Source: an optimization exercise on an open RTL-to-GDS flow (aim: small area, a short achievable clock period and few clock cycles). Production flows keep margins and buffers that such runs may drop.
In this exercise RTL edits were held to simulation tests only and were not proved equivalent to the original.
Some runs may be left out. An edit can pass the tests and still lose a function that they never use.
Power figures rest on the tool's default switching activity, not on a simulated workload.

## design/flow/design.v

```verilog
module multi_core_wb #(
    parameter N = 2,
    parameter IMG_SIZE = 64,
    parameter OUTPUT_SIZE = 32
)(
    input clk,
    input rst,
    input         i_wb_cyc,
    input         i_wb_stb,
    input         i_wb_we,
    input  [3:0]  i_wb_sel,
    input  [31:0] i_wb_addr,
    input  [31:0] i_wb_data,
    output reg [31:0] o_wb_data,
    output reg        o_wb_ack,
    output reg        o_wb_stall
);
reg [2:0] cnt;
always @(posedge clk) begin
  if (rst) cnt <= 3'd0;
  else     cnt <= cnt + 3'd1;
end
wire [2:0] cnt_n = cnt + 3'd1;
wire req       = i_wb_cyc & i_wb_stb & ~o_wb_stall;
wire a9        = i_wb_addr[9];
wire acc_pix   = req &  i_wb_we & ~a9;
wire acc_start = req &  i_wb_we &  a9;
wire acc_stat  = req & ~i_wb_we &  a9;
reg       busy;       
reg       done_flag;  
reg       st_wait;    
reg       waitst;     
reg       act;        
reg [1:0] rv;         
wire finish        = act & (rv == 2'd3) & (cnt == 3'd1);
wire start_pending = acc_start | waitst;
wire hold_stat     = acc_stat & busy & ~finish;
wire st_wait_n     = hold_stat | (st_wait & ~finish);
always @(posedge clk) begin
  if (rst) begin
    busy      <= 1'b0;
    done_flag <= 1'b0;
    st_wait   <= 1'b0;
    waitst    <= 1'b0;
    act       <= 1'b0;
  end else begin
    busy      <= (busy | acc_start) & ~finish;
    done_flag <= acc_start ? 1'b0 : (done_flag | finish);
    st_wait   <= st_wait_n;
    waitst    <= start_pending & (cnt != 3'd7);
    act       <= (start_pending & (cnt == 3'd7)) | (act & ~finish);
  end
end
always @(posedge clk) begin
  if (!act)            rv <= 2'd0;
  else if (cnt == 3'd7) rv <= rv + 2'd1;
end
reg        w_pend;
reg        w_core;
reg [2:0]  w_row;
reg [2:0]  w_col;
reg [31:0] w_data;
wire ins_now  = w_pend & (w_col == cnt);
wire w_pend_n = o_wb_stall ? (w_pend & ~ins_now) : acc_pix;
wire [2:0] w_col_n = o_wb_stall ? w_col : i_wb_addr[2:0];
always @(posedge clk) begin
  if (!o_wb_stall) begin
    w_core <= i_wb_addr[8];
    w_row  <= i_wb_addr[5:3];
    w_col  <= i_wb_addr[2:0];
    w_data <= i_wb_data;
  end
end
always @(posedge clk) begin
  if (rst) begin
    w_pend     <= 1'b0;
    o_wb_stall <= 1'b0;
    o_wb_ack   <= 1'b0;
  end else begin
    w_pend     <= w_pend_n;
    o_wb_stall <= st_wait_n | (w_pend_n & (w_col_n != cnt_n));
    o_wb_ack   <= (req & ~hold_stat) | (st_wait & finish);
  end
end
wire [31:0] tap [0:15];    
genvar k, i;
generate
for (k = 0; k < 2; k = k + 1) begin : core_mem
  for (i = 0; i < 8; i = i + 1) begin : row
    reg [255:0] r;
    wire ins = ins_now & (w_core == k) & (w_row == i);
    always @(posedge clk)
      r <= {r[223:0], ins ? w_data : r[255:224]};
    assign tap[8*k + i] = r[255:224];
  end
end
endgenerate
reg e_clr, e_x2, o_clr, o_x2;
reg f_selo;
always @(posedge clk) begin
  e_clr  <= (cnt_n == 3'd1) | (cnt_n == 3'd5);
  e_x2   <= cnt_n[1];                        
  o_clr  <= (cnt_n == 3'd3);
  o_x2   <= (cnt_n == 3'd4) | (cnt_n == 3'd5);
  f_selo <= (cnt_n == 3'd7);
end
wire f_en_c  = act & ((cnt == 3'd5) | (cnt == 3'd7) | ((cnt == 3'd1) & (rv != 2'd0)));
wire f_clr_c = (rv == 2'd0) & (cnt == 3'd5);
wire [31:0] pred [0:1];
generate
for (k = 0; k < 2; k = k + 1) begin : core
  reg [31:0] q0, q1, q2, q3;
  always @(*) begin
    case (rv)
      2'd0:    begin q0 = tap[8*k+0]; q1 = tap[8*k+1]; q2 = tap[8*k+2]; q3 = tap[8*k+3]; end
      2'd1:    begin q0 = tap[8*k+2]; q1 = tap[8*k+3]; q2 = tap[8*k+4]; q3 = tap[8*k+5]; end
      default: begin q0 = tap[8*k+4]; q1 = tap[8*k+5]; q2 = tap[8*k+6]; q3 = tap[8*k+7]; end
    endcase
  end
  wire [31:0] n0 = ~q0;
  wire [31:0] n1 = ~q1;
  wire [31:0] s1 = q2 ^ q3 ^ n0;
  wire [31:0] m1 = (q2 & q3) | (q2 & n0) | (q3 & n0);
  wire [31:0] c1 = {m1[30:0], 1'b1};
  wire [31:0] s2 = s1 ^ c1 ^ n1;
  wire [31:0] m2 = (s1 & c1) | (s1 & n1) | (c1 & n1);
  reg  [31:0] ts, tc;
  always @(posedge clk) begin
    ts <= s2;
    tc <= {m2[30:0], 1'b1};
  end
  reg  [31:0] E, O;
  wire [31:0] tse = e_x2 ? {ts[30:0], 1'b0} : ts;
  wire [31:0] tce = e_x2 ? {tc[30:0], 1'b0} : tc;
  wire [31:0] tso = o_x2 ? {ts[30:0], 1'b0} : ts;
  wire [31:0] tco = o_x2 ? {tc[30:0], 1'b0} : tc;
  wire [31:0] ea  = e_clr ? 32'd0 : E;
  wire [31:0] oa  = o_clr ? 32'd0 : O;
  wire [31:0] es  = ea ^ tse ^ tce;
  wire [31:0] em  = (ea & tse) | (ea & tce) | (tse & tce);
  wire [31:0] ec  = {em[30:0], 1'b0};
  wire [31:0] os  = oa ^ tso ^ tco;
  wire [31:0] om  = (oa & tso) | (oa & tco) | (tso & tco);
  wire [31:0] oc  = {om[30:0], 1'b0};
  always @(posedge clk) begin
    E <= es + ec;
    O <= os + oc;
  end
  reg  [31:0] F;
  reg  [31:0] P;
  wire [31:0] X   = f_selo ? O : E;
  wire [31:0] sum = (f_clr_c ? 32'd0 : F) + {{2{X[31]}}, X[31:2]};
  always @(posedge clk) begin
    if (f_en_c) F <= sum;
    if (finish) P <= sum[31] ? 32'd0 : sum;
  end
  assign pred[k] = P;
end
endgenerate
always @(posedge clk) begin
  if (st_wait)  o_wb_data <= 32'd1;
  else if (a9)  o_wb_data <= {31'b0, done_flag | finish};
  else          o_wb_data <= pred[i_wb_addr[0]];
end
endmodule
```

## design/flow/run.sh

```bash
#!/bin/bash
# synth_recipe.tcl (not shown) runs the flow's synth.tcl, then flattens the netlist and writes it again
# the make line also repeats each setting of config.mk as NAME=value (left out here)
make -C /OpenROAD-flow-scripts/flow DESIGN_CONFIG=/design/flow/config.mk WORK_HOME=/design/flow/orfs CLKGATE_MAP_FILE= SYNTH_SCRIPT=/design/flow/synth_recipe.tcl finish
```

## design/flow/config.mk

```make
export PLATFORM = sky130hd
export DESIGN_NAME = multi_core_wb
export DESIGN_NICKNAME = multi_core_wb
export VERILOG_FILES = /design/flow/design.v
export SDC_FILE = /design/flow/constraint.sdc
export NUM_CORES = 4
export LEC_CHECK = 0
export ABC_CLOCK_PERIOD_IN_PS = 3000
export CAP_MARGIN = 20
export CORE_MARGIN = 2
export CORE_UTILIZATION = 50
export PLACE_DENSITY = 0.65
export SETUP_SLACK_MARGIN = 5
export SLEW_MARGIN = 20
```

## design/flow/constraint.sdc

```tcl
create_clock -name core_clock -period 10.0 [get_ports {clk}]
set_input_delay 2.0000 -clock core_clock [delete_from_list [all_inputs] [get_ports {clk}]]
set_output_delay 2.0000 -clock core_clock [all_outputs]
set_load 0.01 [all_outputs]
```

**Run 1: the metal 1 layer**

Scale bar: 200 um. Cells faint in the background.
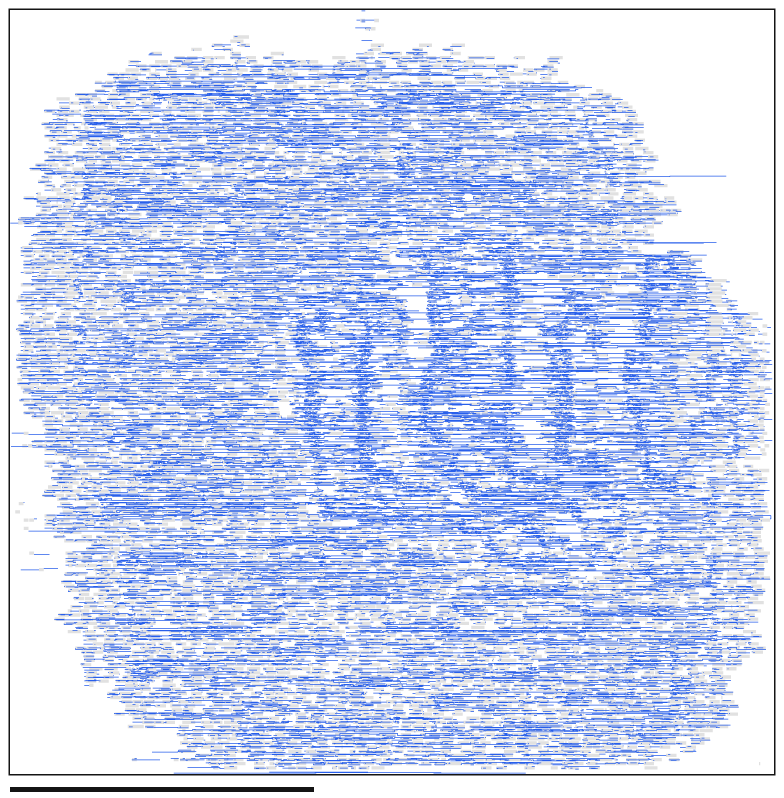
The wires run mostly horizontal. The layer carries 125 mm of wire. The layer holds 51% of the routed length.

**Run 1: the metal 2 layer**

Scale bar: 200 um. Cells faint in the background.
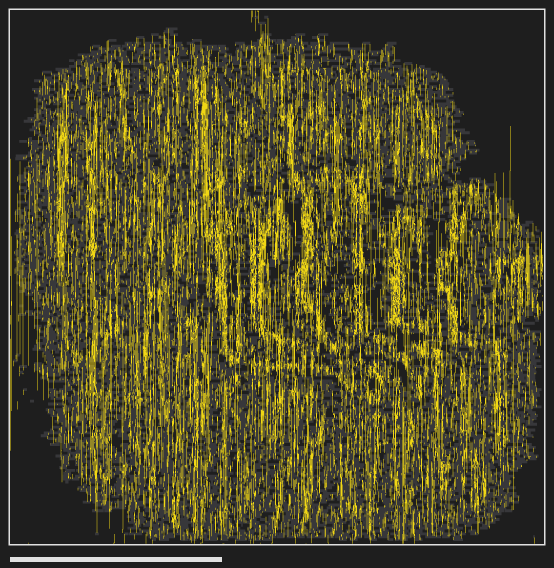
The longest straight run is 200 um. 8089 nets have wire on it.

**Run 1: metal 3**

Scale bar: 200 um. Cells faint in the background.
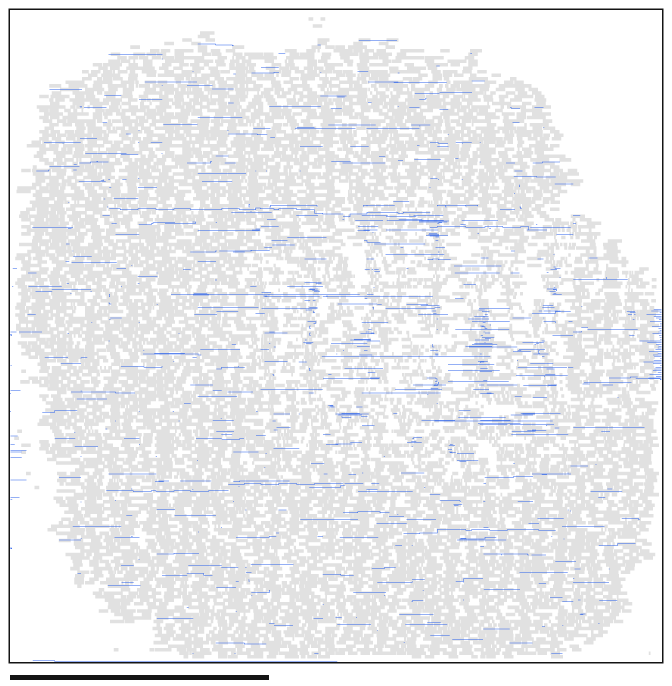
The layer carries 9380 um of wire. The layer holds 3.8% of the routed length. 377 nets have wire on it. The wires run mostly horizontal. The longest straight run is 218 um.

**Run 1: met4 routing**

Scale bar: 200 um.
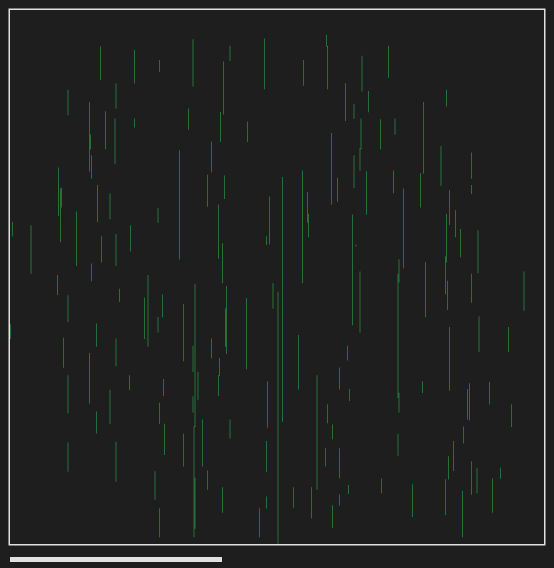
75 nets have wire on it. The wires run mostly vertical. The longest straight run is 237 um.

run 1: where the power goes:
part / leakage, uW / internal [uW] / switching [uW]
Clock: 0.00688 / 9320 / 6560
Combinational: 0.0147 / 2780 / 3900
Sequential: 0.0370 / 18900 / 256
Total: 0.0586 / 31000 / 10700
run 1: path summary, 6_finish.rpt:
path	slack [ns]	start	endpoint	cells after the start
setup / recovery	5.12	e_x2	core[0].E[28]	13
setup reg to reg	5.12	e_x2	core[0].E[28]	13
hold / removal	0.25	core_mem[0].row[3].r[188]	core_mem[0].row[3].r[220]	0
hold reg to reg	0.25	core_mem[0].row[3].r[188]	core_mem[0].row[3].r[220]	0
run 1: through the flow:
step	std cells	power, uW
after CTS	12400	41900
after detailed placement	11700	26100
after global routing	12400	43500
final	12500	41700
after floorplan	8534	24300
after global placement	11700	26000
run 1: layer usage:
layer	routed length, um	vias up
met1	125000	29700
met3	9380	401
met4	5700	2
li1	-	29000
met2	105000	1197
met5	17	-
run 1: what timing repair did:
action	in CTS	in global routing
cloned	0	1
gates resized for setup	7	12
setup buffers	5	0
hold buffers	0	0
endpoints found under the setup margin	41	49
==> results.txt, run 1 <==
final worst slack - 5.12 ns
most frequent cells after synthesis - 4402 x dfxtp_1, 599 x mux2_2, 352 x nand2_1
clock latency on the worst-skew pair - 1.00 ns
commonest cells after routing, fill and taps aside - 4397 x dfxtp_1, 599 x mux2_2, 426 x clkbuf_16, 351 x nand2_1, 314 x a21oi_1
Synth area leader - dfxtp_1
Routed WL - 245000 um
Post-Synth XOR/XNOR Area - 1.38%
post-DR vias/cell - 4.84
highest clock rate - 205 MHz
maximum buffer depth of the clock tree - 4
Leak Pwr - 0.0586 uW
Buf+Inv Stages, Crit Path - 2
global-route wire length before repair - 374000 um
register area - 0.0930 sq mm
top_reg_cell synth - dfxtp_1
Pre-antenna DRT Iters - 5
synth-to-layout area growth - 14.8%
post-synthesis sequential area ratio - 74.6%
num rows - 183
Vias - 60300
gr busiest metal - met2
sequential share of cell area - 65.0%
relative slew slack - 23.7%
Initial Util - 50.2%
Die Wd - 503 um
worst path required time - 10.80 ns
Max Cap Viol - 0
cells along the critical path - buf_6 > mux2i_1 > fa_1 > inv_1 > ha_1 > nand3_1 > nor3_1 > nor4bb_1 > o41ai_1 > nand3b_1 > nor4_1 > a211oi_1 > xnor2_1
Yosys cell types - 76
initial antenna violation count - 10
DR DRC count - 0
fin. max-slew vios - 0
final hold violations - 0
CTS tree - built
clk_skew - 0.122 ns
die area - 0.253 sq mm
post-synthesis cell area - 0.125 sq mm
I/O Buffers - 77
Worst VDD drop - 0.000204 V
pwr/cell area - 291 mW/mm^2
crit path DAT - 5.68 ns
Final HPWL DP - 155000 um
commonest non-fill, non-tap cell in the layout - dfxtp_1
RSZ-0062 raised after global routing - true
n_taps - 3330
Tmin final - 4.88 ns
DP Area - 0.129 sq mm
Area contributors post-synth - dfxtp_1 71%, mux2_2 5.4%, fa_1 4.0%, edfxtp_1 3.9%, ha_1 2.0%
drt wl/cell - 19.6 um
Ports - 107
FFs w/ async S/R, synth - 0%
Crit Path Max Fanout - 61
Hold WC Path Type - flop to flop
post-synthesis compound-gate area fraction - 5.21%
vias in the first global route - 61600
share of the synthesized area in the top cell type - 70.7%
fillers - 19200
Final #Nets - 9314
Signal buffers - 134
CTS H-Tree Depth - 5
Total Routing Usage GR - 19.3%
Clock transition at path regs - 0.06 ns
Final Instance Area - 0.143 sq mm
post-route clock period utilization - 48.8%
Synth Area per Inst - 14.6 sq um
largest net degree at the start of global routing - 91
type of origin of the critical path - flop
Inserted Diodes - 4
share of layout cells above drive strength 1 - 15.0%
CORE AREA - 0.248 sq mm
Place WS - 4.43 ns
outcome - complete, no violations
post-route ant nets - 0
number of synthesized flops with an enable pin - 162
Cells after Synth - 8534
top-count cell post-synth - dfxtp_1
initial drt markers - 3771
critical path type - flop to flop
slowest stage delay, CP - 0.69 ns
CP delay by family, top - simple AND/OR/NAND/NOR gates
Clock Root Buffer - clkbuf_16
multi-input logic cell count - 3418
fraction of area in multi-input gates - 20.8%
element type at the critical path end - flop
Multi-input gate area - 0.0297 sq mm
Slew @ Worst Pin - 1.14 ns
post-synthesis mux area share - 7.37%
Testbench counts for the RTL of run 1, summed over its fixed seeds: cycles 8,104.
## Run 2: what changed since run 1
--- a/design/flow/design.v
+++ b/design/flow/design.v
@@ -16,10 +16,16 @@
     output reg        o_wb_stall
 );
-reg [2:0] cnt;
+reg [3:0] cnt;    
+reg [2:0] cc;     
 always @(posedge clk) begin
-  if (rst) cnt <= 3'd0;
-  else     cnt <= cnt + 3'd1;
+  if (rst) begin
+    cnt <= 4'd7;
+    cc  <= 3'd6;
+  end else begin
+    cnt <= cnt + 4'd1;
+    cc  <= cnt[2:0];
+  end
 end
-wire [2:0] cnt_n = cnt + 3'd1;
+wire [3:0] cnt_n = cnt + 4'd1;
 wire req       = i_wb_cyc & i_wb_stb & ~o_wb_stall;
 wire a9        = i_wb_addr[9];
@@ -33,5 +39,5 @@
 reg       act;        
 reg [1:0] rv;         
-wire finish        = act & (rv == 2'd3) & (cnt == 3'd1);
+wire finish        = act & (rv == 2'd3) & (cc == 3'd1);
 wire start_pending = acc_start | waitst;
 wire hold_stat     = acc_stat & busy & ~finish;
@@ -48,25 +54,25 @@
     done_flag <= acc_start ? 1'b0 : (done_flag | finish);
     st_wait   <= st_wait_n;
-    waitst    <= start_pending & (cnt != 3'd7);
-    act       <= (start_pending & (cnt == 3'd7)) | (act & ~finish);
+    waitst    <= start_pending & (cc != 3'd7);
+    act       <= (start_pending & (cc == 3'd7)) | (act & ~finish);
   end
 end
 always @(posedge clk) begin
   if (!act)            rv <= 2'd0;
-  else if (cnt == 3'd7) rv <= rv + 2'd1;
+  else if (cc == 3'd7) rv <= rv + 2'd1;
 end
 reg        w_pend;
 reg        w_core;
-reg [2:0]  w_row;
-reg [2:0]  w_col;
+reg [1:0]  w_pair;    
+reg [3:0]  w_slot;    
 reg [31:0] w_data;
-wire ins_now  = w_pend & (w_col == cnt);
+wire ins_now  = w_pend & (w_slot == cnt);
 wire w_pend_n = o_wb_stall ? (w_pend & ~ins_now) : acc_pix;
-wire [2:0] w_col_n = o_wb_stall ? w_col : i_wb_addr[2:0];
+wire [3:0] w_slot_n = o_wb_stall ? w_slot : i_wb_addr[3:0];
 always @(posedge clk) begin
   if (!o_wb_stall) begin
     w_core <= i_wb_addr[8];
-    w_row  <= i_wb_addr[5:3];
-    w_col  <= i_wb_addr[2:0];
+    w_pair <= i_wb_addr[5:4];
+    w_slot <= i_wb_addr[3:0];
     w_data <= i_wb_data;
   end
@@ -79,5 +85,5 @@
   end else begin
     w_pend     <= w_pend_n;
-    o_wb_stall <= st_wait_n | (w_pend_n & (w_col_n != cnt_n));
+    o_wb_stall <= st_wait_n | (w_pend_n & (w_slot_n != cnt_n));
     o_wb_ack   <= (req & ~hold_stat) | (st_wait & finish);
   end
@@ -87,10 +93,11 @@
 generate
 for (k = 0; k < 2; k = k + 1) begin : core_mem
-  for (i = 0; i < 8; i = i + 1) begin : row
-    reg [255:0] r;
-    wire ins = ins_now & (w_core == k) & (w_row == i);
+  for (i = 0; i < 4; i = i + 1) begin : pair
+    reg [511:0] r;
+    wire ins = ins_now & (w_core == k) & (w_pair == i);
     always @(posedge clk)
-      r <= {r[223:0], ins ? w_data : r[255:224]};
-    assign tap[8*k + i] = r[255:224];
+      r <= {r[479:0], ins ? w_data : r[511:480]};
+    assign tap[8*k + 2*i]     = r[31:0];
+    assign tap[8*k + 2*i + 1] = r[287:256];
   end
 end
@@ -99,12 +106,12 @@
 reg f_selo;
 always @(posedge clk) begin
-  e_clr  <= (cnt_n == 3'd1) | (cnt_n == 3'd5);
-  e_x2   <= cnt_n[1];                        
-  o_clr  <= (cnt_n == 3'd3);
-  o_x2   <= (cnt_n == 3'd4) | (cnt_n == 3'd5);
-  f_selo <= (cnt_n == 3'd7);
+  e_clr  <= (cnt[2:0] == 3'd1) | (cnt[2:0] == 3'd5);    
+  e_x2   <= cnt[1];                                     
+  o_clr  <= (cnt[2:0] == 3'd3);
+  o_x2   <= (cnt[2:0] == 3'd4) | (cnt[2:0] == 3'd5);
+  f_selo <= (cnt[2:0] == 3'd7);
 end
-wire f_en_c  = act & ((cnt == 3'd5) | (cnt == 3'd7) | ((cnt == 3'd1) & (rv != 2'd0)));
-wire f_clr_c = (rv == 2'd0) & (cnt == 3'd5);
+wire f_en_c  = act & ((cc == 3'd5) | (cc == 3'd7) | ((cc == 3'd1) & (rv != 2'd0)));
+wire f_clr_c = (rv == 2'd0) & (cc == 3'd5);
 wire [31:0] pred [0:1];
 generate
@@ -148,12 +155,10 @@
   end
   reg  [31:0] F;
-  reg  [31:0] P;
   wire [31:0] X   = f_selo ? O : E;
   wire [31:0] sum = (f_clr_c ? 32'd0 : F) + {{2{X[31]}}, X[31:2]};
   always @(posedge clk) begin
     if (f_en_c) F <= sum;
-    if (finish) P <= sum[31] ? 32'd0 : sum;
   end
-  assign pred[k] = P;
+  assign pred[k] = F[31] ? 32'd0 : F;
 end
 endgenerate
==> results.txt, run 2 <==
routed wl met2 - 95400 um (-9.2%)
Synth Area per Inst - 14.8 sq um (+1.5%)
outcome - complete, no violations
commonest non-fill, non-tap cell in the layout - dfxtp_1
Power Sequential - 18800 uW (about the same)
number of synthesized flops with an enable pin - 99 (-39%)
slowest stage delay, CP - 0.77 ns (+0.08 ns)
max reg flops - 4096
Vias - 56800 (-5.8%)
Cells after Synth - 8030 (-5.9%)
worst path required time - 10.66 ns (-0.14 ns)
gr busiest metal - met1
relative slew slack - 33.8% (+10 points)
vias in the first global route - 58000 (-5.9%)
Hold Buf Count CTS - 0 (unchanged)
most frequent cells after synthesis - 4407 x dfxtp_1, 344 x mux2_2, 340 x nand2_1
CTS H-Tree Depth - 5 (unchanged)
Slew @ Worst Pin - 0.993 ns (-0.151 ns)
Area contributors post-synth - dfxtp_1 74%, fa_1 4.2%, mux2_2 3.3%, edfxtp_1 2.5%, ha_1 2.1%
die area - 0.242 sq mm (-4.5%)
sw frac - 25.8% (+0.13 points)
Initial Util - 50.2% (about the same)
pwr/cell area - 301 mW/mm^2 (+3.3%)
Post-Synth XOR/XNOR Area - 1.41% (+0.030 points)
global-route wire length before repair - 342000 um (-8.4%)
post-route clock period utilization - 47.0% (-1.8 points)
Leak Pwr - 0.0566 uW (-3.4%)
critical path type - flop to flop
CP delay by family, top - compound AO/OA/AOI/OAI gates
Ports - 107 (unchanged)
CORE AREA - 0.237 sq mm (-4.4%)
Worst Reg2Reg Path Length in Cells - 11 (-2)
type of origin of the critical path - flop
metal3 WL - 8640 um (-7.9%)
drt wl/cell - 18.9 um (-3.7%)
Clock power frac - 37.8% (-0.3 points)
highest routed layer - met4
clk_skew - 0.127 ns (+0.00526 ns)
Crit Path Max Fanout - 52 (-15%)
Die Wd - 492 um (-2.3%)
Routed WL - 224000 um (-8.3%)
cells along the critical path - buf_4 > mux2_2 > ha_1 > a2111oi_0 > o21ai_0 > a32oi_1 > o21ai_1 > a21oi_1 > nor3_1 > nor3_1 > xnor2_1
initial drt markers - 3292 (-13%)
post-synthesis compound-gate area fraction - 5.45% (+0.23 points)
I/O Buffers - 77 (unchanged)
hold endpoint - core_mem[1].pair[2].r[160]
share of the synthesized area in the top cell type - 74.1% (+3.4 points)
post-route ant nets - 0 (unchanged)
Clock Root Buffer - clkbuf_16
Pre-antenna DRT Iters - 8 (+3)
initial antenna violation count - 18 (+8)
CTS tree - built
Yosys cell types - 87 (+14%)
highest clock rate - 213 MHz (+3.9%)
Hold WC Path Type - flop to flop
power share of the sequential group - 45.5% (-0.4 points)
Max Cap Viol - 0 (unchanged)
largest net degree at the start of global routing - 145 (+59%)
top_reg_cell synth - dfxtp_1
final hold violations - 0 (unchanged)
crit path DAT - 5.36 ns (-0.32 ns)
Synth area leader - dfxtp_1
Final HPWL DP - 142000 um (-7.9%)
synth-to-layout area growth - 15.3%
Buf+Inv Stages, Crit Path - 1 (-1)
maximum buffer depth of the clock tree - 4 (unchanged)
flop-to-flop setup slack - 5.30 ns (+0.18 ns)
DR DRC count - 0 (unchanged)
Final #Nets - 8875 (-4.7%)
post-synthesis cell area - 0.119 sq mm (-4.5%)
fillers - 18100 (-6.0%)
top-count cell post-synth - dfxtp_1
Psw - 10700 uW (-0.45%)
share of layout cells above drive strength 1 - 12.5% (-2.5 points)
num rows - 179 (-2.2%)
critical path launch point - f_selo
Setup crit end - core[1].F[29]
post-synthesis sequential area ratio - 76.6% (+2.0 points)
internal power component - 30600 uW (-1.1%)
clock-net power - 15600 uW (about the same)
post-DR vias/cell - 4.79 (-1.0%)
Worst VDD drop - 0.000202 V (-1.1%)
RR Endpoint - core[1].F[29]
Crit path depth - 11 (-2)
Testbench counts for the RTL of run 2, summed over its fixed seeds: cycles 7,736.
-- run 2: cell types whose count changed in the layout (fill, tap and decap cells not counted), moves of 23 or more --
cell,delta
a21oi_1,-33
a22oi_1,+31
and2_1,-62
edfxtp_1,-63
inv_1,+23
mux2_2,-255
mux2i_1,-27
-- run 2: final cells by class --
class | count | area [sq um] | share of cell area (%)
diodes | 6 | 15.0 | 0.0109
clock buffers | 591 | 11900 | 8.71
clock inverters | 142 | 1780 | 1.30
inverters | 286 | 1070 | 0.783
multi-input cells | 3039 | 26100 | 19.0
flip-flops and latches | 4506 | 91200 | 66.5
well taps | 3167 | 3960 | 2.89
repair buffers | 116 | 1150 | 0.837
-- run 2: stage by stage --
step	hold slack, ns	area (sq um)	std cells	setup WS, ns	util, %
2_1_floorplan	0.310	119000	8030	5.43	-
3_3_place_gp	0.310	123000	11100	4.61	52.0
3_5_place_dp	0.312	123000	11100	4.52	52.0
4_1_cts	0.263	137000	11800	5.02	57.8
5_1_grt	0.271	137000	11800	5.05	57.9
6_report	0.264	137000	11900	5.30	57.9
-- run 2: repair_timing --
action	in CTS	in global routing
pin swaps	0	1
endpoints found under the setup margin	16	13
gates resized for setup	4	4
setup buffers	1	4
**Run 2: path with the least slack**

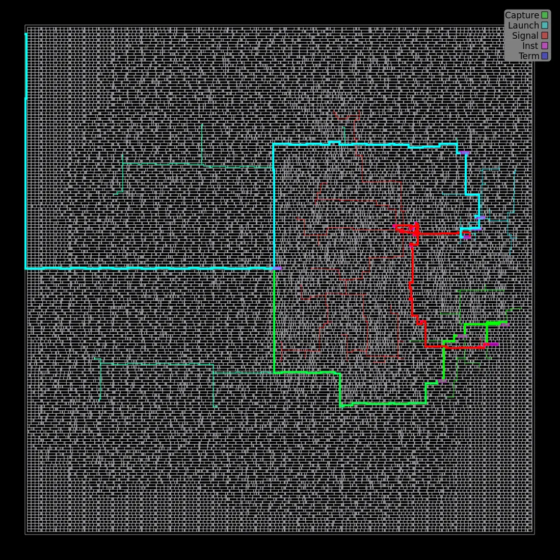
Tmin final: 4.70 ns
Fin Setup TNS: 0 ns

**Run 2: the metal 2 layer**

Scale bar: 100 um. Cells faint in the background.
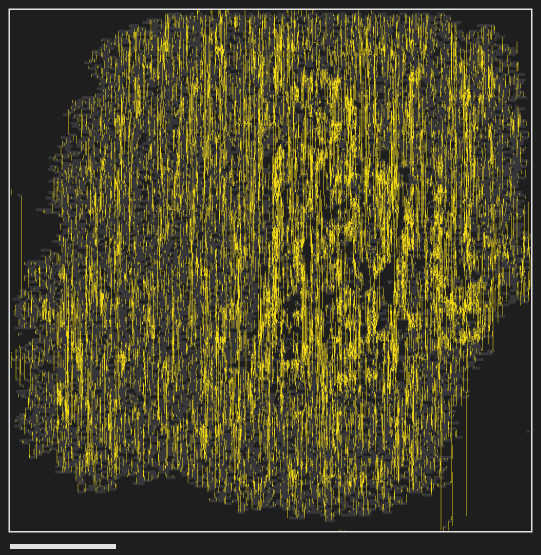
The wires run mostly vertical. The longest straight run is 169 um. The layer holds 43% of the routed length. 7825 nets have wire on it.

**Run 2: met4 routing**

Scale bar: 100 um.
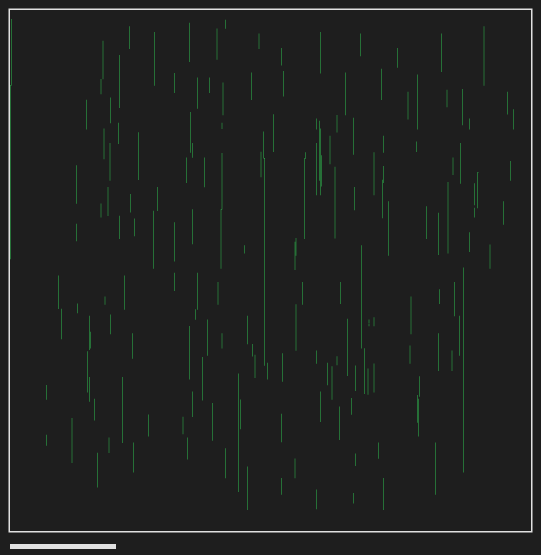
The wires run mostly vertical. 79 nets have wire on it. The layer carries 5350 um of wire. The longest straight run is 196 um. The layer holds 2.4% of the routed length.

## Run 3: files that changed since run 2, shown whole
removed: design/flow/run.sh
==> design/flow/design.v <==
module multi_core_wb #(
    parameter N = 2,
    parameter IMG_SIZE = 64,
    parameter OUTPUT_SIZE = 32
)(
    input clk,
    input rst,
    input         i_wb_cyc,
    input         i_wb_stb,
    input         i_wb_we,
    input  [3:0]  i_wb_sel,
    input  [31:0] i_wb_addr,
    input  [31:0] i_wb_data,
    output reg [31:0] o_wb_data,
    output reg        o_wb_ack,
    output reg        o_wb_stall
);
reg [3:0] cnt;    
reg [2:0] cc;     
always @(posedge clk) begin
  if (rst) begin
    cnt <= 4'd7;
    cc  <= 3'd6;
  end else begin
    cnt <= cnt + 4'd1;
    cc  <= cnt[2:0];
  end
end
wire [3:0] cnt_n = cnt + 4'd1;
reg  stall_i, w_hold;
wire req       = i_wb_cyc & i_wb_stb & ~stall_i;
wire a9        = i_wb_addr[9];
wire acc_pix   = req &  i_wb_we & ~a9;
wire acc_start = req &  i_wb_we &  a9;
wire acc_stat  = req & ~i_wb_we &  a9;
reg       busy;       
reg       done_flag;  
reg       st_wait;    
reg       waitst;     
reg       act;        
reg [1:0] rv;         
wire finish        = act & (rv == 2'd3) & (cc == 3'd1);
wire start_pending = acc_start | waitst;
wire hold_stat     = acc_stat & busy & ~finish;
wire st_wait_n     = hold_stat | (st_wait & ~finish);
always @(posedge clk) begin
  if (rst) begin
    busy      <= 1'b0;
    done_flag <= 1'b0;
    st_wait   <= 1'b0;
    waitst    <= 1'b0;
    act       <= 1'b0;
  end else begin
    busy      <= (busy | acc_start) & ~finish;
    done_flag <= acc_start ? 1'b0 : (done_flag | finish);
    st_wait   <= st_wait_n;
    waitst    <= start_pending & (cc != 3'd7);
    act       <= act_n;
  end
end
wire       act_n = (start_pending & (cc == 3'd7)) | (act & ~finish);
wire [1:0] rv_n  = !act ? 2'd0 : (cc == 3'd7) ? rv + 2'd1 : rv;
always @(posedge clk) rv <= rv_n;
reg        w_pend;
reg        w_core;
reg [1:0]  w_pair;    
reg [3:0]  w_slot;    
reg [31:0] w_data;
wire ins_now  = w_pend & (w_slot == cnt);
wire w_pend_n = stall_i ? (w_pend & ~ins_now) : acc_pix;
wire [3:0] w_slot_n = w_hold ? w_slot : i_wb_addr[3:0];
wire w_mis_n  = w_slot_n != cnt_n;
always @(posedge clk) begin
  if (!w_hold) begin
    w_core <= i_wb_addr[8];
    w_pair <= i_wb_addr[5:4];
    w_slot <= i_wb_addr[3:0];
    w_data <= i_wb_data;
  end
end
always @(posedge clk) begin
  if (rst) begin
    w_pend     <= 1'b0;
    w_hold     <= 1'b0;
    stall_i    <= 1'b0;
    o_wb_stall <= 1'b0;
    o_wb_ack   <= 1'b0;
  end else begin
    w_pend     <= w_pend_n;
    w_hold     <= w_pend_n & w_mis_n;
    stall_i    <= (st_wait_n | w_pend_n) & (st_wait_n | w_mis_n);
    o_wb_stall <= st_wait_n | (w_pend_n & w_mis_n);
    o_wb_ack   <= (req & ~hold_stat) | (st_wait & finish);
  end
end
wire [31:0] tap [0:15];    
genvar k, i;
generate
for (k = 0; k < 2; k = k + 1) begin : core_mem
  for (i = 0; i < 4; i = i + 1) begin : pair
    reg [511:0] r;
    wire ins = ins_now & (w_core == k) & (w_pair == i);
    always @(posedge clk)
      r <= {r[479:0], ins ? w_data : r[511:480]};
    assign tap[8*k + 2*i]     = r[31:0];
    assign tap[8*k + 2*i + 1] = r[287:256];
  end
end
endgenerate
wire [31:0] pred [0:1];
wire f_en_c  = act & ((cc == 3'd5) | (cc == 3'd7) | ((cc == 3'd1) & (rv != 2'd0)));
wire f_clr_c = (rv == 2'd0) & (cc == 3'd5);
wire [2:0] cc_n = cnt[2:0];
generate
for (k = 0; k < 2; k = k + 1) begin : core
  localparam P = (k == 1);
  reg       oh0, oh1;    
  reg [1:0] rb;          
  reg       x2u;         
  reg       x2v;         
  reg       eclr, oclr;  
  reg       fso;         
  always @(posedge clk) begin
    oh0  <= (rv_n == 2'd0) ^ P;
    oh1  <= (rv_n == 2'd1) ^ P;
    rb   <= rv_n ^ {2{P}};
    x2u  <= (cc_n[0] ^ cc_n[1]) ^ P;
    x2v  <= P ? ~((cc_n == 3'd0) | (cc_n == 3'd3) | (cc_n == 3'd4))
              :  ((cc_n == 3'd3) | (cc_n == 3'd4));
    eclr <= ((cnt[2:0] == 3'd1) | (cnt[2:0] == 3'd5)) ^ P;
    oclr <= (cnt[2:0] == 3'd3) ^ P;
    fso  <= (cnt[2:0] == 3'd7) ^ P;
  end
  wire s0 = oh0 ^ P;
  wire s1 = oh1 ^ P;
  wire [1:0] r = rb ^ {2{P}};
  wire [31:0] q0 = s0 ? tap[8*k+0] : s1 ? tap[8*k+2] : tap[8*k+4];
  wire [31:0] q1 = s0 ? tap[8*k+1] : s1 ? tap[8*k+3] : tap[8*k+5];
  wire [31:0] q2 = r[1] ? tap[8*k+6] : r[0] ? tap[8*k+4] : tap[8*k+2];
  wire [31:0] q3 = r[1] ? tap[8*k+7] : r[0] ? tap[8*k+5] : tap[8*k+3];
  wire [31:0] n0 = ~q0;
  wire [31:0] n1 = ~q1;
  wire [31:0] s1v = q2 ^ q3 ^ n0;
  wire [31:0] m1  = (q2 & q3) | (q2 & n0) | (q3 & n0);
  wire [31:0] c1  = {m1[30:0], 1'b1};
  wire [31:0] ts  = s1v ^ c1 ^ n1;
  wire [31:0] m2  = (s1v & c1) | (s1v & n1) | (c1 & n1);
  wire [31:0] tc  = {m2[30:0], 1'b1};
  wire wu = x2u ^ P;
  wire wv = P ? ~x2v : x2v;
  reg  [31:0] us, uc, vs, vc;
  always @(posedge clk) begin
    us <= wu ? {ts[30:0], 1'b0} : ts;
    uc <= wu ? {tc[30:0], 1'b0} : tc;
    vs <= wv ? {ts[30:0], 1'b0} : ts;
    vc <= wv ? {tc[30:0], 1'b0} : tc;
  end
  reg  [31:0] E, O;
  wire [31:0] ea  = (eclr ^ P) ? 32'd0 : E;
  wire [31:0] oa  = (oclr ^ P) ? 32'd0 : O;
  wire [31:0] es  = ea ^ us ^ uc;
  wire [31:0] em  = (ea & us) | (ea & uc) | (us & uc);
  wire [31:0] os  = oa ^ vs ^ vc;
  wire [31:0] om  = (oa & vs) | (oa & vc) | (vs & vc);
  always @(posedge clk) begin
    E <= es + {em[30:0], 1'b0};
    O <= os + {om[30:0], 1'b0};
  end
  reg  [31:0] F;
  wire [31:0] X   = (fso ^ P) ? O : E;
  wire [31:0] sum = (f_clr_c ? 32'd0 : F) + {{2{X[31]}}, X[31:2]};
  always @(posedge clk) begin
    if (f_en_c) F <= sum;
  end
  assign pred[k] = F[31] ? 32'd0 : F;
end
endgenerate
always @(posedge clk) begin
  if (st_wait)  o_wb_data <= 32'd1;
  else if (a9)  o_wb_data <= {31'b0, done_flag | finish};
  else          o_wb_data <= pred[i_wb_addr[0]];
end
endmodule
==> design/flow/flow/run.sh <==
#!/bin/bash
set -euo pipefail
export SETUP_SLACK_MARGIN=6.6
export TNS_END_PERCENT=100
bash standard.sh > standard_flow.log 2>&1
==> design/flow/standard.sh <==
#!/bin/bash
# synth_recipe.tcl (not shown) runs the flow's synth.tcl, then flattens the netlist and writes it again
# the make line also repeats each setting of config.mk as NAME=value (left out here)
make -C /OpenROAD-flow-scripts/flow DESIGN_CONFIG=/design/flow/config.mk WORK_HOME=/design/flow/orfs CLKGATE_MAP_FILE= SYNTH_SCRIPT=/design/flow/synth_recipe.tcl "${@:-finish}"
==> design/flow/config.mk <==
export PLATFORM = sky130hd
export DESIGN_NAME = multi_core_wb
export DESIGN_NICKNAME = multi_core_wb
export VERILOG_FILES = /design/flow/design.v
export SDC_FILE = /design/flow/constraint.sdc
export NUM_CORES = 4
export LEC_CHECK = 0
export CAP_MARGIN = 20
export CORE_MARGIN = 2
export CORE_UTILIZATION = 60
export CTS_BUF_LIST = sky130_fd_sc_hd__clkbuf_8
export CTS_CLUSTER_DIAMETER = 40
export CTS_CLUSTER_SIZE = 16
export PLACE_DENSITY = 0.7
export SLEW_MARGIN = 20
==> results.txt, run 3 <==
hold path depth - 0
post-synthesis sequential area ratio - 75.6% (-1.0 points)
final core utilization - 68.4% (+10 points)
critical path type - flop to primary output
slowest stage delay, CP - 0.37 ns (-0.40 ns)
commonest cells after routing, fill and taps aside - 4511 x dfxtp_1, 574 x inv_1, 541 x mux2_2, 494 x clkbuf_8, 318 x nand2_1
FFs w/ async S/R, synth - 0%
Synth area leader - dfxtp_1
worst hold slack - 0.278 ns (+0.0142 ns)
metal3 WL - 10300 um (+19%)
Routed WL - 240000 um (+7.1%)
top-count cell post-synth - dfxtp_1
relative slew slack - 28.4% (-5.5 points)
Clock transition at path regs - 0.09 ns
outcome - complete, no violations
initial antenna violation count - 14 (-4)
flop-to-flop setup slack - 6.46 ns (+1.16 ns)
commonest non-fill, non-tap cell in the layout - dfxtp_1
Buf+Inv Stages, Crit Path - 1 (unchanged)
Worst Reg2Reg Path Length in Cells - 15 (+4)
met1 global-route usage - 32.2%
CP delay by family, top - flip-flops
RR Endpoint - core[0].E[25]
Cells after Synth - 8664 (+7.9%)
CTS tree - built
Clock power frac - 31.0% (-6.8 points)
Total Routing Usage GR - 22.7%
Crit Path Max Fanout - 1 (-98%)
Worst VDD drop - 0.000210 V (+3.8%)
largest family of logic cells by synthesized area - multiplexers
element type at the critical path end - primary output
pwr/cell area - 290 mW/mm^2 (-3.6%)
Slew @ Worst Pin - 1.07 ns (+0.0818 ns)
post-synthesis compound-gate area fraction - 4.19% (-1.3 points)
hold endpoint - core_mem[0].pair[1].r[238]
Post-Synth XOR/XNOR Area - 1.38% (-0.033 points)
Synth Area per Inst - 14.4 sq um (-3.1%)
Fin Setup TNS - 0 ns (unchanged)
CORE AREA - 0.207 sq mm (-13%)
Yosys cell types - 78 (-10%)
met2 global-route usage - 35.1%
net count after synthesis - 9180
Place WS - 5.30 ns (+0.779 ns)
synth-to-layout area growth - 13.5%
clock-net power - 12700 uW (-19%)
post-route clock period utilization - 36.0% (-11 points)
cells along the critical path - buf_6
CTS H-Tree Depth - 5 (unchanged)
clk_skew - 0.0715 ns (-0.0559 ns)
largest register by flop count - core_mem.pair.r
worst path required time - 8.00 ns (-2.66 ns)
maximum buffer depth of the clock tree - 4 (unchanged)
Hold Buf Count CTS - 0 (unchanged)
Tmin final - 3.60 ns (-1.09 ns)
number of synthesized flops with an enable pin - 99 (unchanged)
post-synthesis mux area share - 7.09%
r2r startpoint - core[0].eclr
I/O Buffers - 77 (unchanged)
dpl cells - 11300 (+1.3%)
Pwr top - sequential cells
fin. max-slew vios - 0
top_reg_cell synth - dfxtp_1
gr busiest metal - met2
Vias - 60000 (+5.5%)
max reg flops - 4096 (unchanged)
post-synthesis cell area - 0.124 sq mm (+4.5%)
Yosys reg bits - 4649
drt wl/cell - 19.7 um (+4.3%)
Hold WC Path Type - flop to flop
crit path DAT - 1.60 ns (-3.76 ns)
clock latency on the worst-skew pair - 1.13 ns
Final #Nets - 9634 (+8.6%)
power share of the sequential group - 47.4% (+1.9 points)
Psw - 11900 uW (+11%)
die area - 0.211 sq mm (-13%)
Comb. pwr - 8850 uW
Tot Pwr - 41000 uW
DP Area - 0.128 sq mm (+3.9%)
highest routed layer - met5
clock sink count - 4649
CTS buffer count - 455
Power Sequential - 19400 uW (+3%)
Ports - 107 (unchanged)
Leak Pwr - 0.0590 uW (+4.3%)
initial drt markers - 3443 (+4.6%)
Clock Root Buffer - clkbuf_8
highest clock rate - 277 MHz (+30%)
type of origin of the critical path - flop
Post-Synth Simple-Gate Area - 3.43%
vias in the first global route - 61500 (+6.0%)
most frequent cells after synthesis - 4550 x dfxtp_1, 546 x inv_1, 541 x mux2_2
Area contributors post-synth - dfxtp_1 73%, mux2_2 4.9%, fa_1 4.1%, edfxtp_1 2.4%, mux2i_1 2.2%
post-DR vias/cell - 4.93 (+2.8%)
DR DRC count - 0 (unchanged)
Synth Area in Adders - 5.98%
Final Non-Filler Cells - 12200 (+2.6%)
post-route ant nets - 0 (unchanged)
Worst Hold Launch - core_mem[0].pair[1].r[206]
internal power component - 29100 uW (-5.1%)
share of the synthesized area in the top cell type - 73.2% (-0.91 points)
routed wl met2 - 107000 um (+12%)
final worst slack - 6.40 ns (+1.09 ns)
wl on met1 - 114000 um
slowest CP cell - dfxtp_2
yosys warns - 1
Congestion Overflow GR - 0
met3 GRT Util - 3.69%
power share of the combinational group - 21.6%
Setup Viol. Count Final - 0
global-route wire length before repair - 362000 um (+5.8%)
largest net degree at the start of global routing - 97 (-33%)
sw frac - 29.0% (+3.2 points)
final hold violations - 0 (unchanged)
Final HPWL DP - 151000 um (+6.2%)
share of layout cells above drive strength 1 - 19.0% (+6.5 points)
Max Cap Viol - 0 (unchanged)
Placer Congestion - 0.898
RSZ-0062 raised after global routing - true
Initial Util - 60.2% (+10 points)
Pre-antenna DRT Iters - 6 (-2)
Testbench counts for the RTL of run 3, summed over its fixed seeds: cycles 7,736.
==> run 3: changes by cell type in the layout (fill, tap and decap cells not counted), sizes merged, moves of 56 or more <==
cell    change
a22oi     -124
clkbuf     -97
buf       +136
inv       +349
o21ai     +147
dfxtp     +143
nor2      +129
a22o      -133
mux2      +197
mux2i      +56
==> run 3: layout make-up <==
| type | count | area, sq um |
|---|---|---|
| clock buffer | 494 | 6800 |
| timing repair buffer | 219 | 2250 |
| sequential | 4649 | 94100 |
| clock inverter | 303 | 3580 |
| multi-input combinational | 3247 | 29000 |
| tap | 2704 | 3380 |
| inverter | 546 | 2050 |
| fill | 14100 | 65400 |
| antenna | 2 | 5.00 |
==> run 3: worst max path at each step <==
stage                              from       endpoint  cells after the start
after detailed placement  core[0].rb[0]  core[1].F[25]                     14
after global placement     core[0].oclr  core[0].O[29]                     12
after global routing       o_wb_data[0]   o_wb_data[0]                      1
after floorplan           core[0].rb[1]  core[1].F[25]                     16
final                      o_wb_data[0]   o_wb_data[0]                      1
after CTS                  o_wb_data[0]   o_wb_data[0]                      1
==> run 3: what timing repair did <==
action                     CTS  global route
setup endpoints to repair  326           138
cloned                       4             0
pin swaps                   65            87
buffers inserted            73            31
gates resized for setup    338           212
**Run 3: the metal 1 layer**

Scale bar: 100 um. Cells faint in the background.
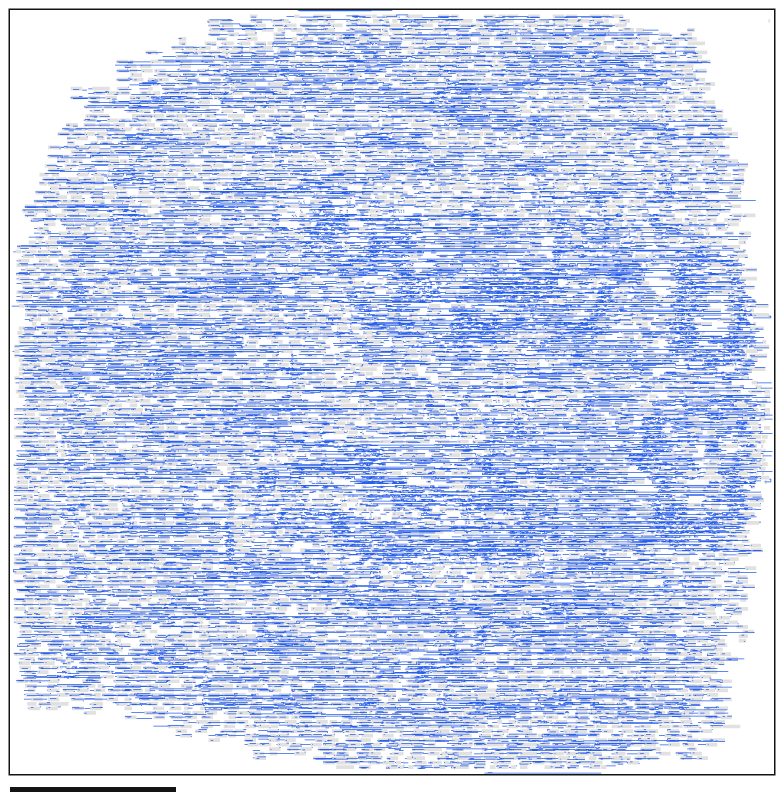
The layer carries 114 mm of wire. The longest straight run is 153 um. The layer holds 48% of the routed length. 9376 nets have wire on it.

**Run 3: full-chip view from the flow's report step**

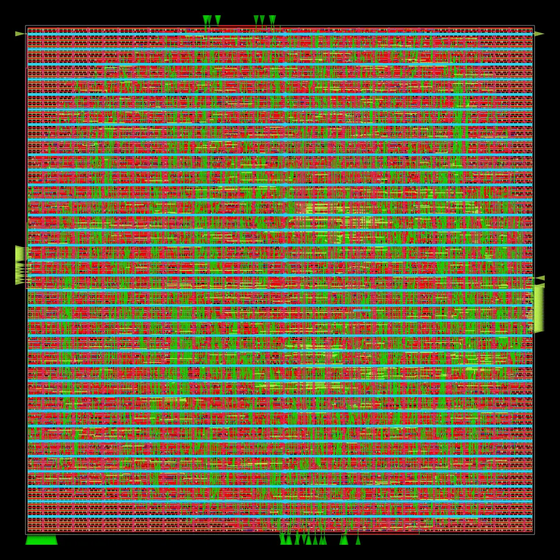
num rows: 167
Die Wd: 459 um
Final Instance Area: 0.141 sq mm
die height: 459 um

**Run 3: metal 3**

Scale bar: 100 um. Cells faint in the background.
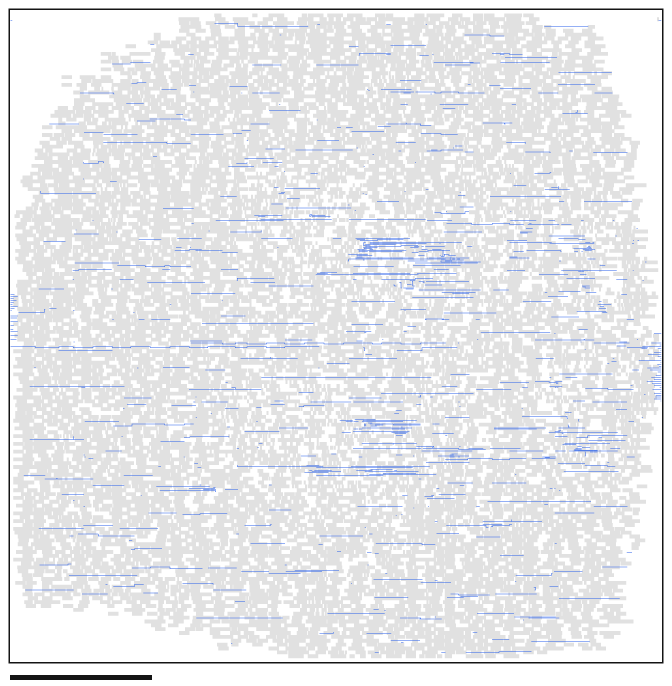
374 nets have wire on it. The wires run mostly horizontal. The layer carries 10300 um of wire. The longest straight run is 120 um.

## Run 4: what changed since run 3
==> design/flow/run.sh (new file) <==
#!/bin/bash
# synth_recipe.tcl (not shown) runs the flow's synth.tcl, then flattens the netlist and writes it again
# the make line also repeats each setting of config.mk as NAME=value (left out here)
make -C /OpenROAD-flow-scripts/flow DESIGN_CONFIG=/design/flow/config.mk WORK_HOME=/design/flow/orfs CLKGATE_MAP_FILE= SYNTH_SCRIPT=/design/flow/synth_recipe.tcl finish
--- a/design/flow/config.mk
+++ b/design/flow/config.mk
@@ -13,3 +13,4 @@
 export CTS_CLUSTER_SIZE = 16
 export PLACE_DENSITY = 0.7
+export SETUP_SLACK_MARGIN = 5
 export SLEW_MARGIN = 20
removed: design/flow/flow/run.sh
removed: design/flow/standard.sh
==> results.txt, run 4 <==
drt wl/cell - 19.0 um (-3.9%)
largest family of logic cells by synthesized area - multiplexers
Pre-antenna DRT Iters - 5 (-1)
Die Wd - 459 um (unchanged)
Clock Root Buffer - clkbuf_8
fin. max-slew vios - 0 (unchanged)
largest register by flop count - core_mem.pair.r
FFs w/ async S/R, synth - 0% (unchanged)
Crit Path Max Fanout - 32 (+31)
top-count cell post-synth - dfxtp_1
die area - 0.211 sq mm (unchanged)
Leak Pwr - 0.0579 uW (-1.9%)
CTS buffer count - 442 (-2.9%)
RSZ-0062 raised after global routing - false
vias in the first global route - 59800 (-2.7%)
register area - 0.0941 sq mm (about the same)
Final HPWL DP - 150000 um (-0.84%)
yosys warns - 1 (unchanged)
Final #Nets - 9513 (-1.3%)
net count after synthesis - 9180 (unchanged)
number of synthesized flops with an enable pin - 99 (unchanged)
share of layout cells above drive strength 1 - 14.3% (-4.7 points)
Congestion Overflow GR - 0 (unchanged)
n_taps - 2704 (unchanged)
clock latency on the worst-skew pair - 1.15 ns (+0.02 ns)
initial drt markers - 3516 (+2.1%)
Initial Util - 60.2% (unchanged)
critical path type - flop to flop
Area contributors post-synth - dfxtp_1 73%, mux2_2 4.9%, fa_1 4.1%, edfxtp_1 2.4%, mux2i_1 2.2%
flop-to-flop setup slack - 5.32 ns (-1.14 ns)
Post-Synth XOR/XNOR Area - 1.38% (unchanged)
sequential share of cell area - 68.2% (+1.6 points)
highest clock rate - 214 MHz (-23%)
Ports - 107 (unchanged)
CP delay by family, top - compound AO/OA/AOI/OAI gates
DP Area - 0.128 sq mm (about the same)
worst hold slack - 0.253 ns (-0.0256 ns)
pwr/cell area - 281 mW/mm^2 (-2.9%)
layout clock buffer count - 475 (-3.8%)
Multi-input gate area - 0.0275 sq mm (-5.2%)
Setup Viol. Count Final - 0 (unchanged)
slowest stage delay, CP - 0.61 ns (+0.24 ns)
post-synthesis mux area share - 7.09% (unchanged)
Worst Hold Launch - core_mem[0].pair[0].r[223]
type of origin of the critical path - flop
hold path depth - 0 (unchanged)
share of the synthesized area in the top cell type - 73.2% (unchanged)
Synth area leader - dfxtp_1
clk_skew - 0.109 ns (+0.0372 ns)
routed wl met2 - 102000 um (-4.5%)
max reg flops - 4096 (unchanged)
Tmin final - 4.68 ns (+1.07 ns)
Inserted Diodes - 12 (+10)
worst path required time - 10.96 ns (+2.96 ns)
commonest non-fill, non-tap cell in the layout - dfxtp_1
num sequential - 4649 (unchanged)
maximum buffer depth of the clock tree - 4 (unchanged)
CTS H-Tree Depth - 5 (unchanged)
element type at the critical path end - flop
metal3 WL - 9630 um (-6.3%)
Worst Reg2Reg Path Length in Cells - 14 (-1)
dpl cells - 11300 (-0.0089%)
Fin Setup TNS - 0 ns (unchanged)
fillers - 14600 (+3.1%)
top_reg_cell synth - dfxtp_1
Final Instance Area - 0.138 sq mm (-2.4%)
post-route ant nets - 0 (unchanged)
num rows - 167 (unchanged)
initial antenna violation count - 14 (unchanged)
Yosys reg bits - 4649 (unchanged)
Final Non-Filler Cells - 12000 (-1.1%)
Max Cap Viol - 0 (unchanged)
post-synthesis sequential area ratio - 75.6% (unchanged)
highest routed layer - met4
most frequent cells after synthesis - 4550 x dfxtp_1, 546 x inv_1, 541 x mux2_2
relative slew slack - 21.9% (-6.5 points)
gr busiest metal - met2
clock sink count - 4649 (unchanged)
Hold WC Path Type - flop to flop
CORE AREA - 0.207 sq mm (unchanged)
met3 GRT Util - 3.57% (-0.12 points)
Synth Area per Inst - 14.4 sq um (unchanged)
Hold Buf Count CTS - 0 (unchanged)
Worst VDD drop - 0.000226 V (+7.6%)
nonclk inv count - 546 (unchanged)
outcome - complete, no violations
Placer Congestion - 0.930 (+3.6%)
final core utilization - 66.7% (-1.6 points)
die height - 459 um (unchanged)
r2r startpoint - core[0].oclr
Place WS - 5.26 ns (-0.0356 ns)
Clock transition at path regs - 0.09 ns (about the same)
Yosys cell types - 78 (unchanged)
DR DRC count - 0 (unchanged)
Signal buffers - 111 (-49%)
fraction of area in multi-input gates - 20.0% (-0.59 points)
Buf+Inv Stages, Crit Path - 2 (+1)
Cells after Synth - 8664 (unchanged)
Synth Area in Adders - 5.98% (unchanged)
met1 global-route usage - 30.9% (-1.3 points)
Post-Synth Simple-Gate Area - 3.43% (unchanged)
final hold violations - 0 (unchanged)
Tot Pwr - 38800 uW (-5.2%)
synth-to-layout area growth - 10.8%
slowest CP cell - a221oi_2
Leading cell kind - flip-flops and latches
RR Endpoint - core[0].O[29]
multi-input logic cell count - 3247 (unchanged)
commonest cells after routing, fill and taps aside - 4537 x dfxtp_1, 592 x inv_1, 541 x mux2_2, 475 x clkbuf_8, 330 x nand2_1
post-synthesis compound-gate area fraction - 4.19% (unchanged)
clock network area share - 7.06% (-0.29 points)
met2 global-route usage - 33.7% (-1.4 points)
global-route wire length before repair - 348000 um (-3.9%)
post-synthesis cell area - 0.124 sq mm (unchanged)
largest net degree at the start of global routing - 73 (-25%)
hold endpoint - core_mem[0].pair[0].r[255]
cells along the critical path - buf_4 > nand2b_1 > fa_1 > inv_1 > ha_1 > fa_1 > a21o_1 > a211oi_1 > o31ai_1 > a221oi_2 > nor2_1 > a31oi_1 > o221ai_1 > xnor2_1
crit path DAT - 5.64 ns (+4.04 ns)
I/O Buffers - 77 (unchanged)
post-DR vias/cell - 4.91 (-0.44%)
Routed WL - 228000 um (-5.0%)
wl on met1 - 110000 um (-4.2%)
final worst slack - 5.32 ns (-1.07 ns)
buffering overhead - 0.765% (-0.83 points)
Slew @ Worst Pin - 1.17 ns (+0.0977 ns)
Total Routing Usage GR - 21.7% (-1.1 points)
post-route clock period utilization - 46.8% (+11 points)
## run 4: worst register-to-register path: stages, from the launching register on
cell and delay [ns]:
dfxtp_1 0.30, buf_4 0.23, nand2b_1 0.23, fa_1 0.50, inv_1 0.04, ha_1 0.23, fa_1 0.48, a21o_1 0.20
a211oi_1 0.41, o31ai_1 0.27, a221oi_2 0.61, nor2_1 0.24, a31oi_1 0.44, o221ai_1 0.20, xnor2_1 0.16
## run 4: timing repair
item,4_1_cts,5_1_grt
buffers inserted,0,1
setup endpoints to repair,0,3
resized for setup,0,1
## run 4: how the worst max path moves through the flow
stage	cells past startpoint	to	from
4_1_cts	14	core[0].F[29]	core[0].rb[0]
6_report	14	core[0].O[29]	core[0].oclr
3_5_place_dp	14	core[0].F[29]	core[0].rb[0]
2_1_floorplan	7	core[0].F[0]	core[0].rb[1]
3_3_place_gp	14	core[0].F[29]	core[0].rb[0]
5_1_grt	14	core[0].F[29]	core[0].rb[0]
## run 4: power breakdown
part / leakage, uW / total, uW / internal (uW) / switching [uW]
Clock: 0.00504 / 12200 / 5820 / 6370
Combinational: 0.0152 / 7230 / 3060 / 4180
Sequential: 0.0377 / 19400 / 19100 / 269
**Run 4: metal 3**

Scale bar: 100 um. Cells faint in the background.
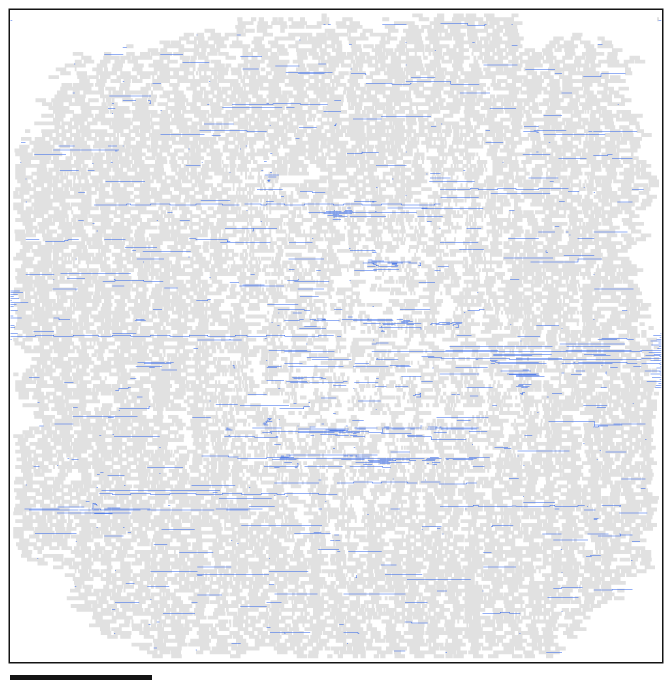
374 nets have wire on it. The layer carries 9630 um of wire. The wires run mostly horizontal.

**Run 4: the metal 1 layer**

Scale bar: 100 um. Cells faint in the background.
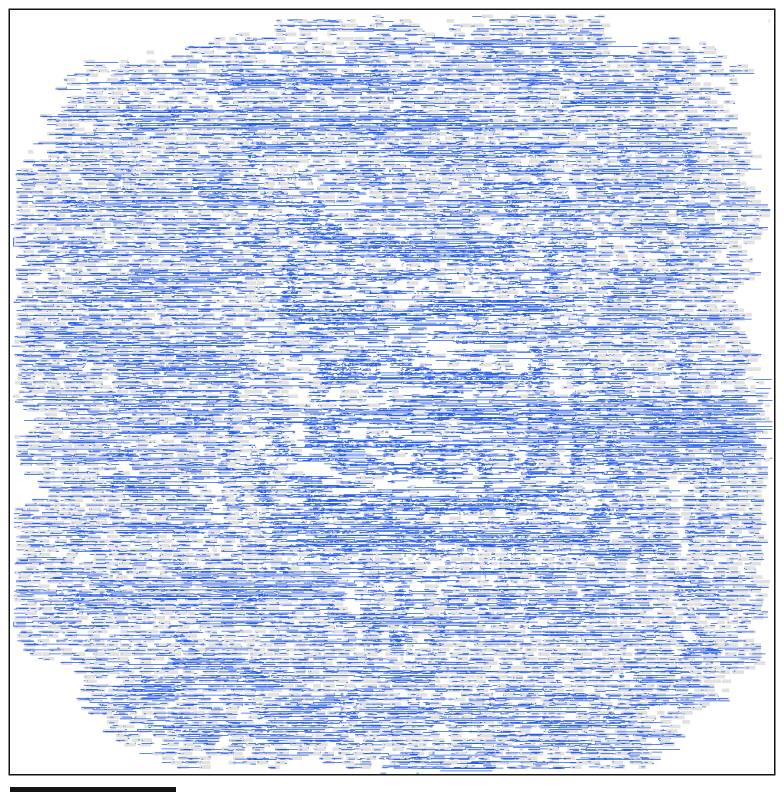
The layer holds 48% of the routed length. The layer carries 110 mm of wire. The wires run mostly horizontal. The longest straight run is 155 um. 9280 nets have wire on it.

**Run 4: met4 routing**

Scale bar: 100 um.
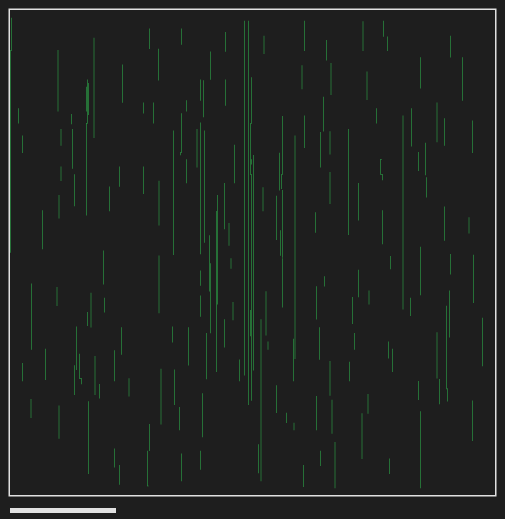
The longest straight run is 364 um. The wires run mostly vertical. The layer carries 7280 um of wire.

## Run 5: what changed since run 4
==> design/flow/config.mk (replaced) <==
export PLATFORM = sky130hd
export DESIGN_NAME = multi_core_wb
export DESIGN_NICKNAME = multi_core_wb
export VERILOG_FILES = /design/flow/design.v
export SDC_FILE = /design/flow/constraint.sdc
export NUM_CORES = 4
export LEC_CHECK = 0
export ABC_CLOCK_PERIOD_IN_PS = 1500
export CAP_MARGIN = 20
export CORE_MARGIN = 2
export CORE_UTILIZATION = 50
export PLACE_DENSITY = 0.65
export SETUP_SLACK_MARGIN = 5
export SLEW_MARGIN = 20
==> results.txt, run 5 <==
clock sink count - 4649 (unchanged)
routed wl met2 - 100000 um (-1.4%)
post-synthesis sequential area ratio - 75.6% (unchanged)
Slew @ Worst Pin - 1.09 ns (-0.0846 ns)
outcome - complete, no violations
commonest cells after routing, fill and taps aside - 4538 x dfxtp_1, 545 x inv_1, 541 x mux2_2, 435 x clkbuf_16, 330 x nand2_1
share of layout cells above drive strength 1 - 14.2% (-0.077 points)
power share of the sequential group - 44.9% (-5.0 points)
I/O Buffers - 77 (unchanged)
pwr/cell area - 301 mW/mm^2 (+7.0%)
hold endpoint - core_mem[1].pair[1].r[183]
Synth area leader - dfxtp_1
element type at the critical path end - flop
clock latency on the worst-skew pair - 0.99 ns (-0.16 ns)
die area - 0.253 sq mm (+20%)
Yosys cell types - 78 (unchanged)
Max Cap Viol - 0 (unchanged)
relative slew slack - 27.5% (+5.6 points)
CTS H-Tree Depth - 5 (unchanged)
Die Wd - 503 um (+9.5%)
Crit Path Max Fanout - 64 (+100%)
die height - 503 um (+9.5%)
worst hold slack - 0.254 ns (+0.00110 ns)
FFs w/ async S/R, synth - 0% (unchanged)
power share of the combinational group - 16.7% (-1.9 points)
type of origin of the critical path - flop
RR Endpoint - core[0].F[29]
DR DRC count - 0 (unchanged)
Tmin final - 4.51 ns (-0.172 ns)
gr busiest metal - met2
Initial Util - 50.2% (-10 points)
clk_skew - 0.105 ns (-0.00344 ns)
Post-Synth XOR/XNOR Area - 1.38% (unchanged)
Pre-antenna DRT Iters - 6 (+1)
hold path depth - 0 (unchanged)
Routed WL - 229000 um (+0.22%)
Hold WC Path Type - flop to flop
vias in the first global route - 60400 (+1.1%)
met2 global-route usage - 27.9% (-5.8 points)
wl on met1 - 113000 um (+3.5%)
highest routed layer - met4
Leak Pwr - 0.0600 uW (+3.7%)
largest net degree at the start of global routing - 83 (+14%)
crit path DAT - 5.19 ns (-0.45 ns)
internal power component - 32200 uW (+15%)
metal3 WL - 8650 um (-10%)
critical path launch point - core[0].rb[1]
top_reg_cell synth - dfxtp_1
CTS buffer count - 423 (-4.3%)
CORE AREA - 0.248 sq mm (+20%)
Final #Nets - 9497 (-0.17%)
cells along the critical path - inv_1 > ha_1 > nand4b_1 > buf_6 > and2_1 > ha_1 > nand2_1 > o31ai_2 > o2111ai_2 > a21oi_1 > o22ai_1 > nor4_1 > a221oi_1 > xnor2_1
Worst VDD drop - 0.000215 V (-4.5%)
Congestion Overflow GR - 0 (unchanged)
post-synthesis compound-gate area fraction - 4.19% (unchanged)
CP delay by family, top - compound AO/OA/AOI/OAI gates
critical path type - flop to flop
final hold violations - 0 (unchanged)
met1 global-route usage - 26.3% (-4.5 points)
Setup Viol. Count Final - 0 (unchanged)
number of synthesized flops with an enable pin - 99 (unchanged)
Psw - 11100 uW (+2.7%)
Cells after Synth - 8664 (unchanged)
num rows - 183 (+9.6%)
Post-Synth Simple-Gate Area - 3.43% (unchanged)
share of the synthesized area in the top cell type - 73.2% (unchanged)
maximum buffer depth of the clock tree - 4 (unchanged)
Final HPWL DP - 146000 um (-2.3%)
Clock transition at path regs - 0.07 ns (-0.02 ns)
Clock power frac - 38.4% (+7.0 points)
drt wl/cell - 18.1 um (-4.7%)
Crit path depth - 14 (unchanged)
Setup crit end - core[0].F[29]
commonest non-fill, non-tap cell in the layout - dfxtp_1
max reg flops - 4096 (unchanged)
r2r startpoint - core[0].rb[1]
Tot Pwr - 43300 uW (+11%)
Hold Buf Count CTS - 0 (unchanged)
yosys warns - 1 (unchanged)
slowest CP cell - dfxtp_4
Worst Reg2Reg Path Length in Cells - 14 (unchanged)
sw frac - 25.7% (-2.2 points)
-- run 5: cell counts after synthesis --
Identical to the previous run, type by type.
-- run 5: power by group through the flow --
stage                     registers [uW]  logic [uW]  clock network (uW)
after global placement             19800        7000                   0
after floorplan                    19700        5580                   0
after CTS                          19400        7180               17000
final                              19400        7230               16600
after detailed placement           19800        7110                   0
after global routing               19400        8070               17700
-- run 5: per-stage QoR --
step | setup WS, ns | cell area (sq um)
5_1_grt | 5.10 | 144000
3_5_place_dp | 5.19 | 129000
2_1_floorplan | 5.53 | 124000
6_report | 5.49 | 144000
4_1_cts | 5.19 | 144000
3_3_place_gp | 5.28 | 129000
-- run 5: layout make-up --
cell class | instances | area, sq um
inverters | 546 | 2050
flip-flops and latches | 4649 | 94100
clock buffers | 579 | 12300
multi-input cells | 3247 | 27500
diodes | 7 | 17.5
fillers | 19200 | 104000
well taps | 3330 | 4170
clock inverters | 176 | 2430
repair buffers | 114 | 1060
-- run 5: timing repair --
action                                  in CTS  in global routing
endpoints found under the setup margin       0                  7
gates resized for setup                      0                  1
buffers inserted                             0                  1
**Run 5: met4 routing**

Scale bar: 200 um.
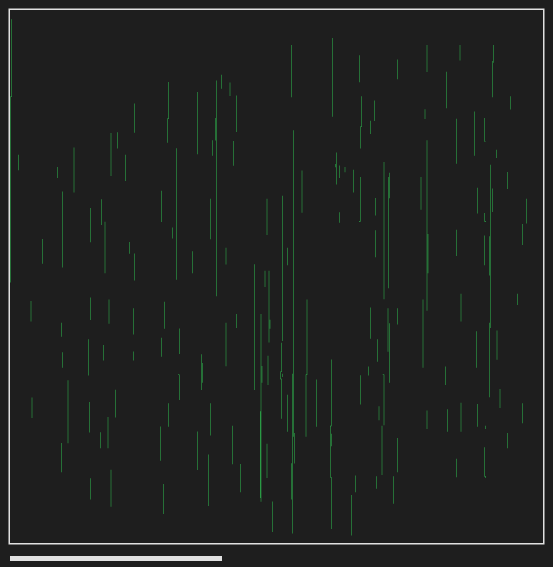
The wires run mostly vertical. The layer holds 2.8% of the routed length. The longest straight run is 289 um. 80 nets have wire on it. The layer carries 6350 um of wire.

**Run 5: the metal 2 layer**

Scale bar: 200 um. Cells faint in the background.
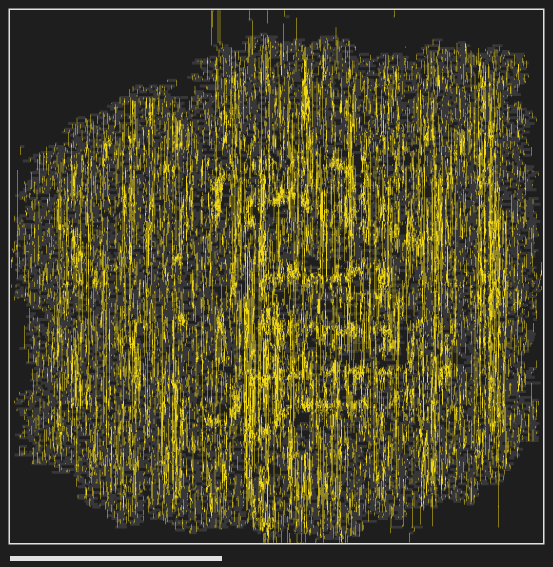
The layer carries 100 mm of wire. The wires run mostly vertical. The longest straight run is 172 um. 8267 nets have wire on it. The layer holds 44% of the routed length.

**Run 5: path with the least slack**

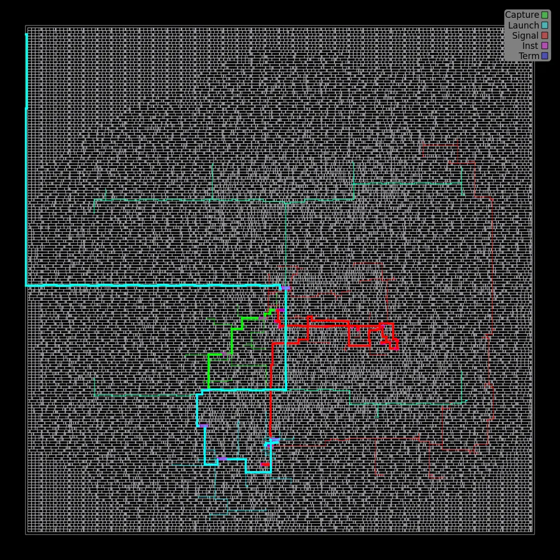
final worst slack: 5.49 ns
Final Non-Filler Cells: 12600

==> run 6: a larger rewrite; changed files in full <==
removed: design/flow/run.sh
==> design/flow/design.v <==
module multi_core_wb #(
    parameter N = 2,
    parameter IMG_SIZE = 64,
    parameter OUTPUT_SIZE = 32
)(
    input clk,
    input rst,
    input         i_wb_cyc,
    input         i_wb_stb,
    input         i_wb_we,
    input  [3:0]  i_wb_sel,
    input  [31:0] i_wb_addr,
    input  [31:0] i_wb_data,
    output reg [31:0] o_wb_data,
    output reg        o_wb_ack,
    output reg        o_wb_stall
);
reg [3:0] cnt;    
always @(posedge clk) begin
  if (rst) cnt <= 4'd7;
  else     cnt <= cnt + 4'd1;
end
wire [3:0] cnt_n = cnt + 4'd1;
wire [2:0] cc    = cnt[2:0];      
wire [2:0] cc_n  = cnt_n[2:0];    
reg  stall_i, w_hold;
wire req       = i_wb_cyc & i_wb_stb & ~stall_i;
wire a9        = i_wb_addr[9];
wire acc_pix   = req &  i_wb_we & ~a9;
wire acc_start = req &  i_wb_we &  a9;
wire acc_stat  = req & ~i_wb_we &  a9;
reg        w_pend;
reg        w_core;
reg [1:0]  w_pair;    
reg [3:0]  w_slot;    
reg [31:0] w_data;
wire ins_now  = w_pend & (w_slot == cnt);
reg       busy;       
reg       done_flag;  
reg       st_wait;    
reg       waitst;     
reg       act;        
reg [1:0] rv;         
wire start_pending = acc_start | waitst;
wire k0            = start_pending & (cc == 3'd0) & ~ins_now;   
wire finish        = act & (rv == 2'd3) & (cc == 3'd2);
wire hold_stat     = acc_stat & busy & ~finish;
wire st_wait_n     = hold_stat | (st_wait & ~finish);
wire act_n         = k0 | (act & ~finish);
wire [1:0] rv_n    = !act_n ? 2'd0 : (cc == 3'd7) ? rv + 2'd1 : rv;
always @(posedge clk) begin
  if (rst) begin
    busy      <= 1'b0;
    done_flag <= 1'b0;
    st_wait   <= 1'b0;
    waitst    <= 1'b0;
    act       <= 1'b0;
    rv        <= 2'd0;
  end else begin
    busy      <= (busy | acc_start) & ~finish;
    done_flag <= acc_start ? 1'b0 : (done_flag | finish);
    st_wait   <= st_wait_n;
    waitst    <= start_pending & ~k0;
    act       <= act_n;
    rv        <= rv_n;
  end
end
wire w_pend_n = stall_i ? (w_pend & ~ins_now) : acc_pix;
wire [3:0] w_slot_n = w_hold ? w_slot : i_wb_addr[3:0];
wire w_mis_n  = w_slot_n != cnt_n;
always @(posedge clk) begin
  if (!w_hold) begin
    w_core <= i_wb_addr[8];
    w_pair <= i_wb_addr[5:4];
    w_slot <= i_wb_addr[3:0];
    w_data <= i_wb_data;
  end
end
always @(posedge clk) begin
  if (rst) begin
    w_pend     <= 1'b0;
    w_hold     <= 1'b0;
    stall_i    <= 1'b0;
    o_wb_stall <= 1'b0;
    o_wb_ack   <= 1'b0;
  end else begin
    w_pend     <= w_pend_n;
    w_hold     <= w_pend_n & w_mis_n;
    stall_i    <= (st_wait_n | w_pend_n) & (st_wait_n | w_mis_n);
    o_wb_stall <= st_wait_n | (w_pend_n & w_mis_n);
    o_wb_ack   <= (req & ~hold_stat) | (st_wait & finish);
  end
end
wire [31:0] tap [0:15];    
genvar k, i;
generate
for (k = 0; k < 2; k = k + 1) begin : core_mem
  for (i = 0; i < 4; i = i + 1) begin : pair
    reg [511:0] r;
    wire ins = ins_now & (w_core == k) & (w_pair == i);
    always @(posedge clk)
      r <= {r[479:0], ins ? w_data : r[511:480]};
    assign tap[8*k + 2*i]     = r[511:480];
    assign tap[8*k + 2*i + 1] = r[255:224];
  end
end
endgenerate
wire [31:0] pred [0:1];
generate
for (k = 0; k < 2; k = k + 1) begin : core
  localparam P = (k == 1);
  reg       oh0, oh1;    
  reg [1:0] rb;          
  reg       x2u;         
  reg       x2v;         
  reg       eclr, oclr;  
  reg       fso;         
  reg       fen, fclr;   
  always @(posedge clk) begin
    oh0  <= (rv_n == 2'd0) ^ P;
    oh1  <= (rv_n == 2'd1) ^ P;
    rb   <= rv_n ^ {2{P}};
    x2u  <= (cc_n[0] ^ cc_n[1]) ^ P;
    x2v  <= P ? ~((cc_n == 3'd0) | (cc_n == 3'd3) | (cc_n == 3'd4))
              :  ((cc_n == 3'd3) | (cc_n == 3'd4));
    eclr <= ((cc_n == 3'd1) | (cc_n == 3'd5)) ^ P;
    oclr <= (cc_n == 3'd3) ^ P;
    fso  <= (cc_n == 3'd7) ^ P;
    fen  <= (act_n & ((cc_n == 3'd6) | (((cc_n == 3'd0) | (cc_n == 3'd2)) & (rv_n != 2'd0)))) ^ P;
    fclr <= ((rv_n == 2'd0) & (cc_n == 3'd6)) ^ P;
  end
  wire s0 = oh0 ^ P;
  wire s1 = oh1 ^ P;
  wire [1:0] r = rb ^ {2{P}};
  wire [31:0] q0 = s0 ? tap[8*k+0] : s1 ? tap[8*k+2] : tap[8*k+4];
  wire [31:0] q1 = s0 ? tap[8*k+1] : s1 ? tap[8*k+3] : tap[8*k+5];
  wire [31:0] q2 = r[1] ? tap[8*k+6] : r[0] ? tap[8*k+4] : tap[8*k+2];
  wire [31:0] q3 = r[1] ? tap[8*k+7] : r[0] ? tap[8*k+5] : tap[8*k+3];
  wire [31:0] n0  = ~q0;
  wire [31:0] n1  = ~q1;
  wire [31:0] s1v = q2 ^ q3 ^ n0;
  wire [31:0] m1  = (q2 & q3) | (q2 & n0) | (q3 & n0);
  wire [31:0] c1  = {m1[30:0], 1'b1};
  wire [31:0] ts  = s1v ^ c1 ^ n1;
  wire [31:0] m2  = (s1v & c1) | (s1v & n1) | (c1 & n1);
  wire [31:0] tc  = {m2[30:0], 1'b1};
  wire wu = x2u ^ P;
  wire wv = P ? ~x2v : x2v;
  reg  [31:0] us, uc, vs, vc;
  always @(posedge clk) begin
    us <= wu ? {ts[30:0], 1'b0} : ts;
    uc <= wu ? {tc[30:0], 1'b0} : tc;
    vs <= wv ? {ts[30:0], 1'b0} : ts;
    vc <= wv ? {tc[30:0], 1'b0} : tc;
  end
  reg  [31:0] es, ec, os, oc;
  wire [31:0] ea  = (eclr ^ P) ? 32'd0 : es;
  wire [31:0] eb  = (eclr ^ P) ? 32'd0 : ec;
  wire [31:0] oa  = (oclr ^ P) ? 32'd0 : os;
  wire [31:0] ob  = (oclr ^ P) ? 32'd0 : oc;
  wire [31:0] e1s = ea ^ eb ^ us;
  wire [31:0] e1m = (ea & eb) | (ea & us) | (eb & us);
  wire [31:0] e1c = {e1m[30:0], 1'b0};
  wire [31:0] e2m = (e1s & e1c) | (e1s & uc) | (e1c & uc);
  wire [31:0] o1s = oa ^ ob ^ vs;
  wire [31:0] o1m = (oa & ob) | (oa & vs) | (ob & vs);
  wire [31:0] o1c = {o1m[30:0], 1'b0};
  wire [31:0] o2m = (o1s & o1c) | (o1s & vc) | (o1c & vc);
  always @(posedge clk) begin
    es <= e1s ^ e1c ^ uc;
    ec <= {e2m[30:0], 1'b0};
    os <= o1s ^ o1c ^ vc;
    oc <= {o2m[30:0], 1'b0};
  end
  reg  [31:0] X;
  wire [31:0] xs = (fso ^ P) ? os : es;
  wire [31:0] xc = (fso ^ P) ? oc : ec;
  always @(posedge clk) X <= xs + xc;
  reg  [31:0] F;
  wire [31:0] sum = ((fclr ^ P) ? 32'd0 : F) + {{2{X[31]}}, X[31:2]};
  always @(posedge clk) begin
    if (fen ^ P) F <= sum;
  end
  assign pred[k] = F[31] ? 32'd0 : F;
end
endgenerate
always @(posedge clk) begin
  if (st_wait)  o_wb_data <= 32'd1;
  else if (a9)  o_wb_data <= {31'b0, done_flag | finish};
  else          o_wb_data <= pred[i_wb_addr[0]];
end
endmodule
==> design/flow/flow/run.sh <==
#!/bin/bash
set -euo pipefail
export SETUP_SLACK_MARGIN=7.2
export TNS_END_PERCENT=100
bash standard.sh > standard_flow.log 2>&1
==> design/flow/standard.sh <==
#!/bin/bash
# synth_recipe.tcl (not shown) runs the flow's synth.tcl, then flattens the netlist and writes it again
# the make line also repeats each setting of config.mk as NAME=value (left out here)
make -C /OpenROAD-flow-scripts/flow DESIGN_CONFIG=/design/flow/config.mk WORK_HOME=/design/flow/orfs CLKGATE_MAP_FILE= SYNTH_SCRIPT=/design/flow/synth_recipe.tcl "${@:-finish}"
==> design/flow/config.mk <==
export PLATFORM = sky130hd
export DESIGN_NAME = multi_core_wb
export DESIGN_NICKNAME = multi_core_wb
export VERILOG_FILES = /design/flow/design.v
export SDC_FILE = /design/flow/constraint.sdc
export NUM_CORES = 4
export LEC_CHECK = 0
export CAP_MARGIN = 20
export CORE_MARGIN = 2
export CORE_UTILIZATION = 60
export CTS_BUF_LIST = sky130_fd_sc_hd__clkbuf_8
export CTS_CLUSTER_DIAMETER = 40
export CTS_CLUSTER_SIZE = 16
export PLACE_DENSITY = 0.7
export SLEW_MARGIN = 20
==> results.txt, run 6 <==
outcome - complete, no violations
gr busiest metal - met2
Inserted Diodes - 5 (-2)
Routed WL - 241000 um (+5.5%)
met1 global-route usage - 31.3% (+5.0 points)
max reg flops - 4096 (unchanged)
routed wl met2 - 108000 um (+8.3%)
sequential share of cell area - 66.7% (+1.1 points)
crit path DAT - 1.57 ns (-3.62 ns)
Initial Util - 60.4% (+10 points)
Synth area leader - dfxtp_1
share of layout cells above drive strength 1 - 21.0% (+6.8 points)
die area - 0.217 sq mm (-14%)
Slew @ Worst Pin - 1.11 ns (+0.0213 ns)
Setup Viol. Count Final - 0 (unchanged)
DR DRC count - 0 (unchanged)
metal3 WL - 11000 um (+27%)
num sequential - 4836 (+4.0%)
post-CTS sizing - 491 (+491)
Clock transition at path regs - 0.09 ns (+0.02 ns)
largest net degree at the start of global routing - 77 (-7.2%)
final hold violations - 0 (unchanged)
type of origin of the critical path - flop
Placer Congestion - 0.858
Hold WC Path Type - flop to flop
Max Cap Viol - 0 (unchanged)
Tot Pwr - 42100 uW (-2.8%)
Post-Synth Simple-Gate Area - 3.27% (-0.16 points)
r2r startpoint - core[0].fso
Leak Pwr - 0.0605 uW (+0.72%)
critical path type - flop to primary output
highest routed layer - met4
n_taps - 2821 (-15%)
num rows - 169 (-7.7%)
slowest CP cell - dfxtp_4
CP delay by family, top - flip-flops
Pre-antenna DRT Iters - 6 (unchanged)
share of the synthesized area in the top cell type - 74.1% (+0.85 points)
clock latency on the worst-skew pair - 1.09 ns (+0.10 ns)
clock sink count - 4836 (+4.0%)
pwr/cell area - 286 mW/mm^2 (-5.0%)
commonest non-fill, non-tap cell in the layout - dfxtp_1
DP Area - 0.132 sq mm (+2.8%)
FFs w/ async S/R, synth - 0% (unchanged)
yosys warns - 1 (unchanged)
fraction of area in multi-input gates - 20.4% (+1.3 points)
clock network area share - 6.85% (-3.4 points)
maximum buffer depth of the clock tree - 4 (unchanged)
layout clock buffer count - 510 (-12%)
Crit Path Max Fanout - 1 (-98%)
wl on met1 - 114000 um (+0.35%)
number of synthesized flops with an enable pin - 99 (unchanged)
buffering overhead - 2.60% (+1.9 points)
postcts setup bufs - 148 (+148)
register area - 0.0980 sq mm (+4.1%)
worst hold slack - 0.289 ns (+0.0354 ns)
cells along the critical path - buf_6
I/O Buffers - 77 (unchanged)
Congestion Overflow GR - 0 (unchanged)
Hold Buf Count CTS - 0 (unchanged)
global-route wire length before repair - 363000 um
clk_skew - 0.0732 ns (-0.0320 ns)
Final HPWL DP - 145000 um (-0.88%)
element type at the critical path end - primary output
Multi-input gate area - 0.0300 sq mm (+9.2%)
Signal buffers - 337 (+200%)
drt wl/cell - 19.6 um (+8.6%)
multi-input logic cell count - 3074 (-5.3%)
CTS buffer count - 461 (+9.0%)
Final #Nets - 9691 (+2.0%)
met2 global-route usage - 33.9% (+6.0 points)
Yosys cell types - 74 (-5.1%)
Post-Synth XOR/XNOR Area - 1.02% (-0.36 points)
fillers - 14100 (-27%)
Cells after Synth - 8537 (-1.5%)
nonclk inv count - 405 (-26%)
Leading cell kind - flip-flops and latches
post-synthesis compound-gate area fraction - 3.13% (-1.1 points)
critical path launch point - o_wb_data[3]
CORE AREA - 0.212 sq mm (-14%)
vias in the first global route - 62400 (+3.2%)
Worst VDD drop - 0.000198 V (-8.0%)
post-route ant nets - 0
post-synthesis sequential area ratio - 76.4% (+0.79 points)
Testbench counts for the RTL of run 6, summed over its fixed seeds: cycles 7,736.
run 6: cell types whose count changed after synthesis, moves of 53 or more:
| cell | previous run | this run |
|---|---|---|
| a21oi_1 | 311 | 247 |
| inv_1 | 546 | 403 |
| fa_1 | 252 | 366 |
| dfxtp_1 | 4550 | 4737 |
| ha_1 | 191 | 137 |
| nand2b_1 | 78 | 131 |
| o21ai_0 | 235 | 171 |
run 6: where the power goes:
group          leakage (uW)  internal, uW  switching (uW)
Combinational        0.0160          4180            4490
Clock               0.00524          5830            6720
Sequential           0.0392         20300             588
run 6: worst paths after layout:
| kind | endpoint | slack (ns) | cells past startpoint |
|---|---|---|---|
| max | o_wb_data[3] | 6.43 | 1 |
| min | core_mem[1].pair[3].r[188] | 0.29 | 0 |
| max reg2reg | core[0].X[30] | 6.62 | 12 |
| min reg2reg | core_mem[1].pair[3].r[188] | 0.29 | 0 |
run 6: metrics by stage:
step	setup slack, ns	std cells
after CTS	6.30	12200
after detailed placement	5.63	11300
after global routing	6.31	12300
final	6.43	12300
after floorplan	6.81	8537
after global placement	5.67	11300
**Run 6: path with the least slack**

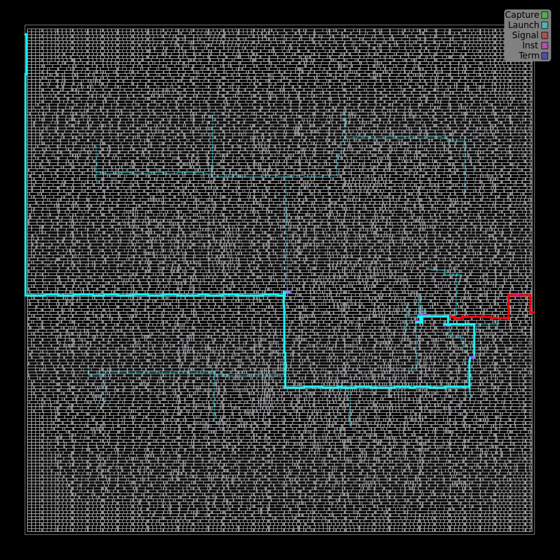
Final Non-Filler Cells: 12300
Tmin final: 3.57 ns
final core utilization: 69.3%
final worst slack: 6.43 ns

**Run 6: full-chip view from the flow's report step**

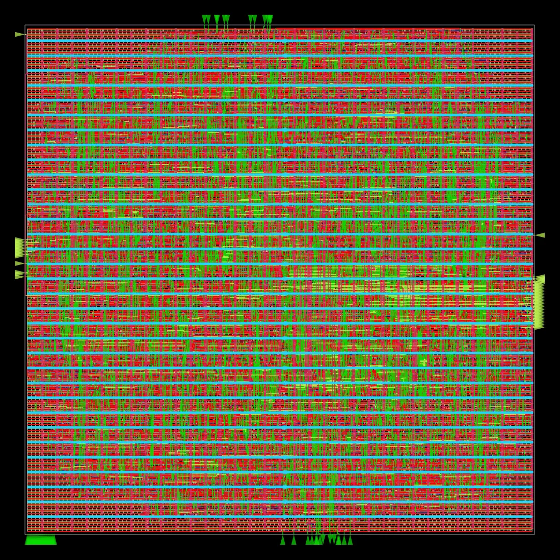
Final Instance Area: 0.147 sq mm
Die Wd: 466 um

**Run 6: the metal 1 layer**

Scale bar: 100 um. Cells faint in the background.
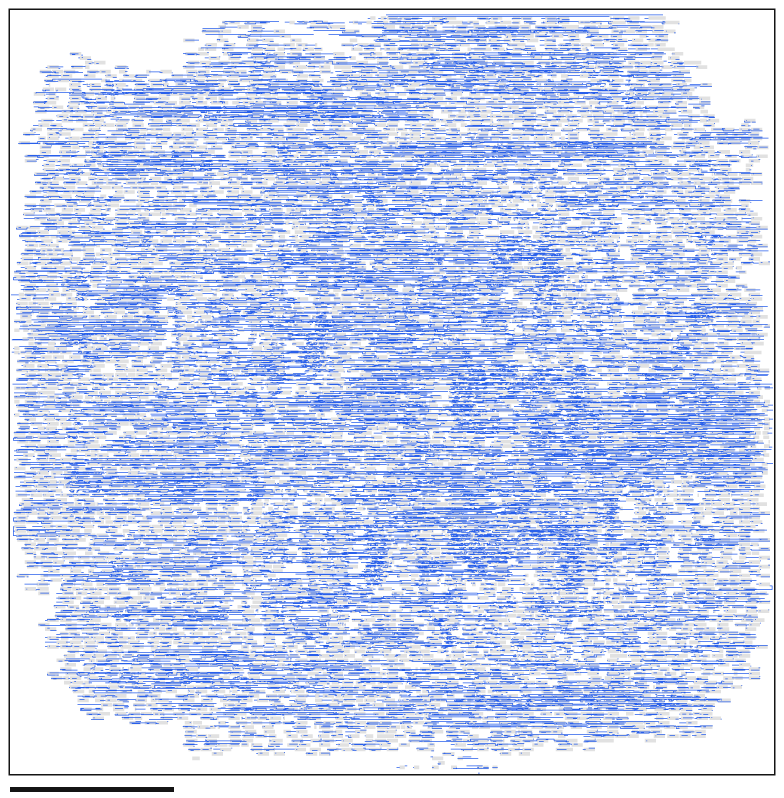
The layer carries 114 mm of wire. The longest straight run is 169 um. The wires run mostly horizontal. 9411 nets have wire on it. The layer holds 47% of the routed length.

## Run 7: what changed since run 6
==> design/flow/flow/run.sh (replaced) <==
#!/bin/bash
set -euo pipefail
export SETUP_SLACK_MARGIN=6.6
export TNS_END_PERCENT=100
bash standard.sh > standard_flow.log 2>&1
==> results.txt, run 7 <==
outcome - complete, no violations
Cells after Synth - 8537 (unchanged)
Hold Buf Count CTS - 0 (unchanged)
gr busiest metal - met2
post-route ant nets - 0 (unchanged)
Leak Pwr - 0.0592 uW (-2.1%)
Yosys cell types - 74 (unchanged)
CTS buffer count - 458 (-0.65%)
critical path type - flop to primary output
dpl cells - 11200 (-0.044%)
Routed WL - 228000 um (-5.4%)
clk_skew - 0.0767 ns (+0.00345 ns)
clock latency on the worst-skew pair - 1.11 ns (+0.02 ns)
Clock transition at path regs - 0.09 ns (about the same)
crit path DAT - 1.62 ns (+0.05 ns)
share of layout cells above drive strength 1 - 17.7% (-3.3 points)
number of synthesized flops with an enable pin - 99 (unchanged)
largest net degree at the start of global routing - 74 (-3.9%)
element type at the critical path end - primary output
Setup Viol. Count Final - 0 (unchanged)
CP delay by family, top - flip-flops
post-synthesis compound-gate area fraction - 3.13% (unchanged)
met1 global-route usage - 30.2% (-1.2 points)
vias in the first global route - 60900 (-2.3%)
Die Wd - 466 um (unchanged)
global-route wire length before repair - 351000 um (-3.5%)
clock sink count - 4836 (unchanged)
final hold violations - 0 (unchanged)
Placer Congestion - 0.856 (-0.19%)
Crit Path Max Fanout - 1 (unchanged)
drt wl/cell - 18.8 um (-4.0%)
type of origin of the critical path - flop
hold endpoint - core_mem[1].pair[3].r[78]
DR DRC count - 0 (unchanged)
cells along the critical path - buf_6
metal3 WL - 7990 um (-27%)
Post-Synth Simple-Gate Area - 3.27% (unchanged)
met2 global-route usage - 32.7% (-1.1 points)
Worst VDD drop - 0.000210 V (+5.7%)
routed wl met2 - 102000 um (-5.7%)
I/O Buffers - 77 (unchanged)
Max Cap Viol - 0 (unchanged)
critical path launch point - o_wb_data[21]
Post-Synth XOR/XNOR Area - 1.02% (unchanged)
Hold WC Path Type - flop to flop
post-synthesis sequential area ratio - 76.4% (unchanged)
Synth area leader - dfxtp_1
Pre-antenna DRT Iters - 5 (-1)
pwr/cell area - 282 mW/mm^2 (-1.3%)
wl on met1 - 111000 um (-2.8%)
RR Endpoint - core[1].X[31]
highest routed layer - met4
Crit path depth - 1 (unchanged)
Final #Nets - 9520 (-1.8%)
max reg flops - 4096 (unchanged)
fillers - 14400 (+2.0%)
CORE AREA - 0.212 sq mm (unchanged)
FFs w/ async S/R, synth - 0% (unchanged)
Final HPWL DP - 144000 um (-0.81%)
hold path depth - 0 (unchanged)
Congestion Overflow GR - 0 (unchanged)
run 7: layout make-up:
| class | instances | area [sq um] | area share (%) |
|---|---|---|---|
| Tap cell | 2821 | 3530 | 2.45 |
| Sequential cell | 4836 | 98000 | 68.1 |
| Multi-Input combinational cell | 3074 | 28500 | 19.8 |
| Clock buffer | 504 | 6940 | 4.82 |
| Inverter | 405 | 1520 | 1.06 |
| Timing Repair Buffer | 169 | 1940 | 1.35 |
| Antenna cell | 9 | 22.5 | 0.0156 |
| Clock inverter | 293 | 3490 | 2.42 |
run 7: metrics by stage:
stage	hold slack, ns	cell area (sq um)	total power, uW
2_1_floorplan	0.310	128000	25800
3_3_place_gp	0.310	132000	27200
3_5_place_dp	0.312	132000	27500
4_1_cts	0.271	143000	40600
5_1_grt	0.277	144000	42700
6_report	0.290	144000	40700
run 7: where the power goes:
group / leakage, uW / total (uW) / switching, uW / internal (uW)
combinational: 0.0146 / 6900 / 3740 / 3170
sequential: 0.0393 / 20800 / 535 / 20300
clock: 0.00533 / 12900 / 6690 / 6250
run 7: what timing repair did:
action                                  CTS  global route
setup buffers                            24            25
endpoints found under the setup margin  324           131
cloned                                    6             4
pin swaps                                15            33
resized for setup                       302            77
**Run 7: full-chip view from the flow's report step**

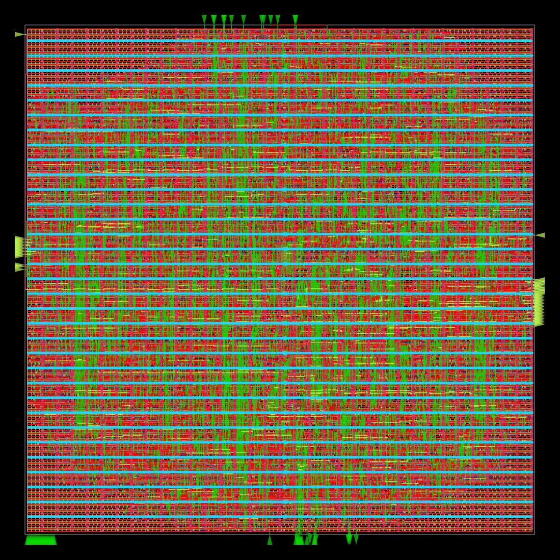
num rows: 169
die area: 0.217 sq mm

**Run 7: path with the least slack**

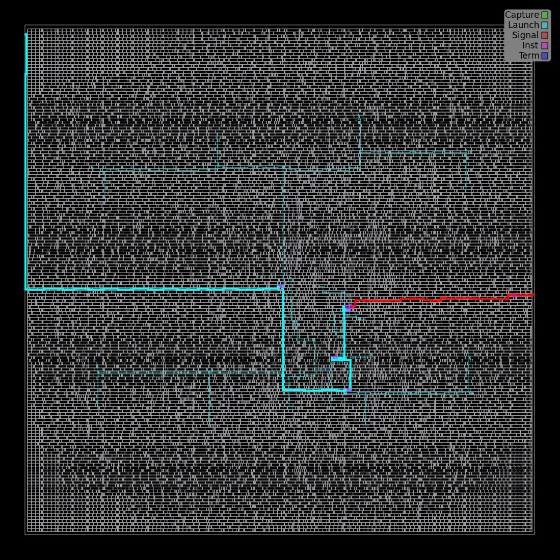
Final Non-Filler Cells: 12100
final core utilization: 67.9%
Tmin final: 3.62 ns
final worst slack: 6.38 ns

**Run 7: metal 3**

Scale bar: 100 um. Cells faint in the background.
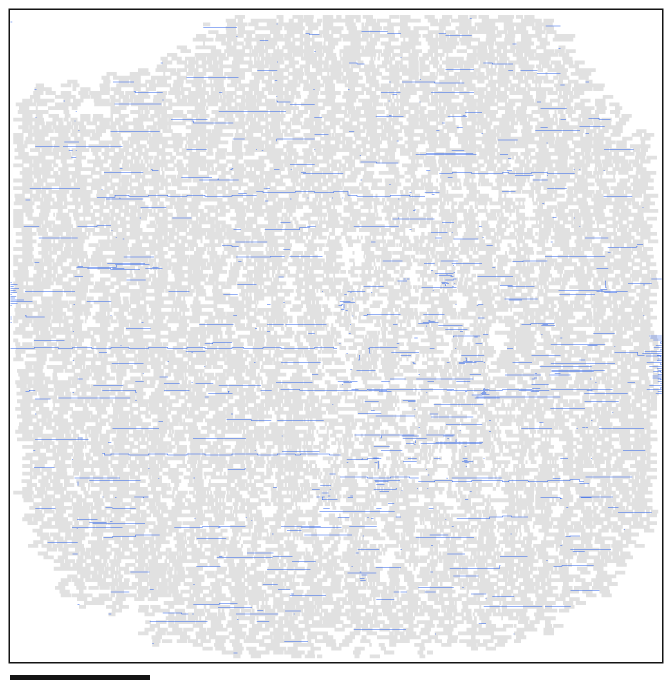
The wires run mostly horizontal. The layer carries 7990 um of wire.

## Run 8: what changed since run 7
--- a/design/flow/design.v
+++ b/design/flow/design.v
@@ -36,17 +36,28 @@
 reg [31:0] w_data;
 wire ins_now  = w_pend & (w_slot == cnt);
+reg  [1:0] lr;        
+wire [1:0] lr_n = (cc == 3'd7) ? ((lr == 2'd2) ? 2'd0 : lr + 2'd1) : lr;
+wire dirty_now  = ins_now & ({1'b0, w_pair} <= {1'b0, lr} + 3'd1);
+reg  clean;           
+reg  clean_done;      
+wire it_first   = (lr == 2'd0) & (cc == 3'd0);    
+wire it_end     = (lr == 2'd0) & (cc == 3'd2);    
+always @(posedge clk) begin
+  if (rst) begin
+    lr         <= 2'd2;
+    clean      <= 1'b0;
+    clean_done <= 1'b0;
+  end else begin
+    lr         <= lr_n;
+    clean      <= (it_first | clean) & ~dirty_now;
+    clean_done <= (it_first ? clean : clean_done) & ~ins_now;
+  end
+end
 reg       busy;       
 reg       done_flag;  
 reg       st_wait;    
-reg       waitst;     
-reg       act;        
-reg [1:0] rv;         
-wire start_pending = acc_start | waitst;
-wire k0            = start_pending & (cc == 3'd0) & ~ins_now;   
-wire finish        = act & (rv == 2'd3) & (cc == 3'd2);
+wire finish        = busy & it_end & clean_done & ~ins_now;
 wire hold_stat     = acc_stat & busy & ~finish;
 wire st_wait_n     = hold_stat | (st_wait & ~finish);
-wire act_n         = k0 | (act & ~finish);
-wire [1:0] rv_n    = !act_n ? 2'd0 : (cc == 3'd7) ? rv + 2'd1 : rv;
 always @(posedge clk) begin
   if (rst) begin
@@ -54,14 +65,8 @@
     done_flag <= 1'b0;
     st_wait   <= 1'b0;
-    waitst    <= 1'b0;
-    act       <= 1'b0;
-    rv        <= 2'd0;
   end else begin
     busy      <= (busy | acc_start) & ~finish;
     done_flag <= acc_start ? 1'b0 : (done_flag | finish);
     st_wait   <= st_wait_n;
-    waitst    <= start_pending & ~k0;
-    act       <= act_n;
-    rv        <= rv_n;
   end
 end
@@ -118,7 +123,7 @@
   reg       fen, fclr;   
   always @(posedge clk) begin
-    oh0  <= (rv_n == 2'd0) ^ P;
-    oh1  <= (rv_n == 2'd1) ^ P;
-    rb   <= rv_n ^ {2{P}};
+    oh0  <= (lr_n == 2'd0) ^ P;
+    oh1  <= (lr_n == 2'd1) ^ P;
+    rb   <= lr_n ^ {2{P}};
     x2u  <= (cc_n[0] ^ cc_n[1]) ^ P;
     x2v  <= P ? ~((cc_n == 3'd0) | (cc_n == 3'd3) | (cc_n == 3'd4))
@@ -127,6 +132,6 @@
     oclr <= (cc_n == 3'd3) ^ P;
     fso  <= (cc_n == 3'd7) ^ P;
-    fen  <= (act_n & ((cc_n == 3'd6) | (((cc_n == 3'd0) | (cc_n == 3'd2)) & (rv_n != 2'd0)))) ^ P;
-    fclr <= ((rv_n == 2'd0) & (cc_n == 3'd6)) ^ P;
+    fen  <= ((cc_n == 3'd6) | (cc_n == 3'd0) | (cc_n == 3'd2)) ^ P;
+    fclr <= ((lr_n == 2'd0) & (cc_n == 3'd6)) ^ P;
   end
   wire s0 = oh0 ^ P;
@@ -177,10 +182,11 @@
   wire [31:0] xc = (fso ^ P) ? oc : ec;
   always @(posedge clk) X <= xs + xc;
-  reg  [31:0] F;
+  reg  [31:0] F, PR;
   wire [31:0] sum = ((fclr ^ P) ? 32'd0 : F) + {{2{X[31]}}, X[31:2]};
   always @(posedge clk) begin
-    if (fen ^ P) F <= sum;
+    if (fen ^ P) F  <= sum;
+    if (finish)  PR <= sum[31] ? 32'd0 : sum;
   end
-  assign pred[k] = F[31] ? 32'd0 : F;
+  assign pred[k] = PR;
 end
 endgenerate
==> design/flow/config.mk (replaced) <==
export PLATFORM = sky130hd
export DESIGN_NAME = multi_core_wb
export DESIGN_NICKNAME = multi_core_wb
export VERILOG_FILES = /design/flow/design.v
export SDC_FILE = /design/flow/constraint.sdc
export NUM_CORES = 4
export LEC_CHECK = 0
export CAP_MARGIN = 20
export CORE_MARGIN = 2
export CORE_UTILIZATION = 72
export CTS_BUF_LIST = sky130_fd_sc_hd__clkbuf_16
export CTS_CLUSTER_DIAMETER = 60
export CTS_CLUSTER_SIZE = 30
export PLACE_DENSITY = 0.8
export SLEW_MARGIN = 20
==> results.txt, run 8 <==
outcome - complete, no violations
final core utilization - 78.0% (+10 points)
Comb. pwr - 11300 uW (+64%)
Yosys cell types - 79 (+6.8%)
CP delay by family, top - flip-flops
buffering overhead - 1.08% (-0.27 points)
Psw - 13000 uW (+19%)
num rows - 156 (-7.7%)
Hold Buf Count CTS - 0 (unchanged)
Crit path depth - 1 (unchanged)
Final Instance Area - 0.141 sq mm (-2.1%)
postcts setup bufs - 5 (-79%)
clock network area share - 4.41% (-2.8 points)
Pre-antenna DRT Iters - 6 (+1)
Final Non-Filler Cells - 11300 (-6.7%)
final worst slack - 6.66 ns (+0.275 ns)
DR DRC count - 0 (unchanged)
max reg flops - 4096 (unchanged)
Worst VDD drop - 0.000239 V (+14%)
Routed WL - 229000 um (+0.30%)
num sequential - 4898 (+1.3%)
post-CTS sizing - 198 (-34%)
RR Endpoint - core[0].vs[26]
Multi-input gate area - 0.0289 sq mm (+1.3%)
met1 global-route usage - 36.0% (+5.8 points)
met2 global-route usage - 39.5% (+6.8 points)
CTS buffer count - 201 (-56%)
n_taps - 2370 (-16%)
number of synthesized flops with an enable pin - 161 (+63%)
register area - 0.0997 sq mm (+1.8%)
Leading cell kind - flip-flops and latches
Setup Viol. Count Final - 0 (unchanged)
global-route wire length before repair - 350000 um (-0.15%)
Inserted Diodes - 1 (-8)
post-synthesis sequential area ratio - 76.3% (-0.098 points)
multi-input logic cell count - 3159 (+2.8%)
Congestion Overflow GR - 0 (unchanged)
pwr/cell area - 307 mW/mm^2 (+8.6%)
Placer Congestion - 0.886 (+3.5%)
Signal buffers - 148 (-12%)
Tot Pwr - 43200 uW (+6.3%)
clk_skew - 0.0336 ns (-0.0431 ns)
clock sink count - 4898 (+1.3%)
crit path DAT - 1.34 ns (-0.28 ns)
Max Cap Viol - 0 (unchanged)
I/O Buffers - 77 (unchanged)
clock latency on the worst-skew pair - 0.90 ns (-0.21 ns)
FFs w/ async S/R, synth - 0% (unchanged)
Final HPWL DP - 142000 um (-1.3%)
Clock transition at path regs - 0.11 ns (+0.02 ns)
vias in the first global route - 61000 (+0.18%)
Leak Pwr - 0.0582 uW (-1.8%)
Synth area leader - dfxtp_1
share of layout cells above drive strength 1 - 12.3% (-5.4 points)
critical path launch point - o_wb_data[14]
power share of the combinational group - 26.1% (+9.1 points)
initial drt markers - 3829
die area - 0.185 sq mm (-15%)
Die Wd - 430 um (-7.7%)
Crit Path Max Fanout - 1 (unchanged)
worst hold slack - 0.308 ns (+0.0184 ns)
nonclk inv count - 421 (+4.0%)
fraction of area in multi-input gates - 20.5% (+0.69 points)
dpl cells - 11000 (-2.6%)
element type at the critical path end - primary output
cells along the critical path - buf_2
post-route ant nets - 0 (unchanged)
Pwr top - sequential cells
DP Area - 0.134 sq mm (+1.6%)
clock-net power - 9830 uW (-24%)
Power Sequential - 22100 uW (+6%)
Tmin final - 3.34 ns (-0.275 ns)
power share of the sequential group - 51.1% (about the same)
Cells after Synth - 8691 (+1.8%)
fillers - 9998 (-30%)
internal power component - 30100 uW (+1.6%)
Hold WC Path Type - flop to flop
Testbench counts for the RTL of run 8, summed over its fixed seeds: cycles 6,968.
-- run 8: how the worst min path moves through the flow --
stage	from	end	slack (ns)	cells after the start
finish	core_mem[1].pair[2].r[24]	core_mem[1].pair[2].r[56]	0.31	0
global placement	core_mem[1].pair[3].r[192]	core_mem[1].pair[3].r[224]	0.31	0
CTS	core_mem[1].pair[2].r[24]	core_mem[1].pair[2].r[56]	0.31	0
floorplan	core_mem[0].pair[0].r[68]	core_mem[0].pair[0].r[100]	0.31	0
global route	core_mem[1].pair[2].r[24]	core_mem[1].pair[2].r[56]	0.31	0
detailed placement	core_mem[0].pair[3].r[300]	core_mem[0].pair[3].r[332]	0.31	0
-- run 8: metal layers --
metal,vias to the layer above,part of all wire (%)
li1,28200,-
met1,29100,47
met2,1074,46
met3,356,4.1
met4,2,2.6
met5,-,0.0057
-- run 8: cell families (layout without fill, tap and decap cells) --
logic type	Yosys count	after routing	synth area share (%)
DFF	4898	4898	76.3
and+or+nand+nor	1000	1000	3.67
muxes	899	899	7.47
buffers and inverters	635	868	1.85
AOI/OAI and AO/OA	611	612	2.80
adders and majority gates	509	509	6.98
xor gates and xnor gates	138	138	0.931
other	1	2	0.00287
**Run 8: the metal 2 layer**

Scale bar: 100 um. Cells faint in the background.
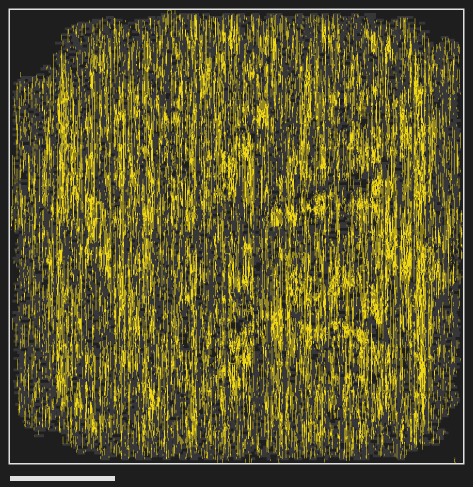
The layer holds 46% of the routed length. The wires run mostly vertical. 8391 nets have wire on it. The longest straight run is 105 um. The layer carries 105 mm of wire.

**Run 8: met4 routing**

Scale bar: 100 um.
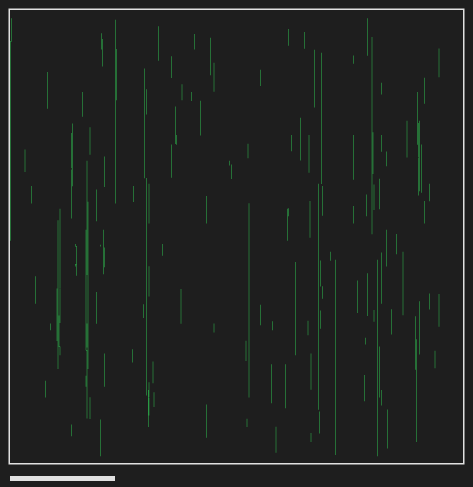
The wires run mostly vertical. 68 nets have wire on it. The layer holds 2.6% of the routed length. The longest straight run is 214 um. The layer carries 5840 um of wire.

**Run 8: the metal 1 layer**

Scale bar: 100 um. Cells faint in the background.
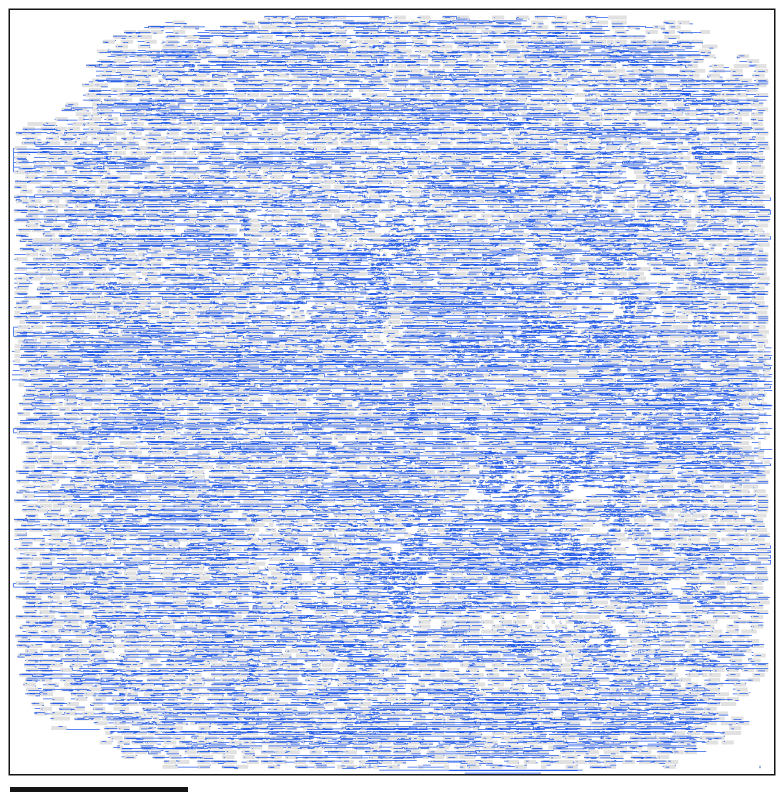
9139 nets have wire on it. The layer carries 109 mm of wire. The wires run mostly horizontal. The longest straight run is 155 um. The layer holds 47% of the routed length.

## Run 9: what changed since run 8
--- a/design/flow/config.mk
+++ b/design/flow/config.mk
@@ -9,7 +9,7 @@
 export CORE_MARGIN = 2
 export CORE_UTILIZATION = 72
-export CTS_BUF_LIST = sky130_fd_sc_hd__clkbuf_16
-export CTS_CLUSTER_DIAMETER = 60
-export CTS_CLUSTER_SIZE = 30
+export CTS_BUF_LIST = sky130_fd_sc_hd__clkbuf_4 sky130_fd_sc_hd__clkbuf_8
+export CTS_CLUSTER_DIAMETER = 40
+export CTS_CLUSTER_SIZE = 12
 export PLACE_DENSITY = 0.8
 export SLEW_MARGIN = 20
==> results.txt, run 9 <==
metal3 WL - 11000 um (+18%)
CTS buffer count - 530 (+160%)
largest family of logic cells by synthesized area - multiplexers
DR DRC count - 0 (unchanged)
Hold Buf Count CTS - 0 (unchanged)
met2 global-route usage - 39.5% (-0.045 points)
outcome - complete, no violations
post-synthesis mux area share - 7.47% (unchanged)
DP Area - 0.134 sq mm (unchanged)
wl on met1 - 108000 um (-0.29%)
Worst Hold Launch - core_mem[1].pair[1].r[43]
global-route wire length before repair - 357000 um (+2.1%)
Crit Path Max Fanout - 1 (unchanged)
routed wl met2 - 106000 um (+1.2%)
Pwr top - sequential cells
hold endpoint - core_mem[1].pair[1].r[75]
Tot Pwr - 45500 uW (+5.3%)
Max Cap Viol - 0 (unchanged)
cells along the critical path - buf_2
clock latency on the worst-skew pair - 1.08 ns (+0.18 ns)
highest routed layer - met4
element type at the critical path end - primary output
worst hold slack - 0.269 ns (-0.0394 ns)
dpl cells - 11000 (unchanged)
clk_skew - 0.0706 ns (+0.0370 ns)
hold path depth - 0 (unchanged)
vias in the first global route - 64100 (+5.0%)
CP delay by family, top - flip-flops
FFs w/ async S/R, synth - 0% (unchanged)
Post-Synth XOR/XNOR Area - 0.931% (unchanged)
Pre-antenna DRT Iters - 5 (-1)
Synth Area in Adders - 6.98% (unchanged)
post-synthesis compound-gate area fraction - 2.80% (unchanged)
number of synthesized flops with an enable pin - 161 (unchanged)
max reg flops - 4096 (unchanged)
critical path launch point - o_wb_data[0]
crit path DAT - 1.49 ns (+0.15 ns)
Yosys cell types - 79 (unchanged)
Congestion Overflow GR - 0 (unchanged)
initial drt markers - 3537 (-7.6%)
power share of the sequential group - 48.6% (-2.5 points)
Setup Viol. Count Final - 0 (unchanged)
Hold WC Path Type - flop to flop
fillers - 9531 (-4.7%)
Worst VDD drop - 0.000256 V (+7.2%)
met1 global-route usage - 35.7% (-0.32 points)
Tmin final - 3.49 ns (+0.150 ns)
post-synthesis sequential area ratio - 76.3% (unchanged)
Cells after Synth - 8691 (unchanged)
num rows - 156 (unchanged)
Synth area leader - dfxtp_1
Power Sequential - 22100 uW (about the same)
Post-Synth Simple-Gate Area - 3.67% (unchanged)
post-route ant nets - 0 (unchanged)
clock-net power - 12100 uW (+23%)
clock sink count - 4898 (unchanged)
Leak Pwr - 0.0598 uW (+2.9%)
Clock transition at path regs - 0.08 ns (-0.03 ns)
share of layout cells above drive strength 1 - 16.4% (+4.1 points)
Psw - 13500 uW (+3.5%)
Placer Congestion - 0.886 (unchanged)
==> run 9: cell counts after synthesis <==
No cell type changed its count.
==> run 9: layout make-up <==
cell class | count | area [sq um] | area share, %
Clock buffer | 616 | 8210 | 5.70
Antenna cell | 9 | 22.5 | 0.0156
Inverter | 421 | 1580 | 1.10
Clock inverter | 94 | 1030 | 0.719
Timing Repair Buffer | 136 | 1530 | 1.06
Sequential cell | 4898 | 99700 | 69.3
Tap cell | 2370 | 2970 | 2.06
Multi-Input combinational cell | 3159 | 28900 | 20.1
==> run 9: how the worst max path moves through the flow <==
stage / to / slack, ns
after floorplan: o_wb_stall / 6.50
after global placement: core[1].PR[27] / 5.85
after detailed placement: core[1].PR[10] / 5.75
after CTS: o_wb_data[5] / 6.41
after global routing: o_wb_data[8] / 6.45
final: o_wb_data[0] / 6.51
==> run 9: what timing repair did <==
| item | CTS | global route |
|---|---|---|
| pin swaps | 2 | 10 |
| hold endpoints to repair | 0 | 0 |
| buffers inserted | 5 | 13 |
| gates cloned | 3 | 4 |
| gates resized for setup | 197 | 82 |
| setup endpoints to repair | 323 | 253 |
**Run 9: the metal 1 layer**

Scale bar: 100 um. Cells faint in the background.
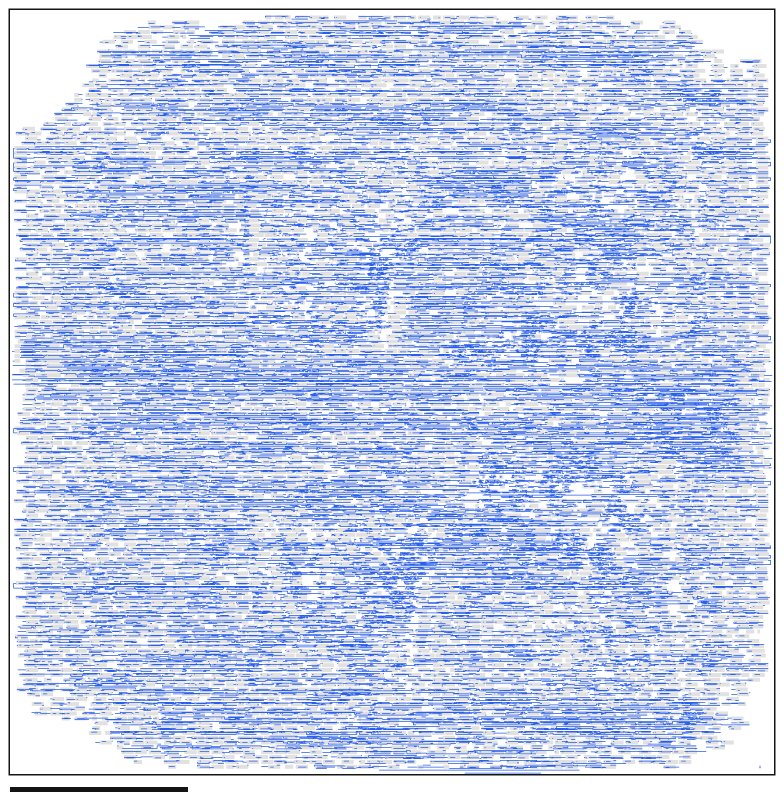
The layer carries 108 mm of wire. The longest straight run is 147 um.

**Run 9: path with the least slack**

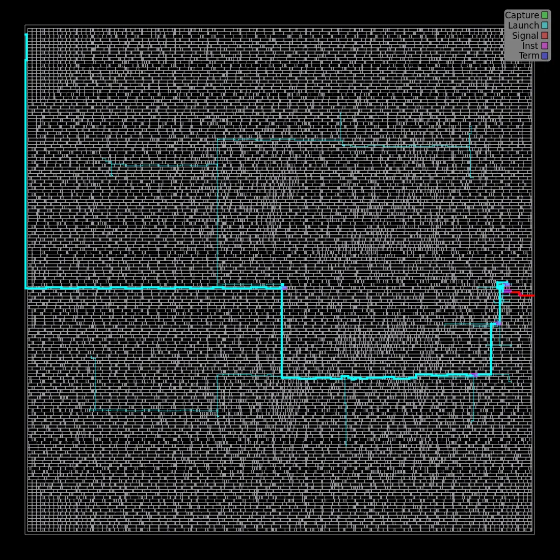
final worst slack: 6.51 ns
Final Non-Filler Cells: 11700
final core utilization: 79.7%

**Run 9: full-chip view from the flow's report step**

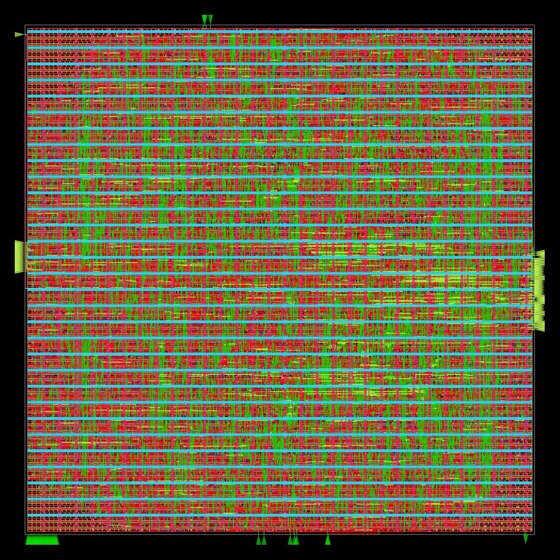
Die Wd: 430 um
die area: 0.185 sq mm
Ports: 107

## Run 10: what changed since run 9
==> design/flow/config.mk (replaced) <==
export PLATFORM = sky130hd
export DESIGN_NAME = multi_core_wb
export DESIGN_NICKNAME = multi_core_wb
export VERILOG_FILES = /design/flow/design.v
export SDC_FILE = /design/flow/constraint.sdc
export NUM_CORES = 4
export LEC_CHECK = 0
export CAP_MARGIN = 20
export CORE_MARGIN = 2
export CORE_UTILIZATION = 60
export CTS_BUF_LIST = sky130_fd_sc_hd__clkbuf_8
export CTS_CLUSTER_DIAMETER = 40
export CTS_CLUSTER_SIZE = 16
export PLACE_DENSITY = 0.7
export SLEW_MARGIN = 20
==> results.txt, run 10 <==
top-count cell post-synth - dfxtp_1
Tot Pwr - 46200 uW (+1.7%)
Worst Hold Launch - core_mem[1].pair[0].r[169]
RR Endpoint - core[1].X[14]
type of origin of the critical path - flop
largest register by flop count - core_mem.pair.r
slowest stage delay, CP - 0.33 ns
CP delay by family, top - flip-flops
DR DRC count - 0 (unchanged)
number of synthesized flops with an enable pin - 161 (unchanged)
FFs w/ async S/R, synth - 0% (unchanged)
clk_skew - 0.0600 ns (-0.0106 ns)
commonest cells after routing, fill and taps aside - 4699 x dfxtp_1, 605 x mux2_2, 518 x clkbuf_8, 463 x inv_1, 364 x fa_1
Place WS - 5.74 ns
Clock power frac - 28.0%
Multi-input gate area - 0.0289 sq mm (+0.25%)
hold path depth - 0 (unchanged)
power share of the sequential group - 47.8% (-0.8 points)
most frequent cells after synthesis - 4737 x dfxtp_1, 606 x mux2_2, 421 x inv_1
global-route wire length before repair - 346000 um (-3.3%)
Yosys cell types - 79 (unchanged)
Hold WC Path Type - flop to flop
initial antenna violation count - 7
element type at the critical path end - primary output
Synth Area per Inst - 15.0 sq um
initial drt markers - 3256 (-7.9%)
critical path launch point - o_wb_data[0]
share of the synthesized area in the top cell type - 72.6%
Vias - 59600
clock latency on the worst-skew pair - 1.10 ns (+0.02 ns)
clock sink count - 4898 (unchanged)
crit path DAT - 1.53 ns (+0.04 ns)
met2 global-route usage - 29.7% (-9.7 points)
highest clock rate - 283 MHz
synth-to-layout area growth - 11.7%
Max Cap Viol - 0 (unchanged)
routed wl met2 - 95800 um (-10%)
wl on met1 - 112000 um (+3.3%)
post-DR vias/cell - 4.84
RSZ-0062 raised after global routing - true
Psw - 14000 uW (+3.2%)
relative slew slack - 28.2%
Pwr top - sequential cells
CORE AREA - 0.217 sq mm
Congestion Overflow GR - 0 (unchanged)
top_reg_cell synth - dfxtp_1
Comb. pwr - 11200 uW
post-route ant nets - 0 (unchanged)
Synth area leader - dfxtp_1
post-synthesis sequential area ratio - 76.3% (unchanged)
share of layout cells above drive strength 1 - 17.2% (+0.78 points)
Fin Setup TNS - 0 ns
worst hold slack - 0.290 ns (+0.0209 ns)
Worst Reg2Reg Path Length in Cells - 10
Crit Path Max Fanout - 1 (unchanged)
post-synthesis cell area - 0.131 sq mm
highest routed layer - met4
I/O Buffers - 77
fin. max-slew vios - 0
Yosys reg bits - 4898
power share of the combinational group - 24.2%
CTS H-Tree Depth - 5
gr busiest metal - met1
vias in the first global route - 61500 (-4.0%)
Leak Pwr - 0.0605 uW (+1.2%)
slowest CP cell - dfxtp_2
Pre-antenna DRT Iters - 5 (unchanged)
Initial Util - 60.3%
commonest non-fill, non-tap cell in the layout - dfxtp_1
pwr/cell area - 317 mW/mm^2
Power Sequential - 22100 uW (about the same)
Hold Buf Count CTS - 0 (unchanged)
dpl cells - 11400 (+4.4%)
cells along the critical path - buf_6
Die Wd - 471 um (+9.5%)
Buf+Inv Stages, Crit Path - 1
Total Routing Usage GR - 20.1%
worst path required time - 8.00 ns
Setup crit end - o_wb_data[0]
Final HPWL DP - 139000 um
Final #Nets - 9674
outcome - complete, no violations
fillers - 15000 (+57%)
DP Area - 0.135 sq mm (+0.48%)
Clock Root Buffer - clkbuf_8
yosys warns - 1
Placer Congestion - 0.863 (-2.6%)
Ports - 107 (unchanged)
Setup Viol. Count Final - 0 (unchanged)
met1 global-route usage - 30.0% (-5.7 points)
Worst VDD drop - 0.000160 V (-37%)
Clock transition at path regs - 0.09 ns (about the same)
CTS tree - built
CTS buffer count - 472 (-11%)
Cells after Synth - 8691 (unchanged)
die area - 0.221 sq mm (+20%)
max reg flops - 4096 (unchanged)
register area - 0.0997 sq mm (unchanged)
r2r startpoint - core[1].fso
largest net degree at the start of global routing - 69
metal3 WL - 9110 um (-18%)
sw frac - 30.2%
Slew @ Worst Pin - 1.08 ns
clock-net power - 13000 uW (+7%)
hold endpoint - core_mem[1].pair[0].r[201]
critical path type - flop to primary output
==> run 10: layout make-up <==
cell class	count	area share, %
multi-input cells	3160	19.8
inverters	421	1.08
flip-flops and latches	4898	68.3
clock buffers	518	4.88
diodes	8	0.0137
well taps	2854	2.45
repair buffers	139	1.09
clock inverters	310	2.32
==> run 10: worst register-to-register path, stage by stage, from the launching register on <==
cell       delay (ns)
dfxtp_4          0.44
bufbuf_16        0.35
mux2_2           0.36
ha_1             0.24
a21o_1           0.22
or4_4            0.46
nand2_1          0.12
o21bai_1         0.12
a31o_2           0.30
a2111oi_1        0.54
nand3b_1         0.18
==> run 10: what timing repair did <==
item                                    CTS  global route
endpoints found under the setup margin  320           188
pin swaps                                 4            14
cloned                                    3             5
gates resized for setup                 191            86
buffers inserted                          8            13
==> run 10: kinds of logic after synthesis <==
kind of cell,after synthesis,synth area share [%]
compound gates,611,2.80
xor+xnor,138,0.931
fa+ha+maj,509,6.98
buf+inv,635,1.85
flops,4898,76.3
mux,899,7.47
other cells,1,0.00287
simple gates,1000,3.67
**Run 10: full-chip view from the flow's report step**

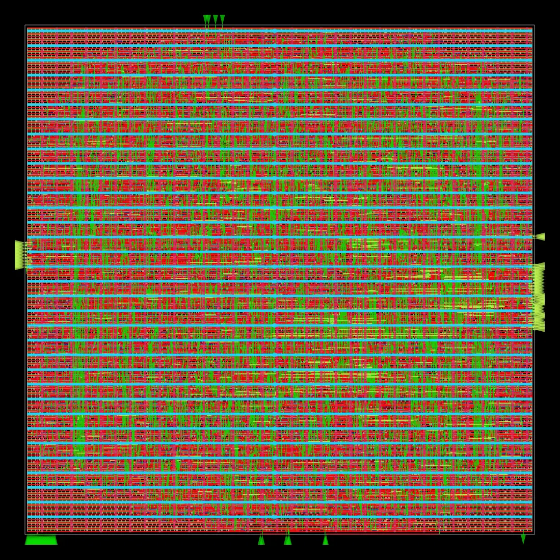
Final Non-Filler Cells: 12300
num rows: 171
Final Instance Area: 0.146 sq mm
die height: 471 um
Routed WL: 223000 um

**Run 10: met4 routing**

Scale bar: 100 um.
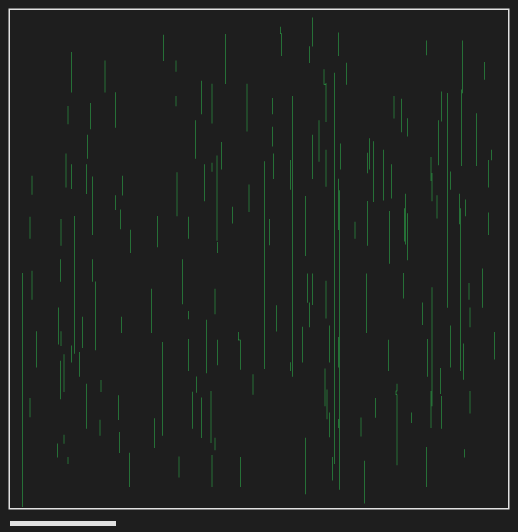
84 nets have wire on it. The layer carries 6610 um of wire. The longest straight run is 369 um. The layer holds 3.0% of the routed length. The wires run mostly vertical.

**Run 10: path with the least slack**

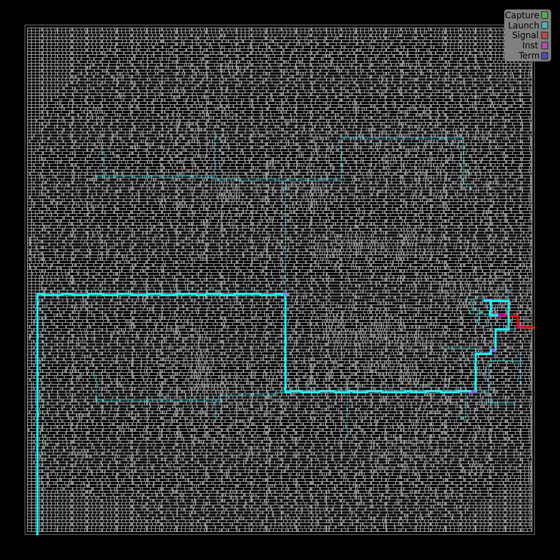
final core utilization: 67.3%
final worst slack: 6.47 ns
Tmin final: 3.53 ns


==> notes/layouts.md <==
Pictures saved along the way, in no particular order.

Full-chip view from the flow's report step.
image #1
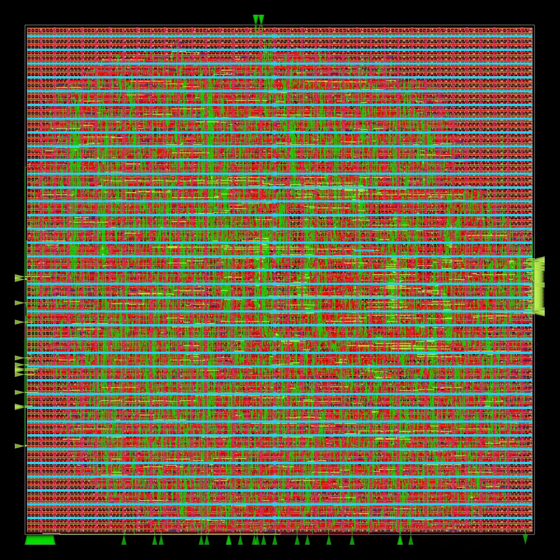
image #2
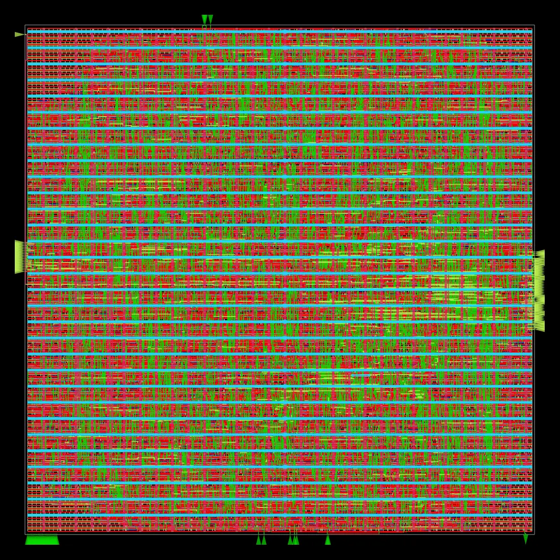
image #3
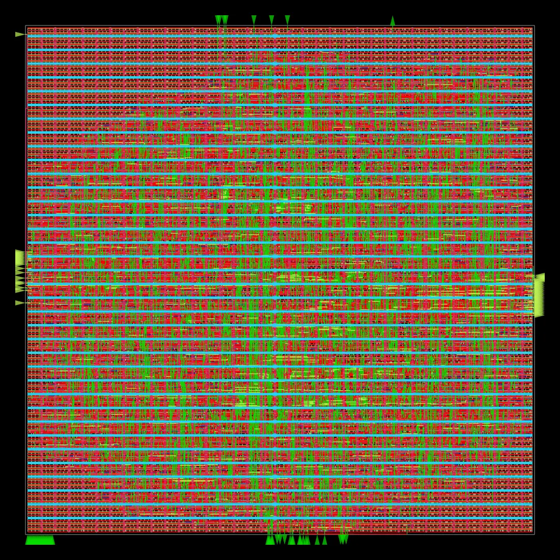
image #4
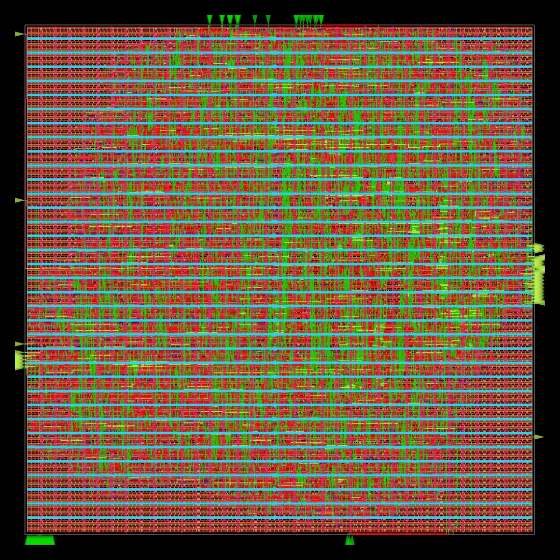
Run 5 is image #3.
Run 1 is image #1.
Run 2 is image #4.
Run 8 is image #2.


==> notes/layouts.md <==
Pictures saved along the way, in no particular order.

Met4 routing.
Scale bar: 100 um.
(a)
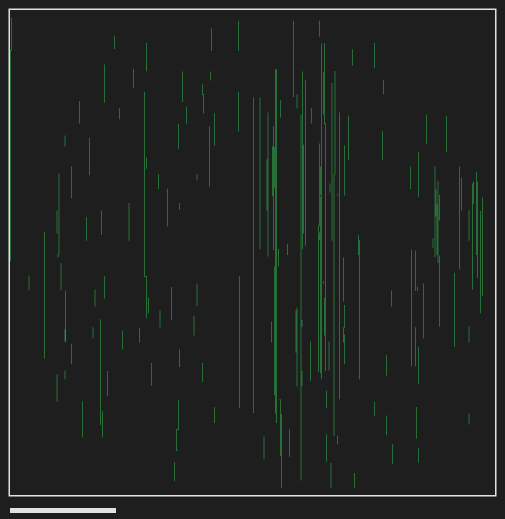
(b)
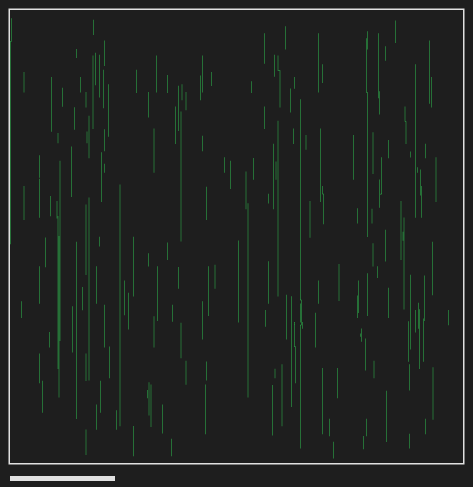
| picture | from |
|---|---|
| (b) | run 9 |
| (a) | run 3 |

Key to (a):
The layer carries 8990 um of wire. The wires run mostly vertical. 108 nets have wire on it. The layer holds 3.7% of the routed length.

what the ideal ports hide:
The flow's constraints put no driver on any port. The routed layouts listed below were extracted and timed again, unchanged, in two steps. Step 1: set_driving_cell puts a clkbuf_16 on clk and a buf_2 on each other input, an assumption about the parent block. Step 2, shift: input delay + t, output delay - t, t = (earliest + latest rising clock arrival at the registers) / 2. This alone moves slack from input paths to output paths. Slacks: ideal / step 1 / step 2; pairs: ideal / step 1.
| run | shift t [ns] | slack for setup (ns) | slew at the worst register clock pin (ns) |
|---|---|---|---|
| run 1 | 1.028 | 5.120 / 5.120 / 5.120 | 0.07 / 0.07 |
| run 2 | 1.024 | 5.303 / 5.303 / 5.303 | 0.07 / 0.07 |
| run 3 | 1.183 | 6.395 / 6.313 / 5.582 | 0.10 / 0.10 |
| run 4 | 1.183 | 5.321 / 5.321 / 5.321 | 0.10 / 0.10 |
| run 5 | 1.034 | 5.494 / 5.494 / 5.494 | 0.07 / 0.07 |
| run 6 | 1.147 | 6.427 / 6.338 / 6.138 | 0.10 / 0.10 |
| run 7 | 1.159 | 6.382 / 6.295 / 5.834 | 0.10 / 0.10 |
| run 8 | 0.959 | 6.657 / 6.575 / 5.917 | 0.12 / 0.12 |
| run 9 | 1.129 | 6.507 / 6.427 / 5.901 | 0.08 / 0.08 |
| run 10 | 1.158 | 6.471 / 6.384 / 5.714 | 0.10 / 0.10 |
After both steps every run listed still meets setup and hold. The setup slack of run 3, which loses most, moves by -0.082 ns with the drivers and by -0.813 ns with both steps.
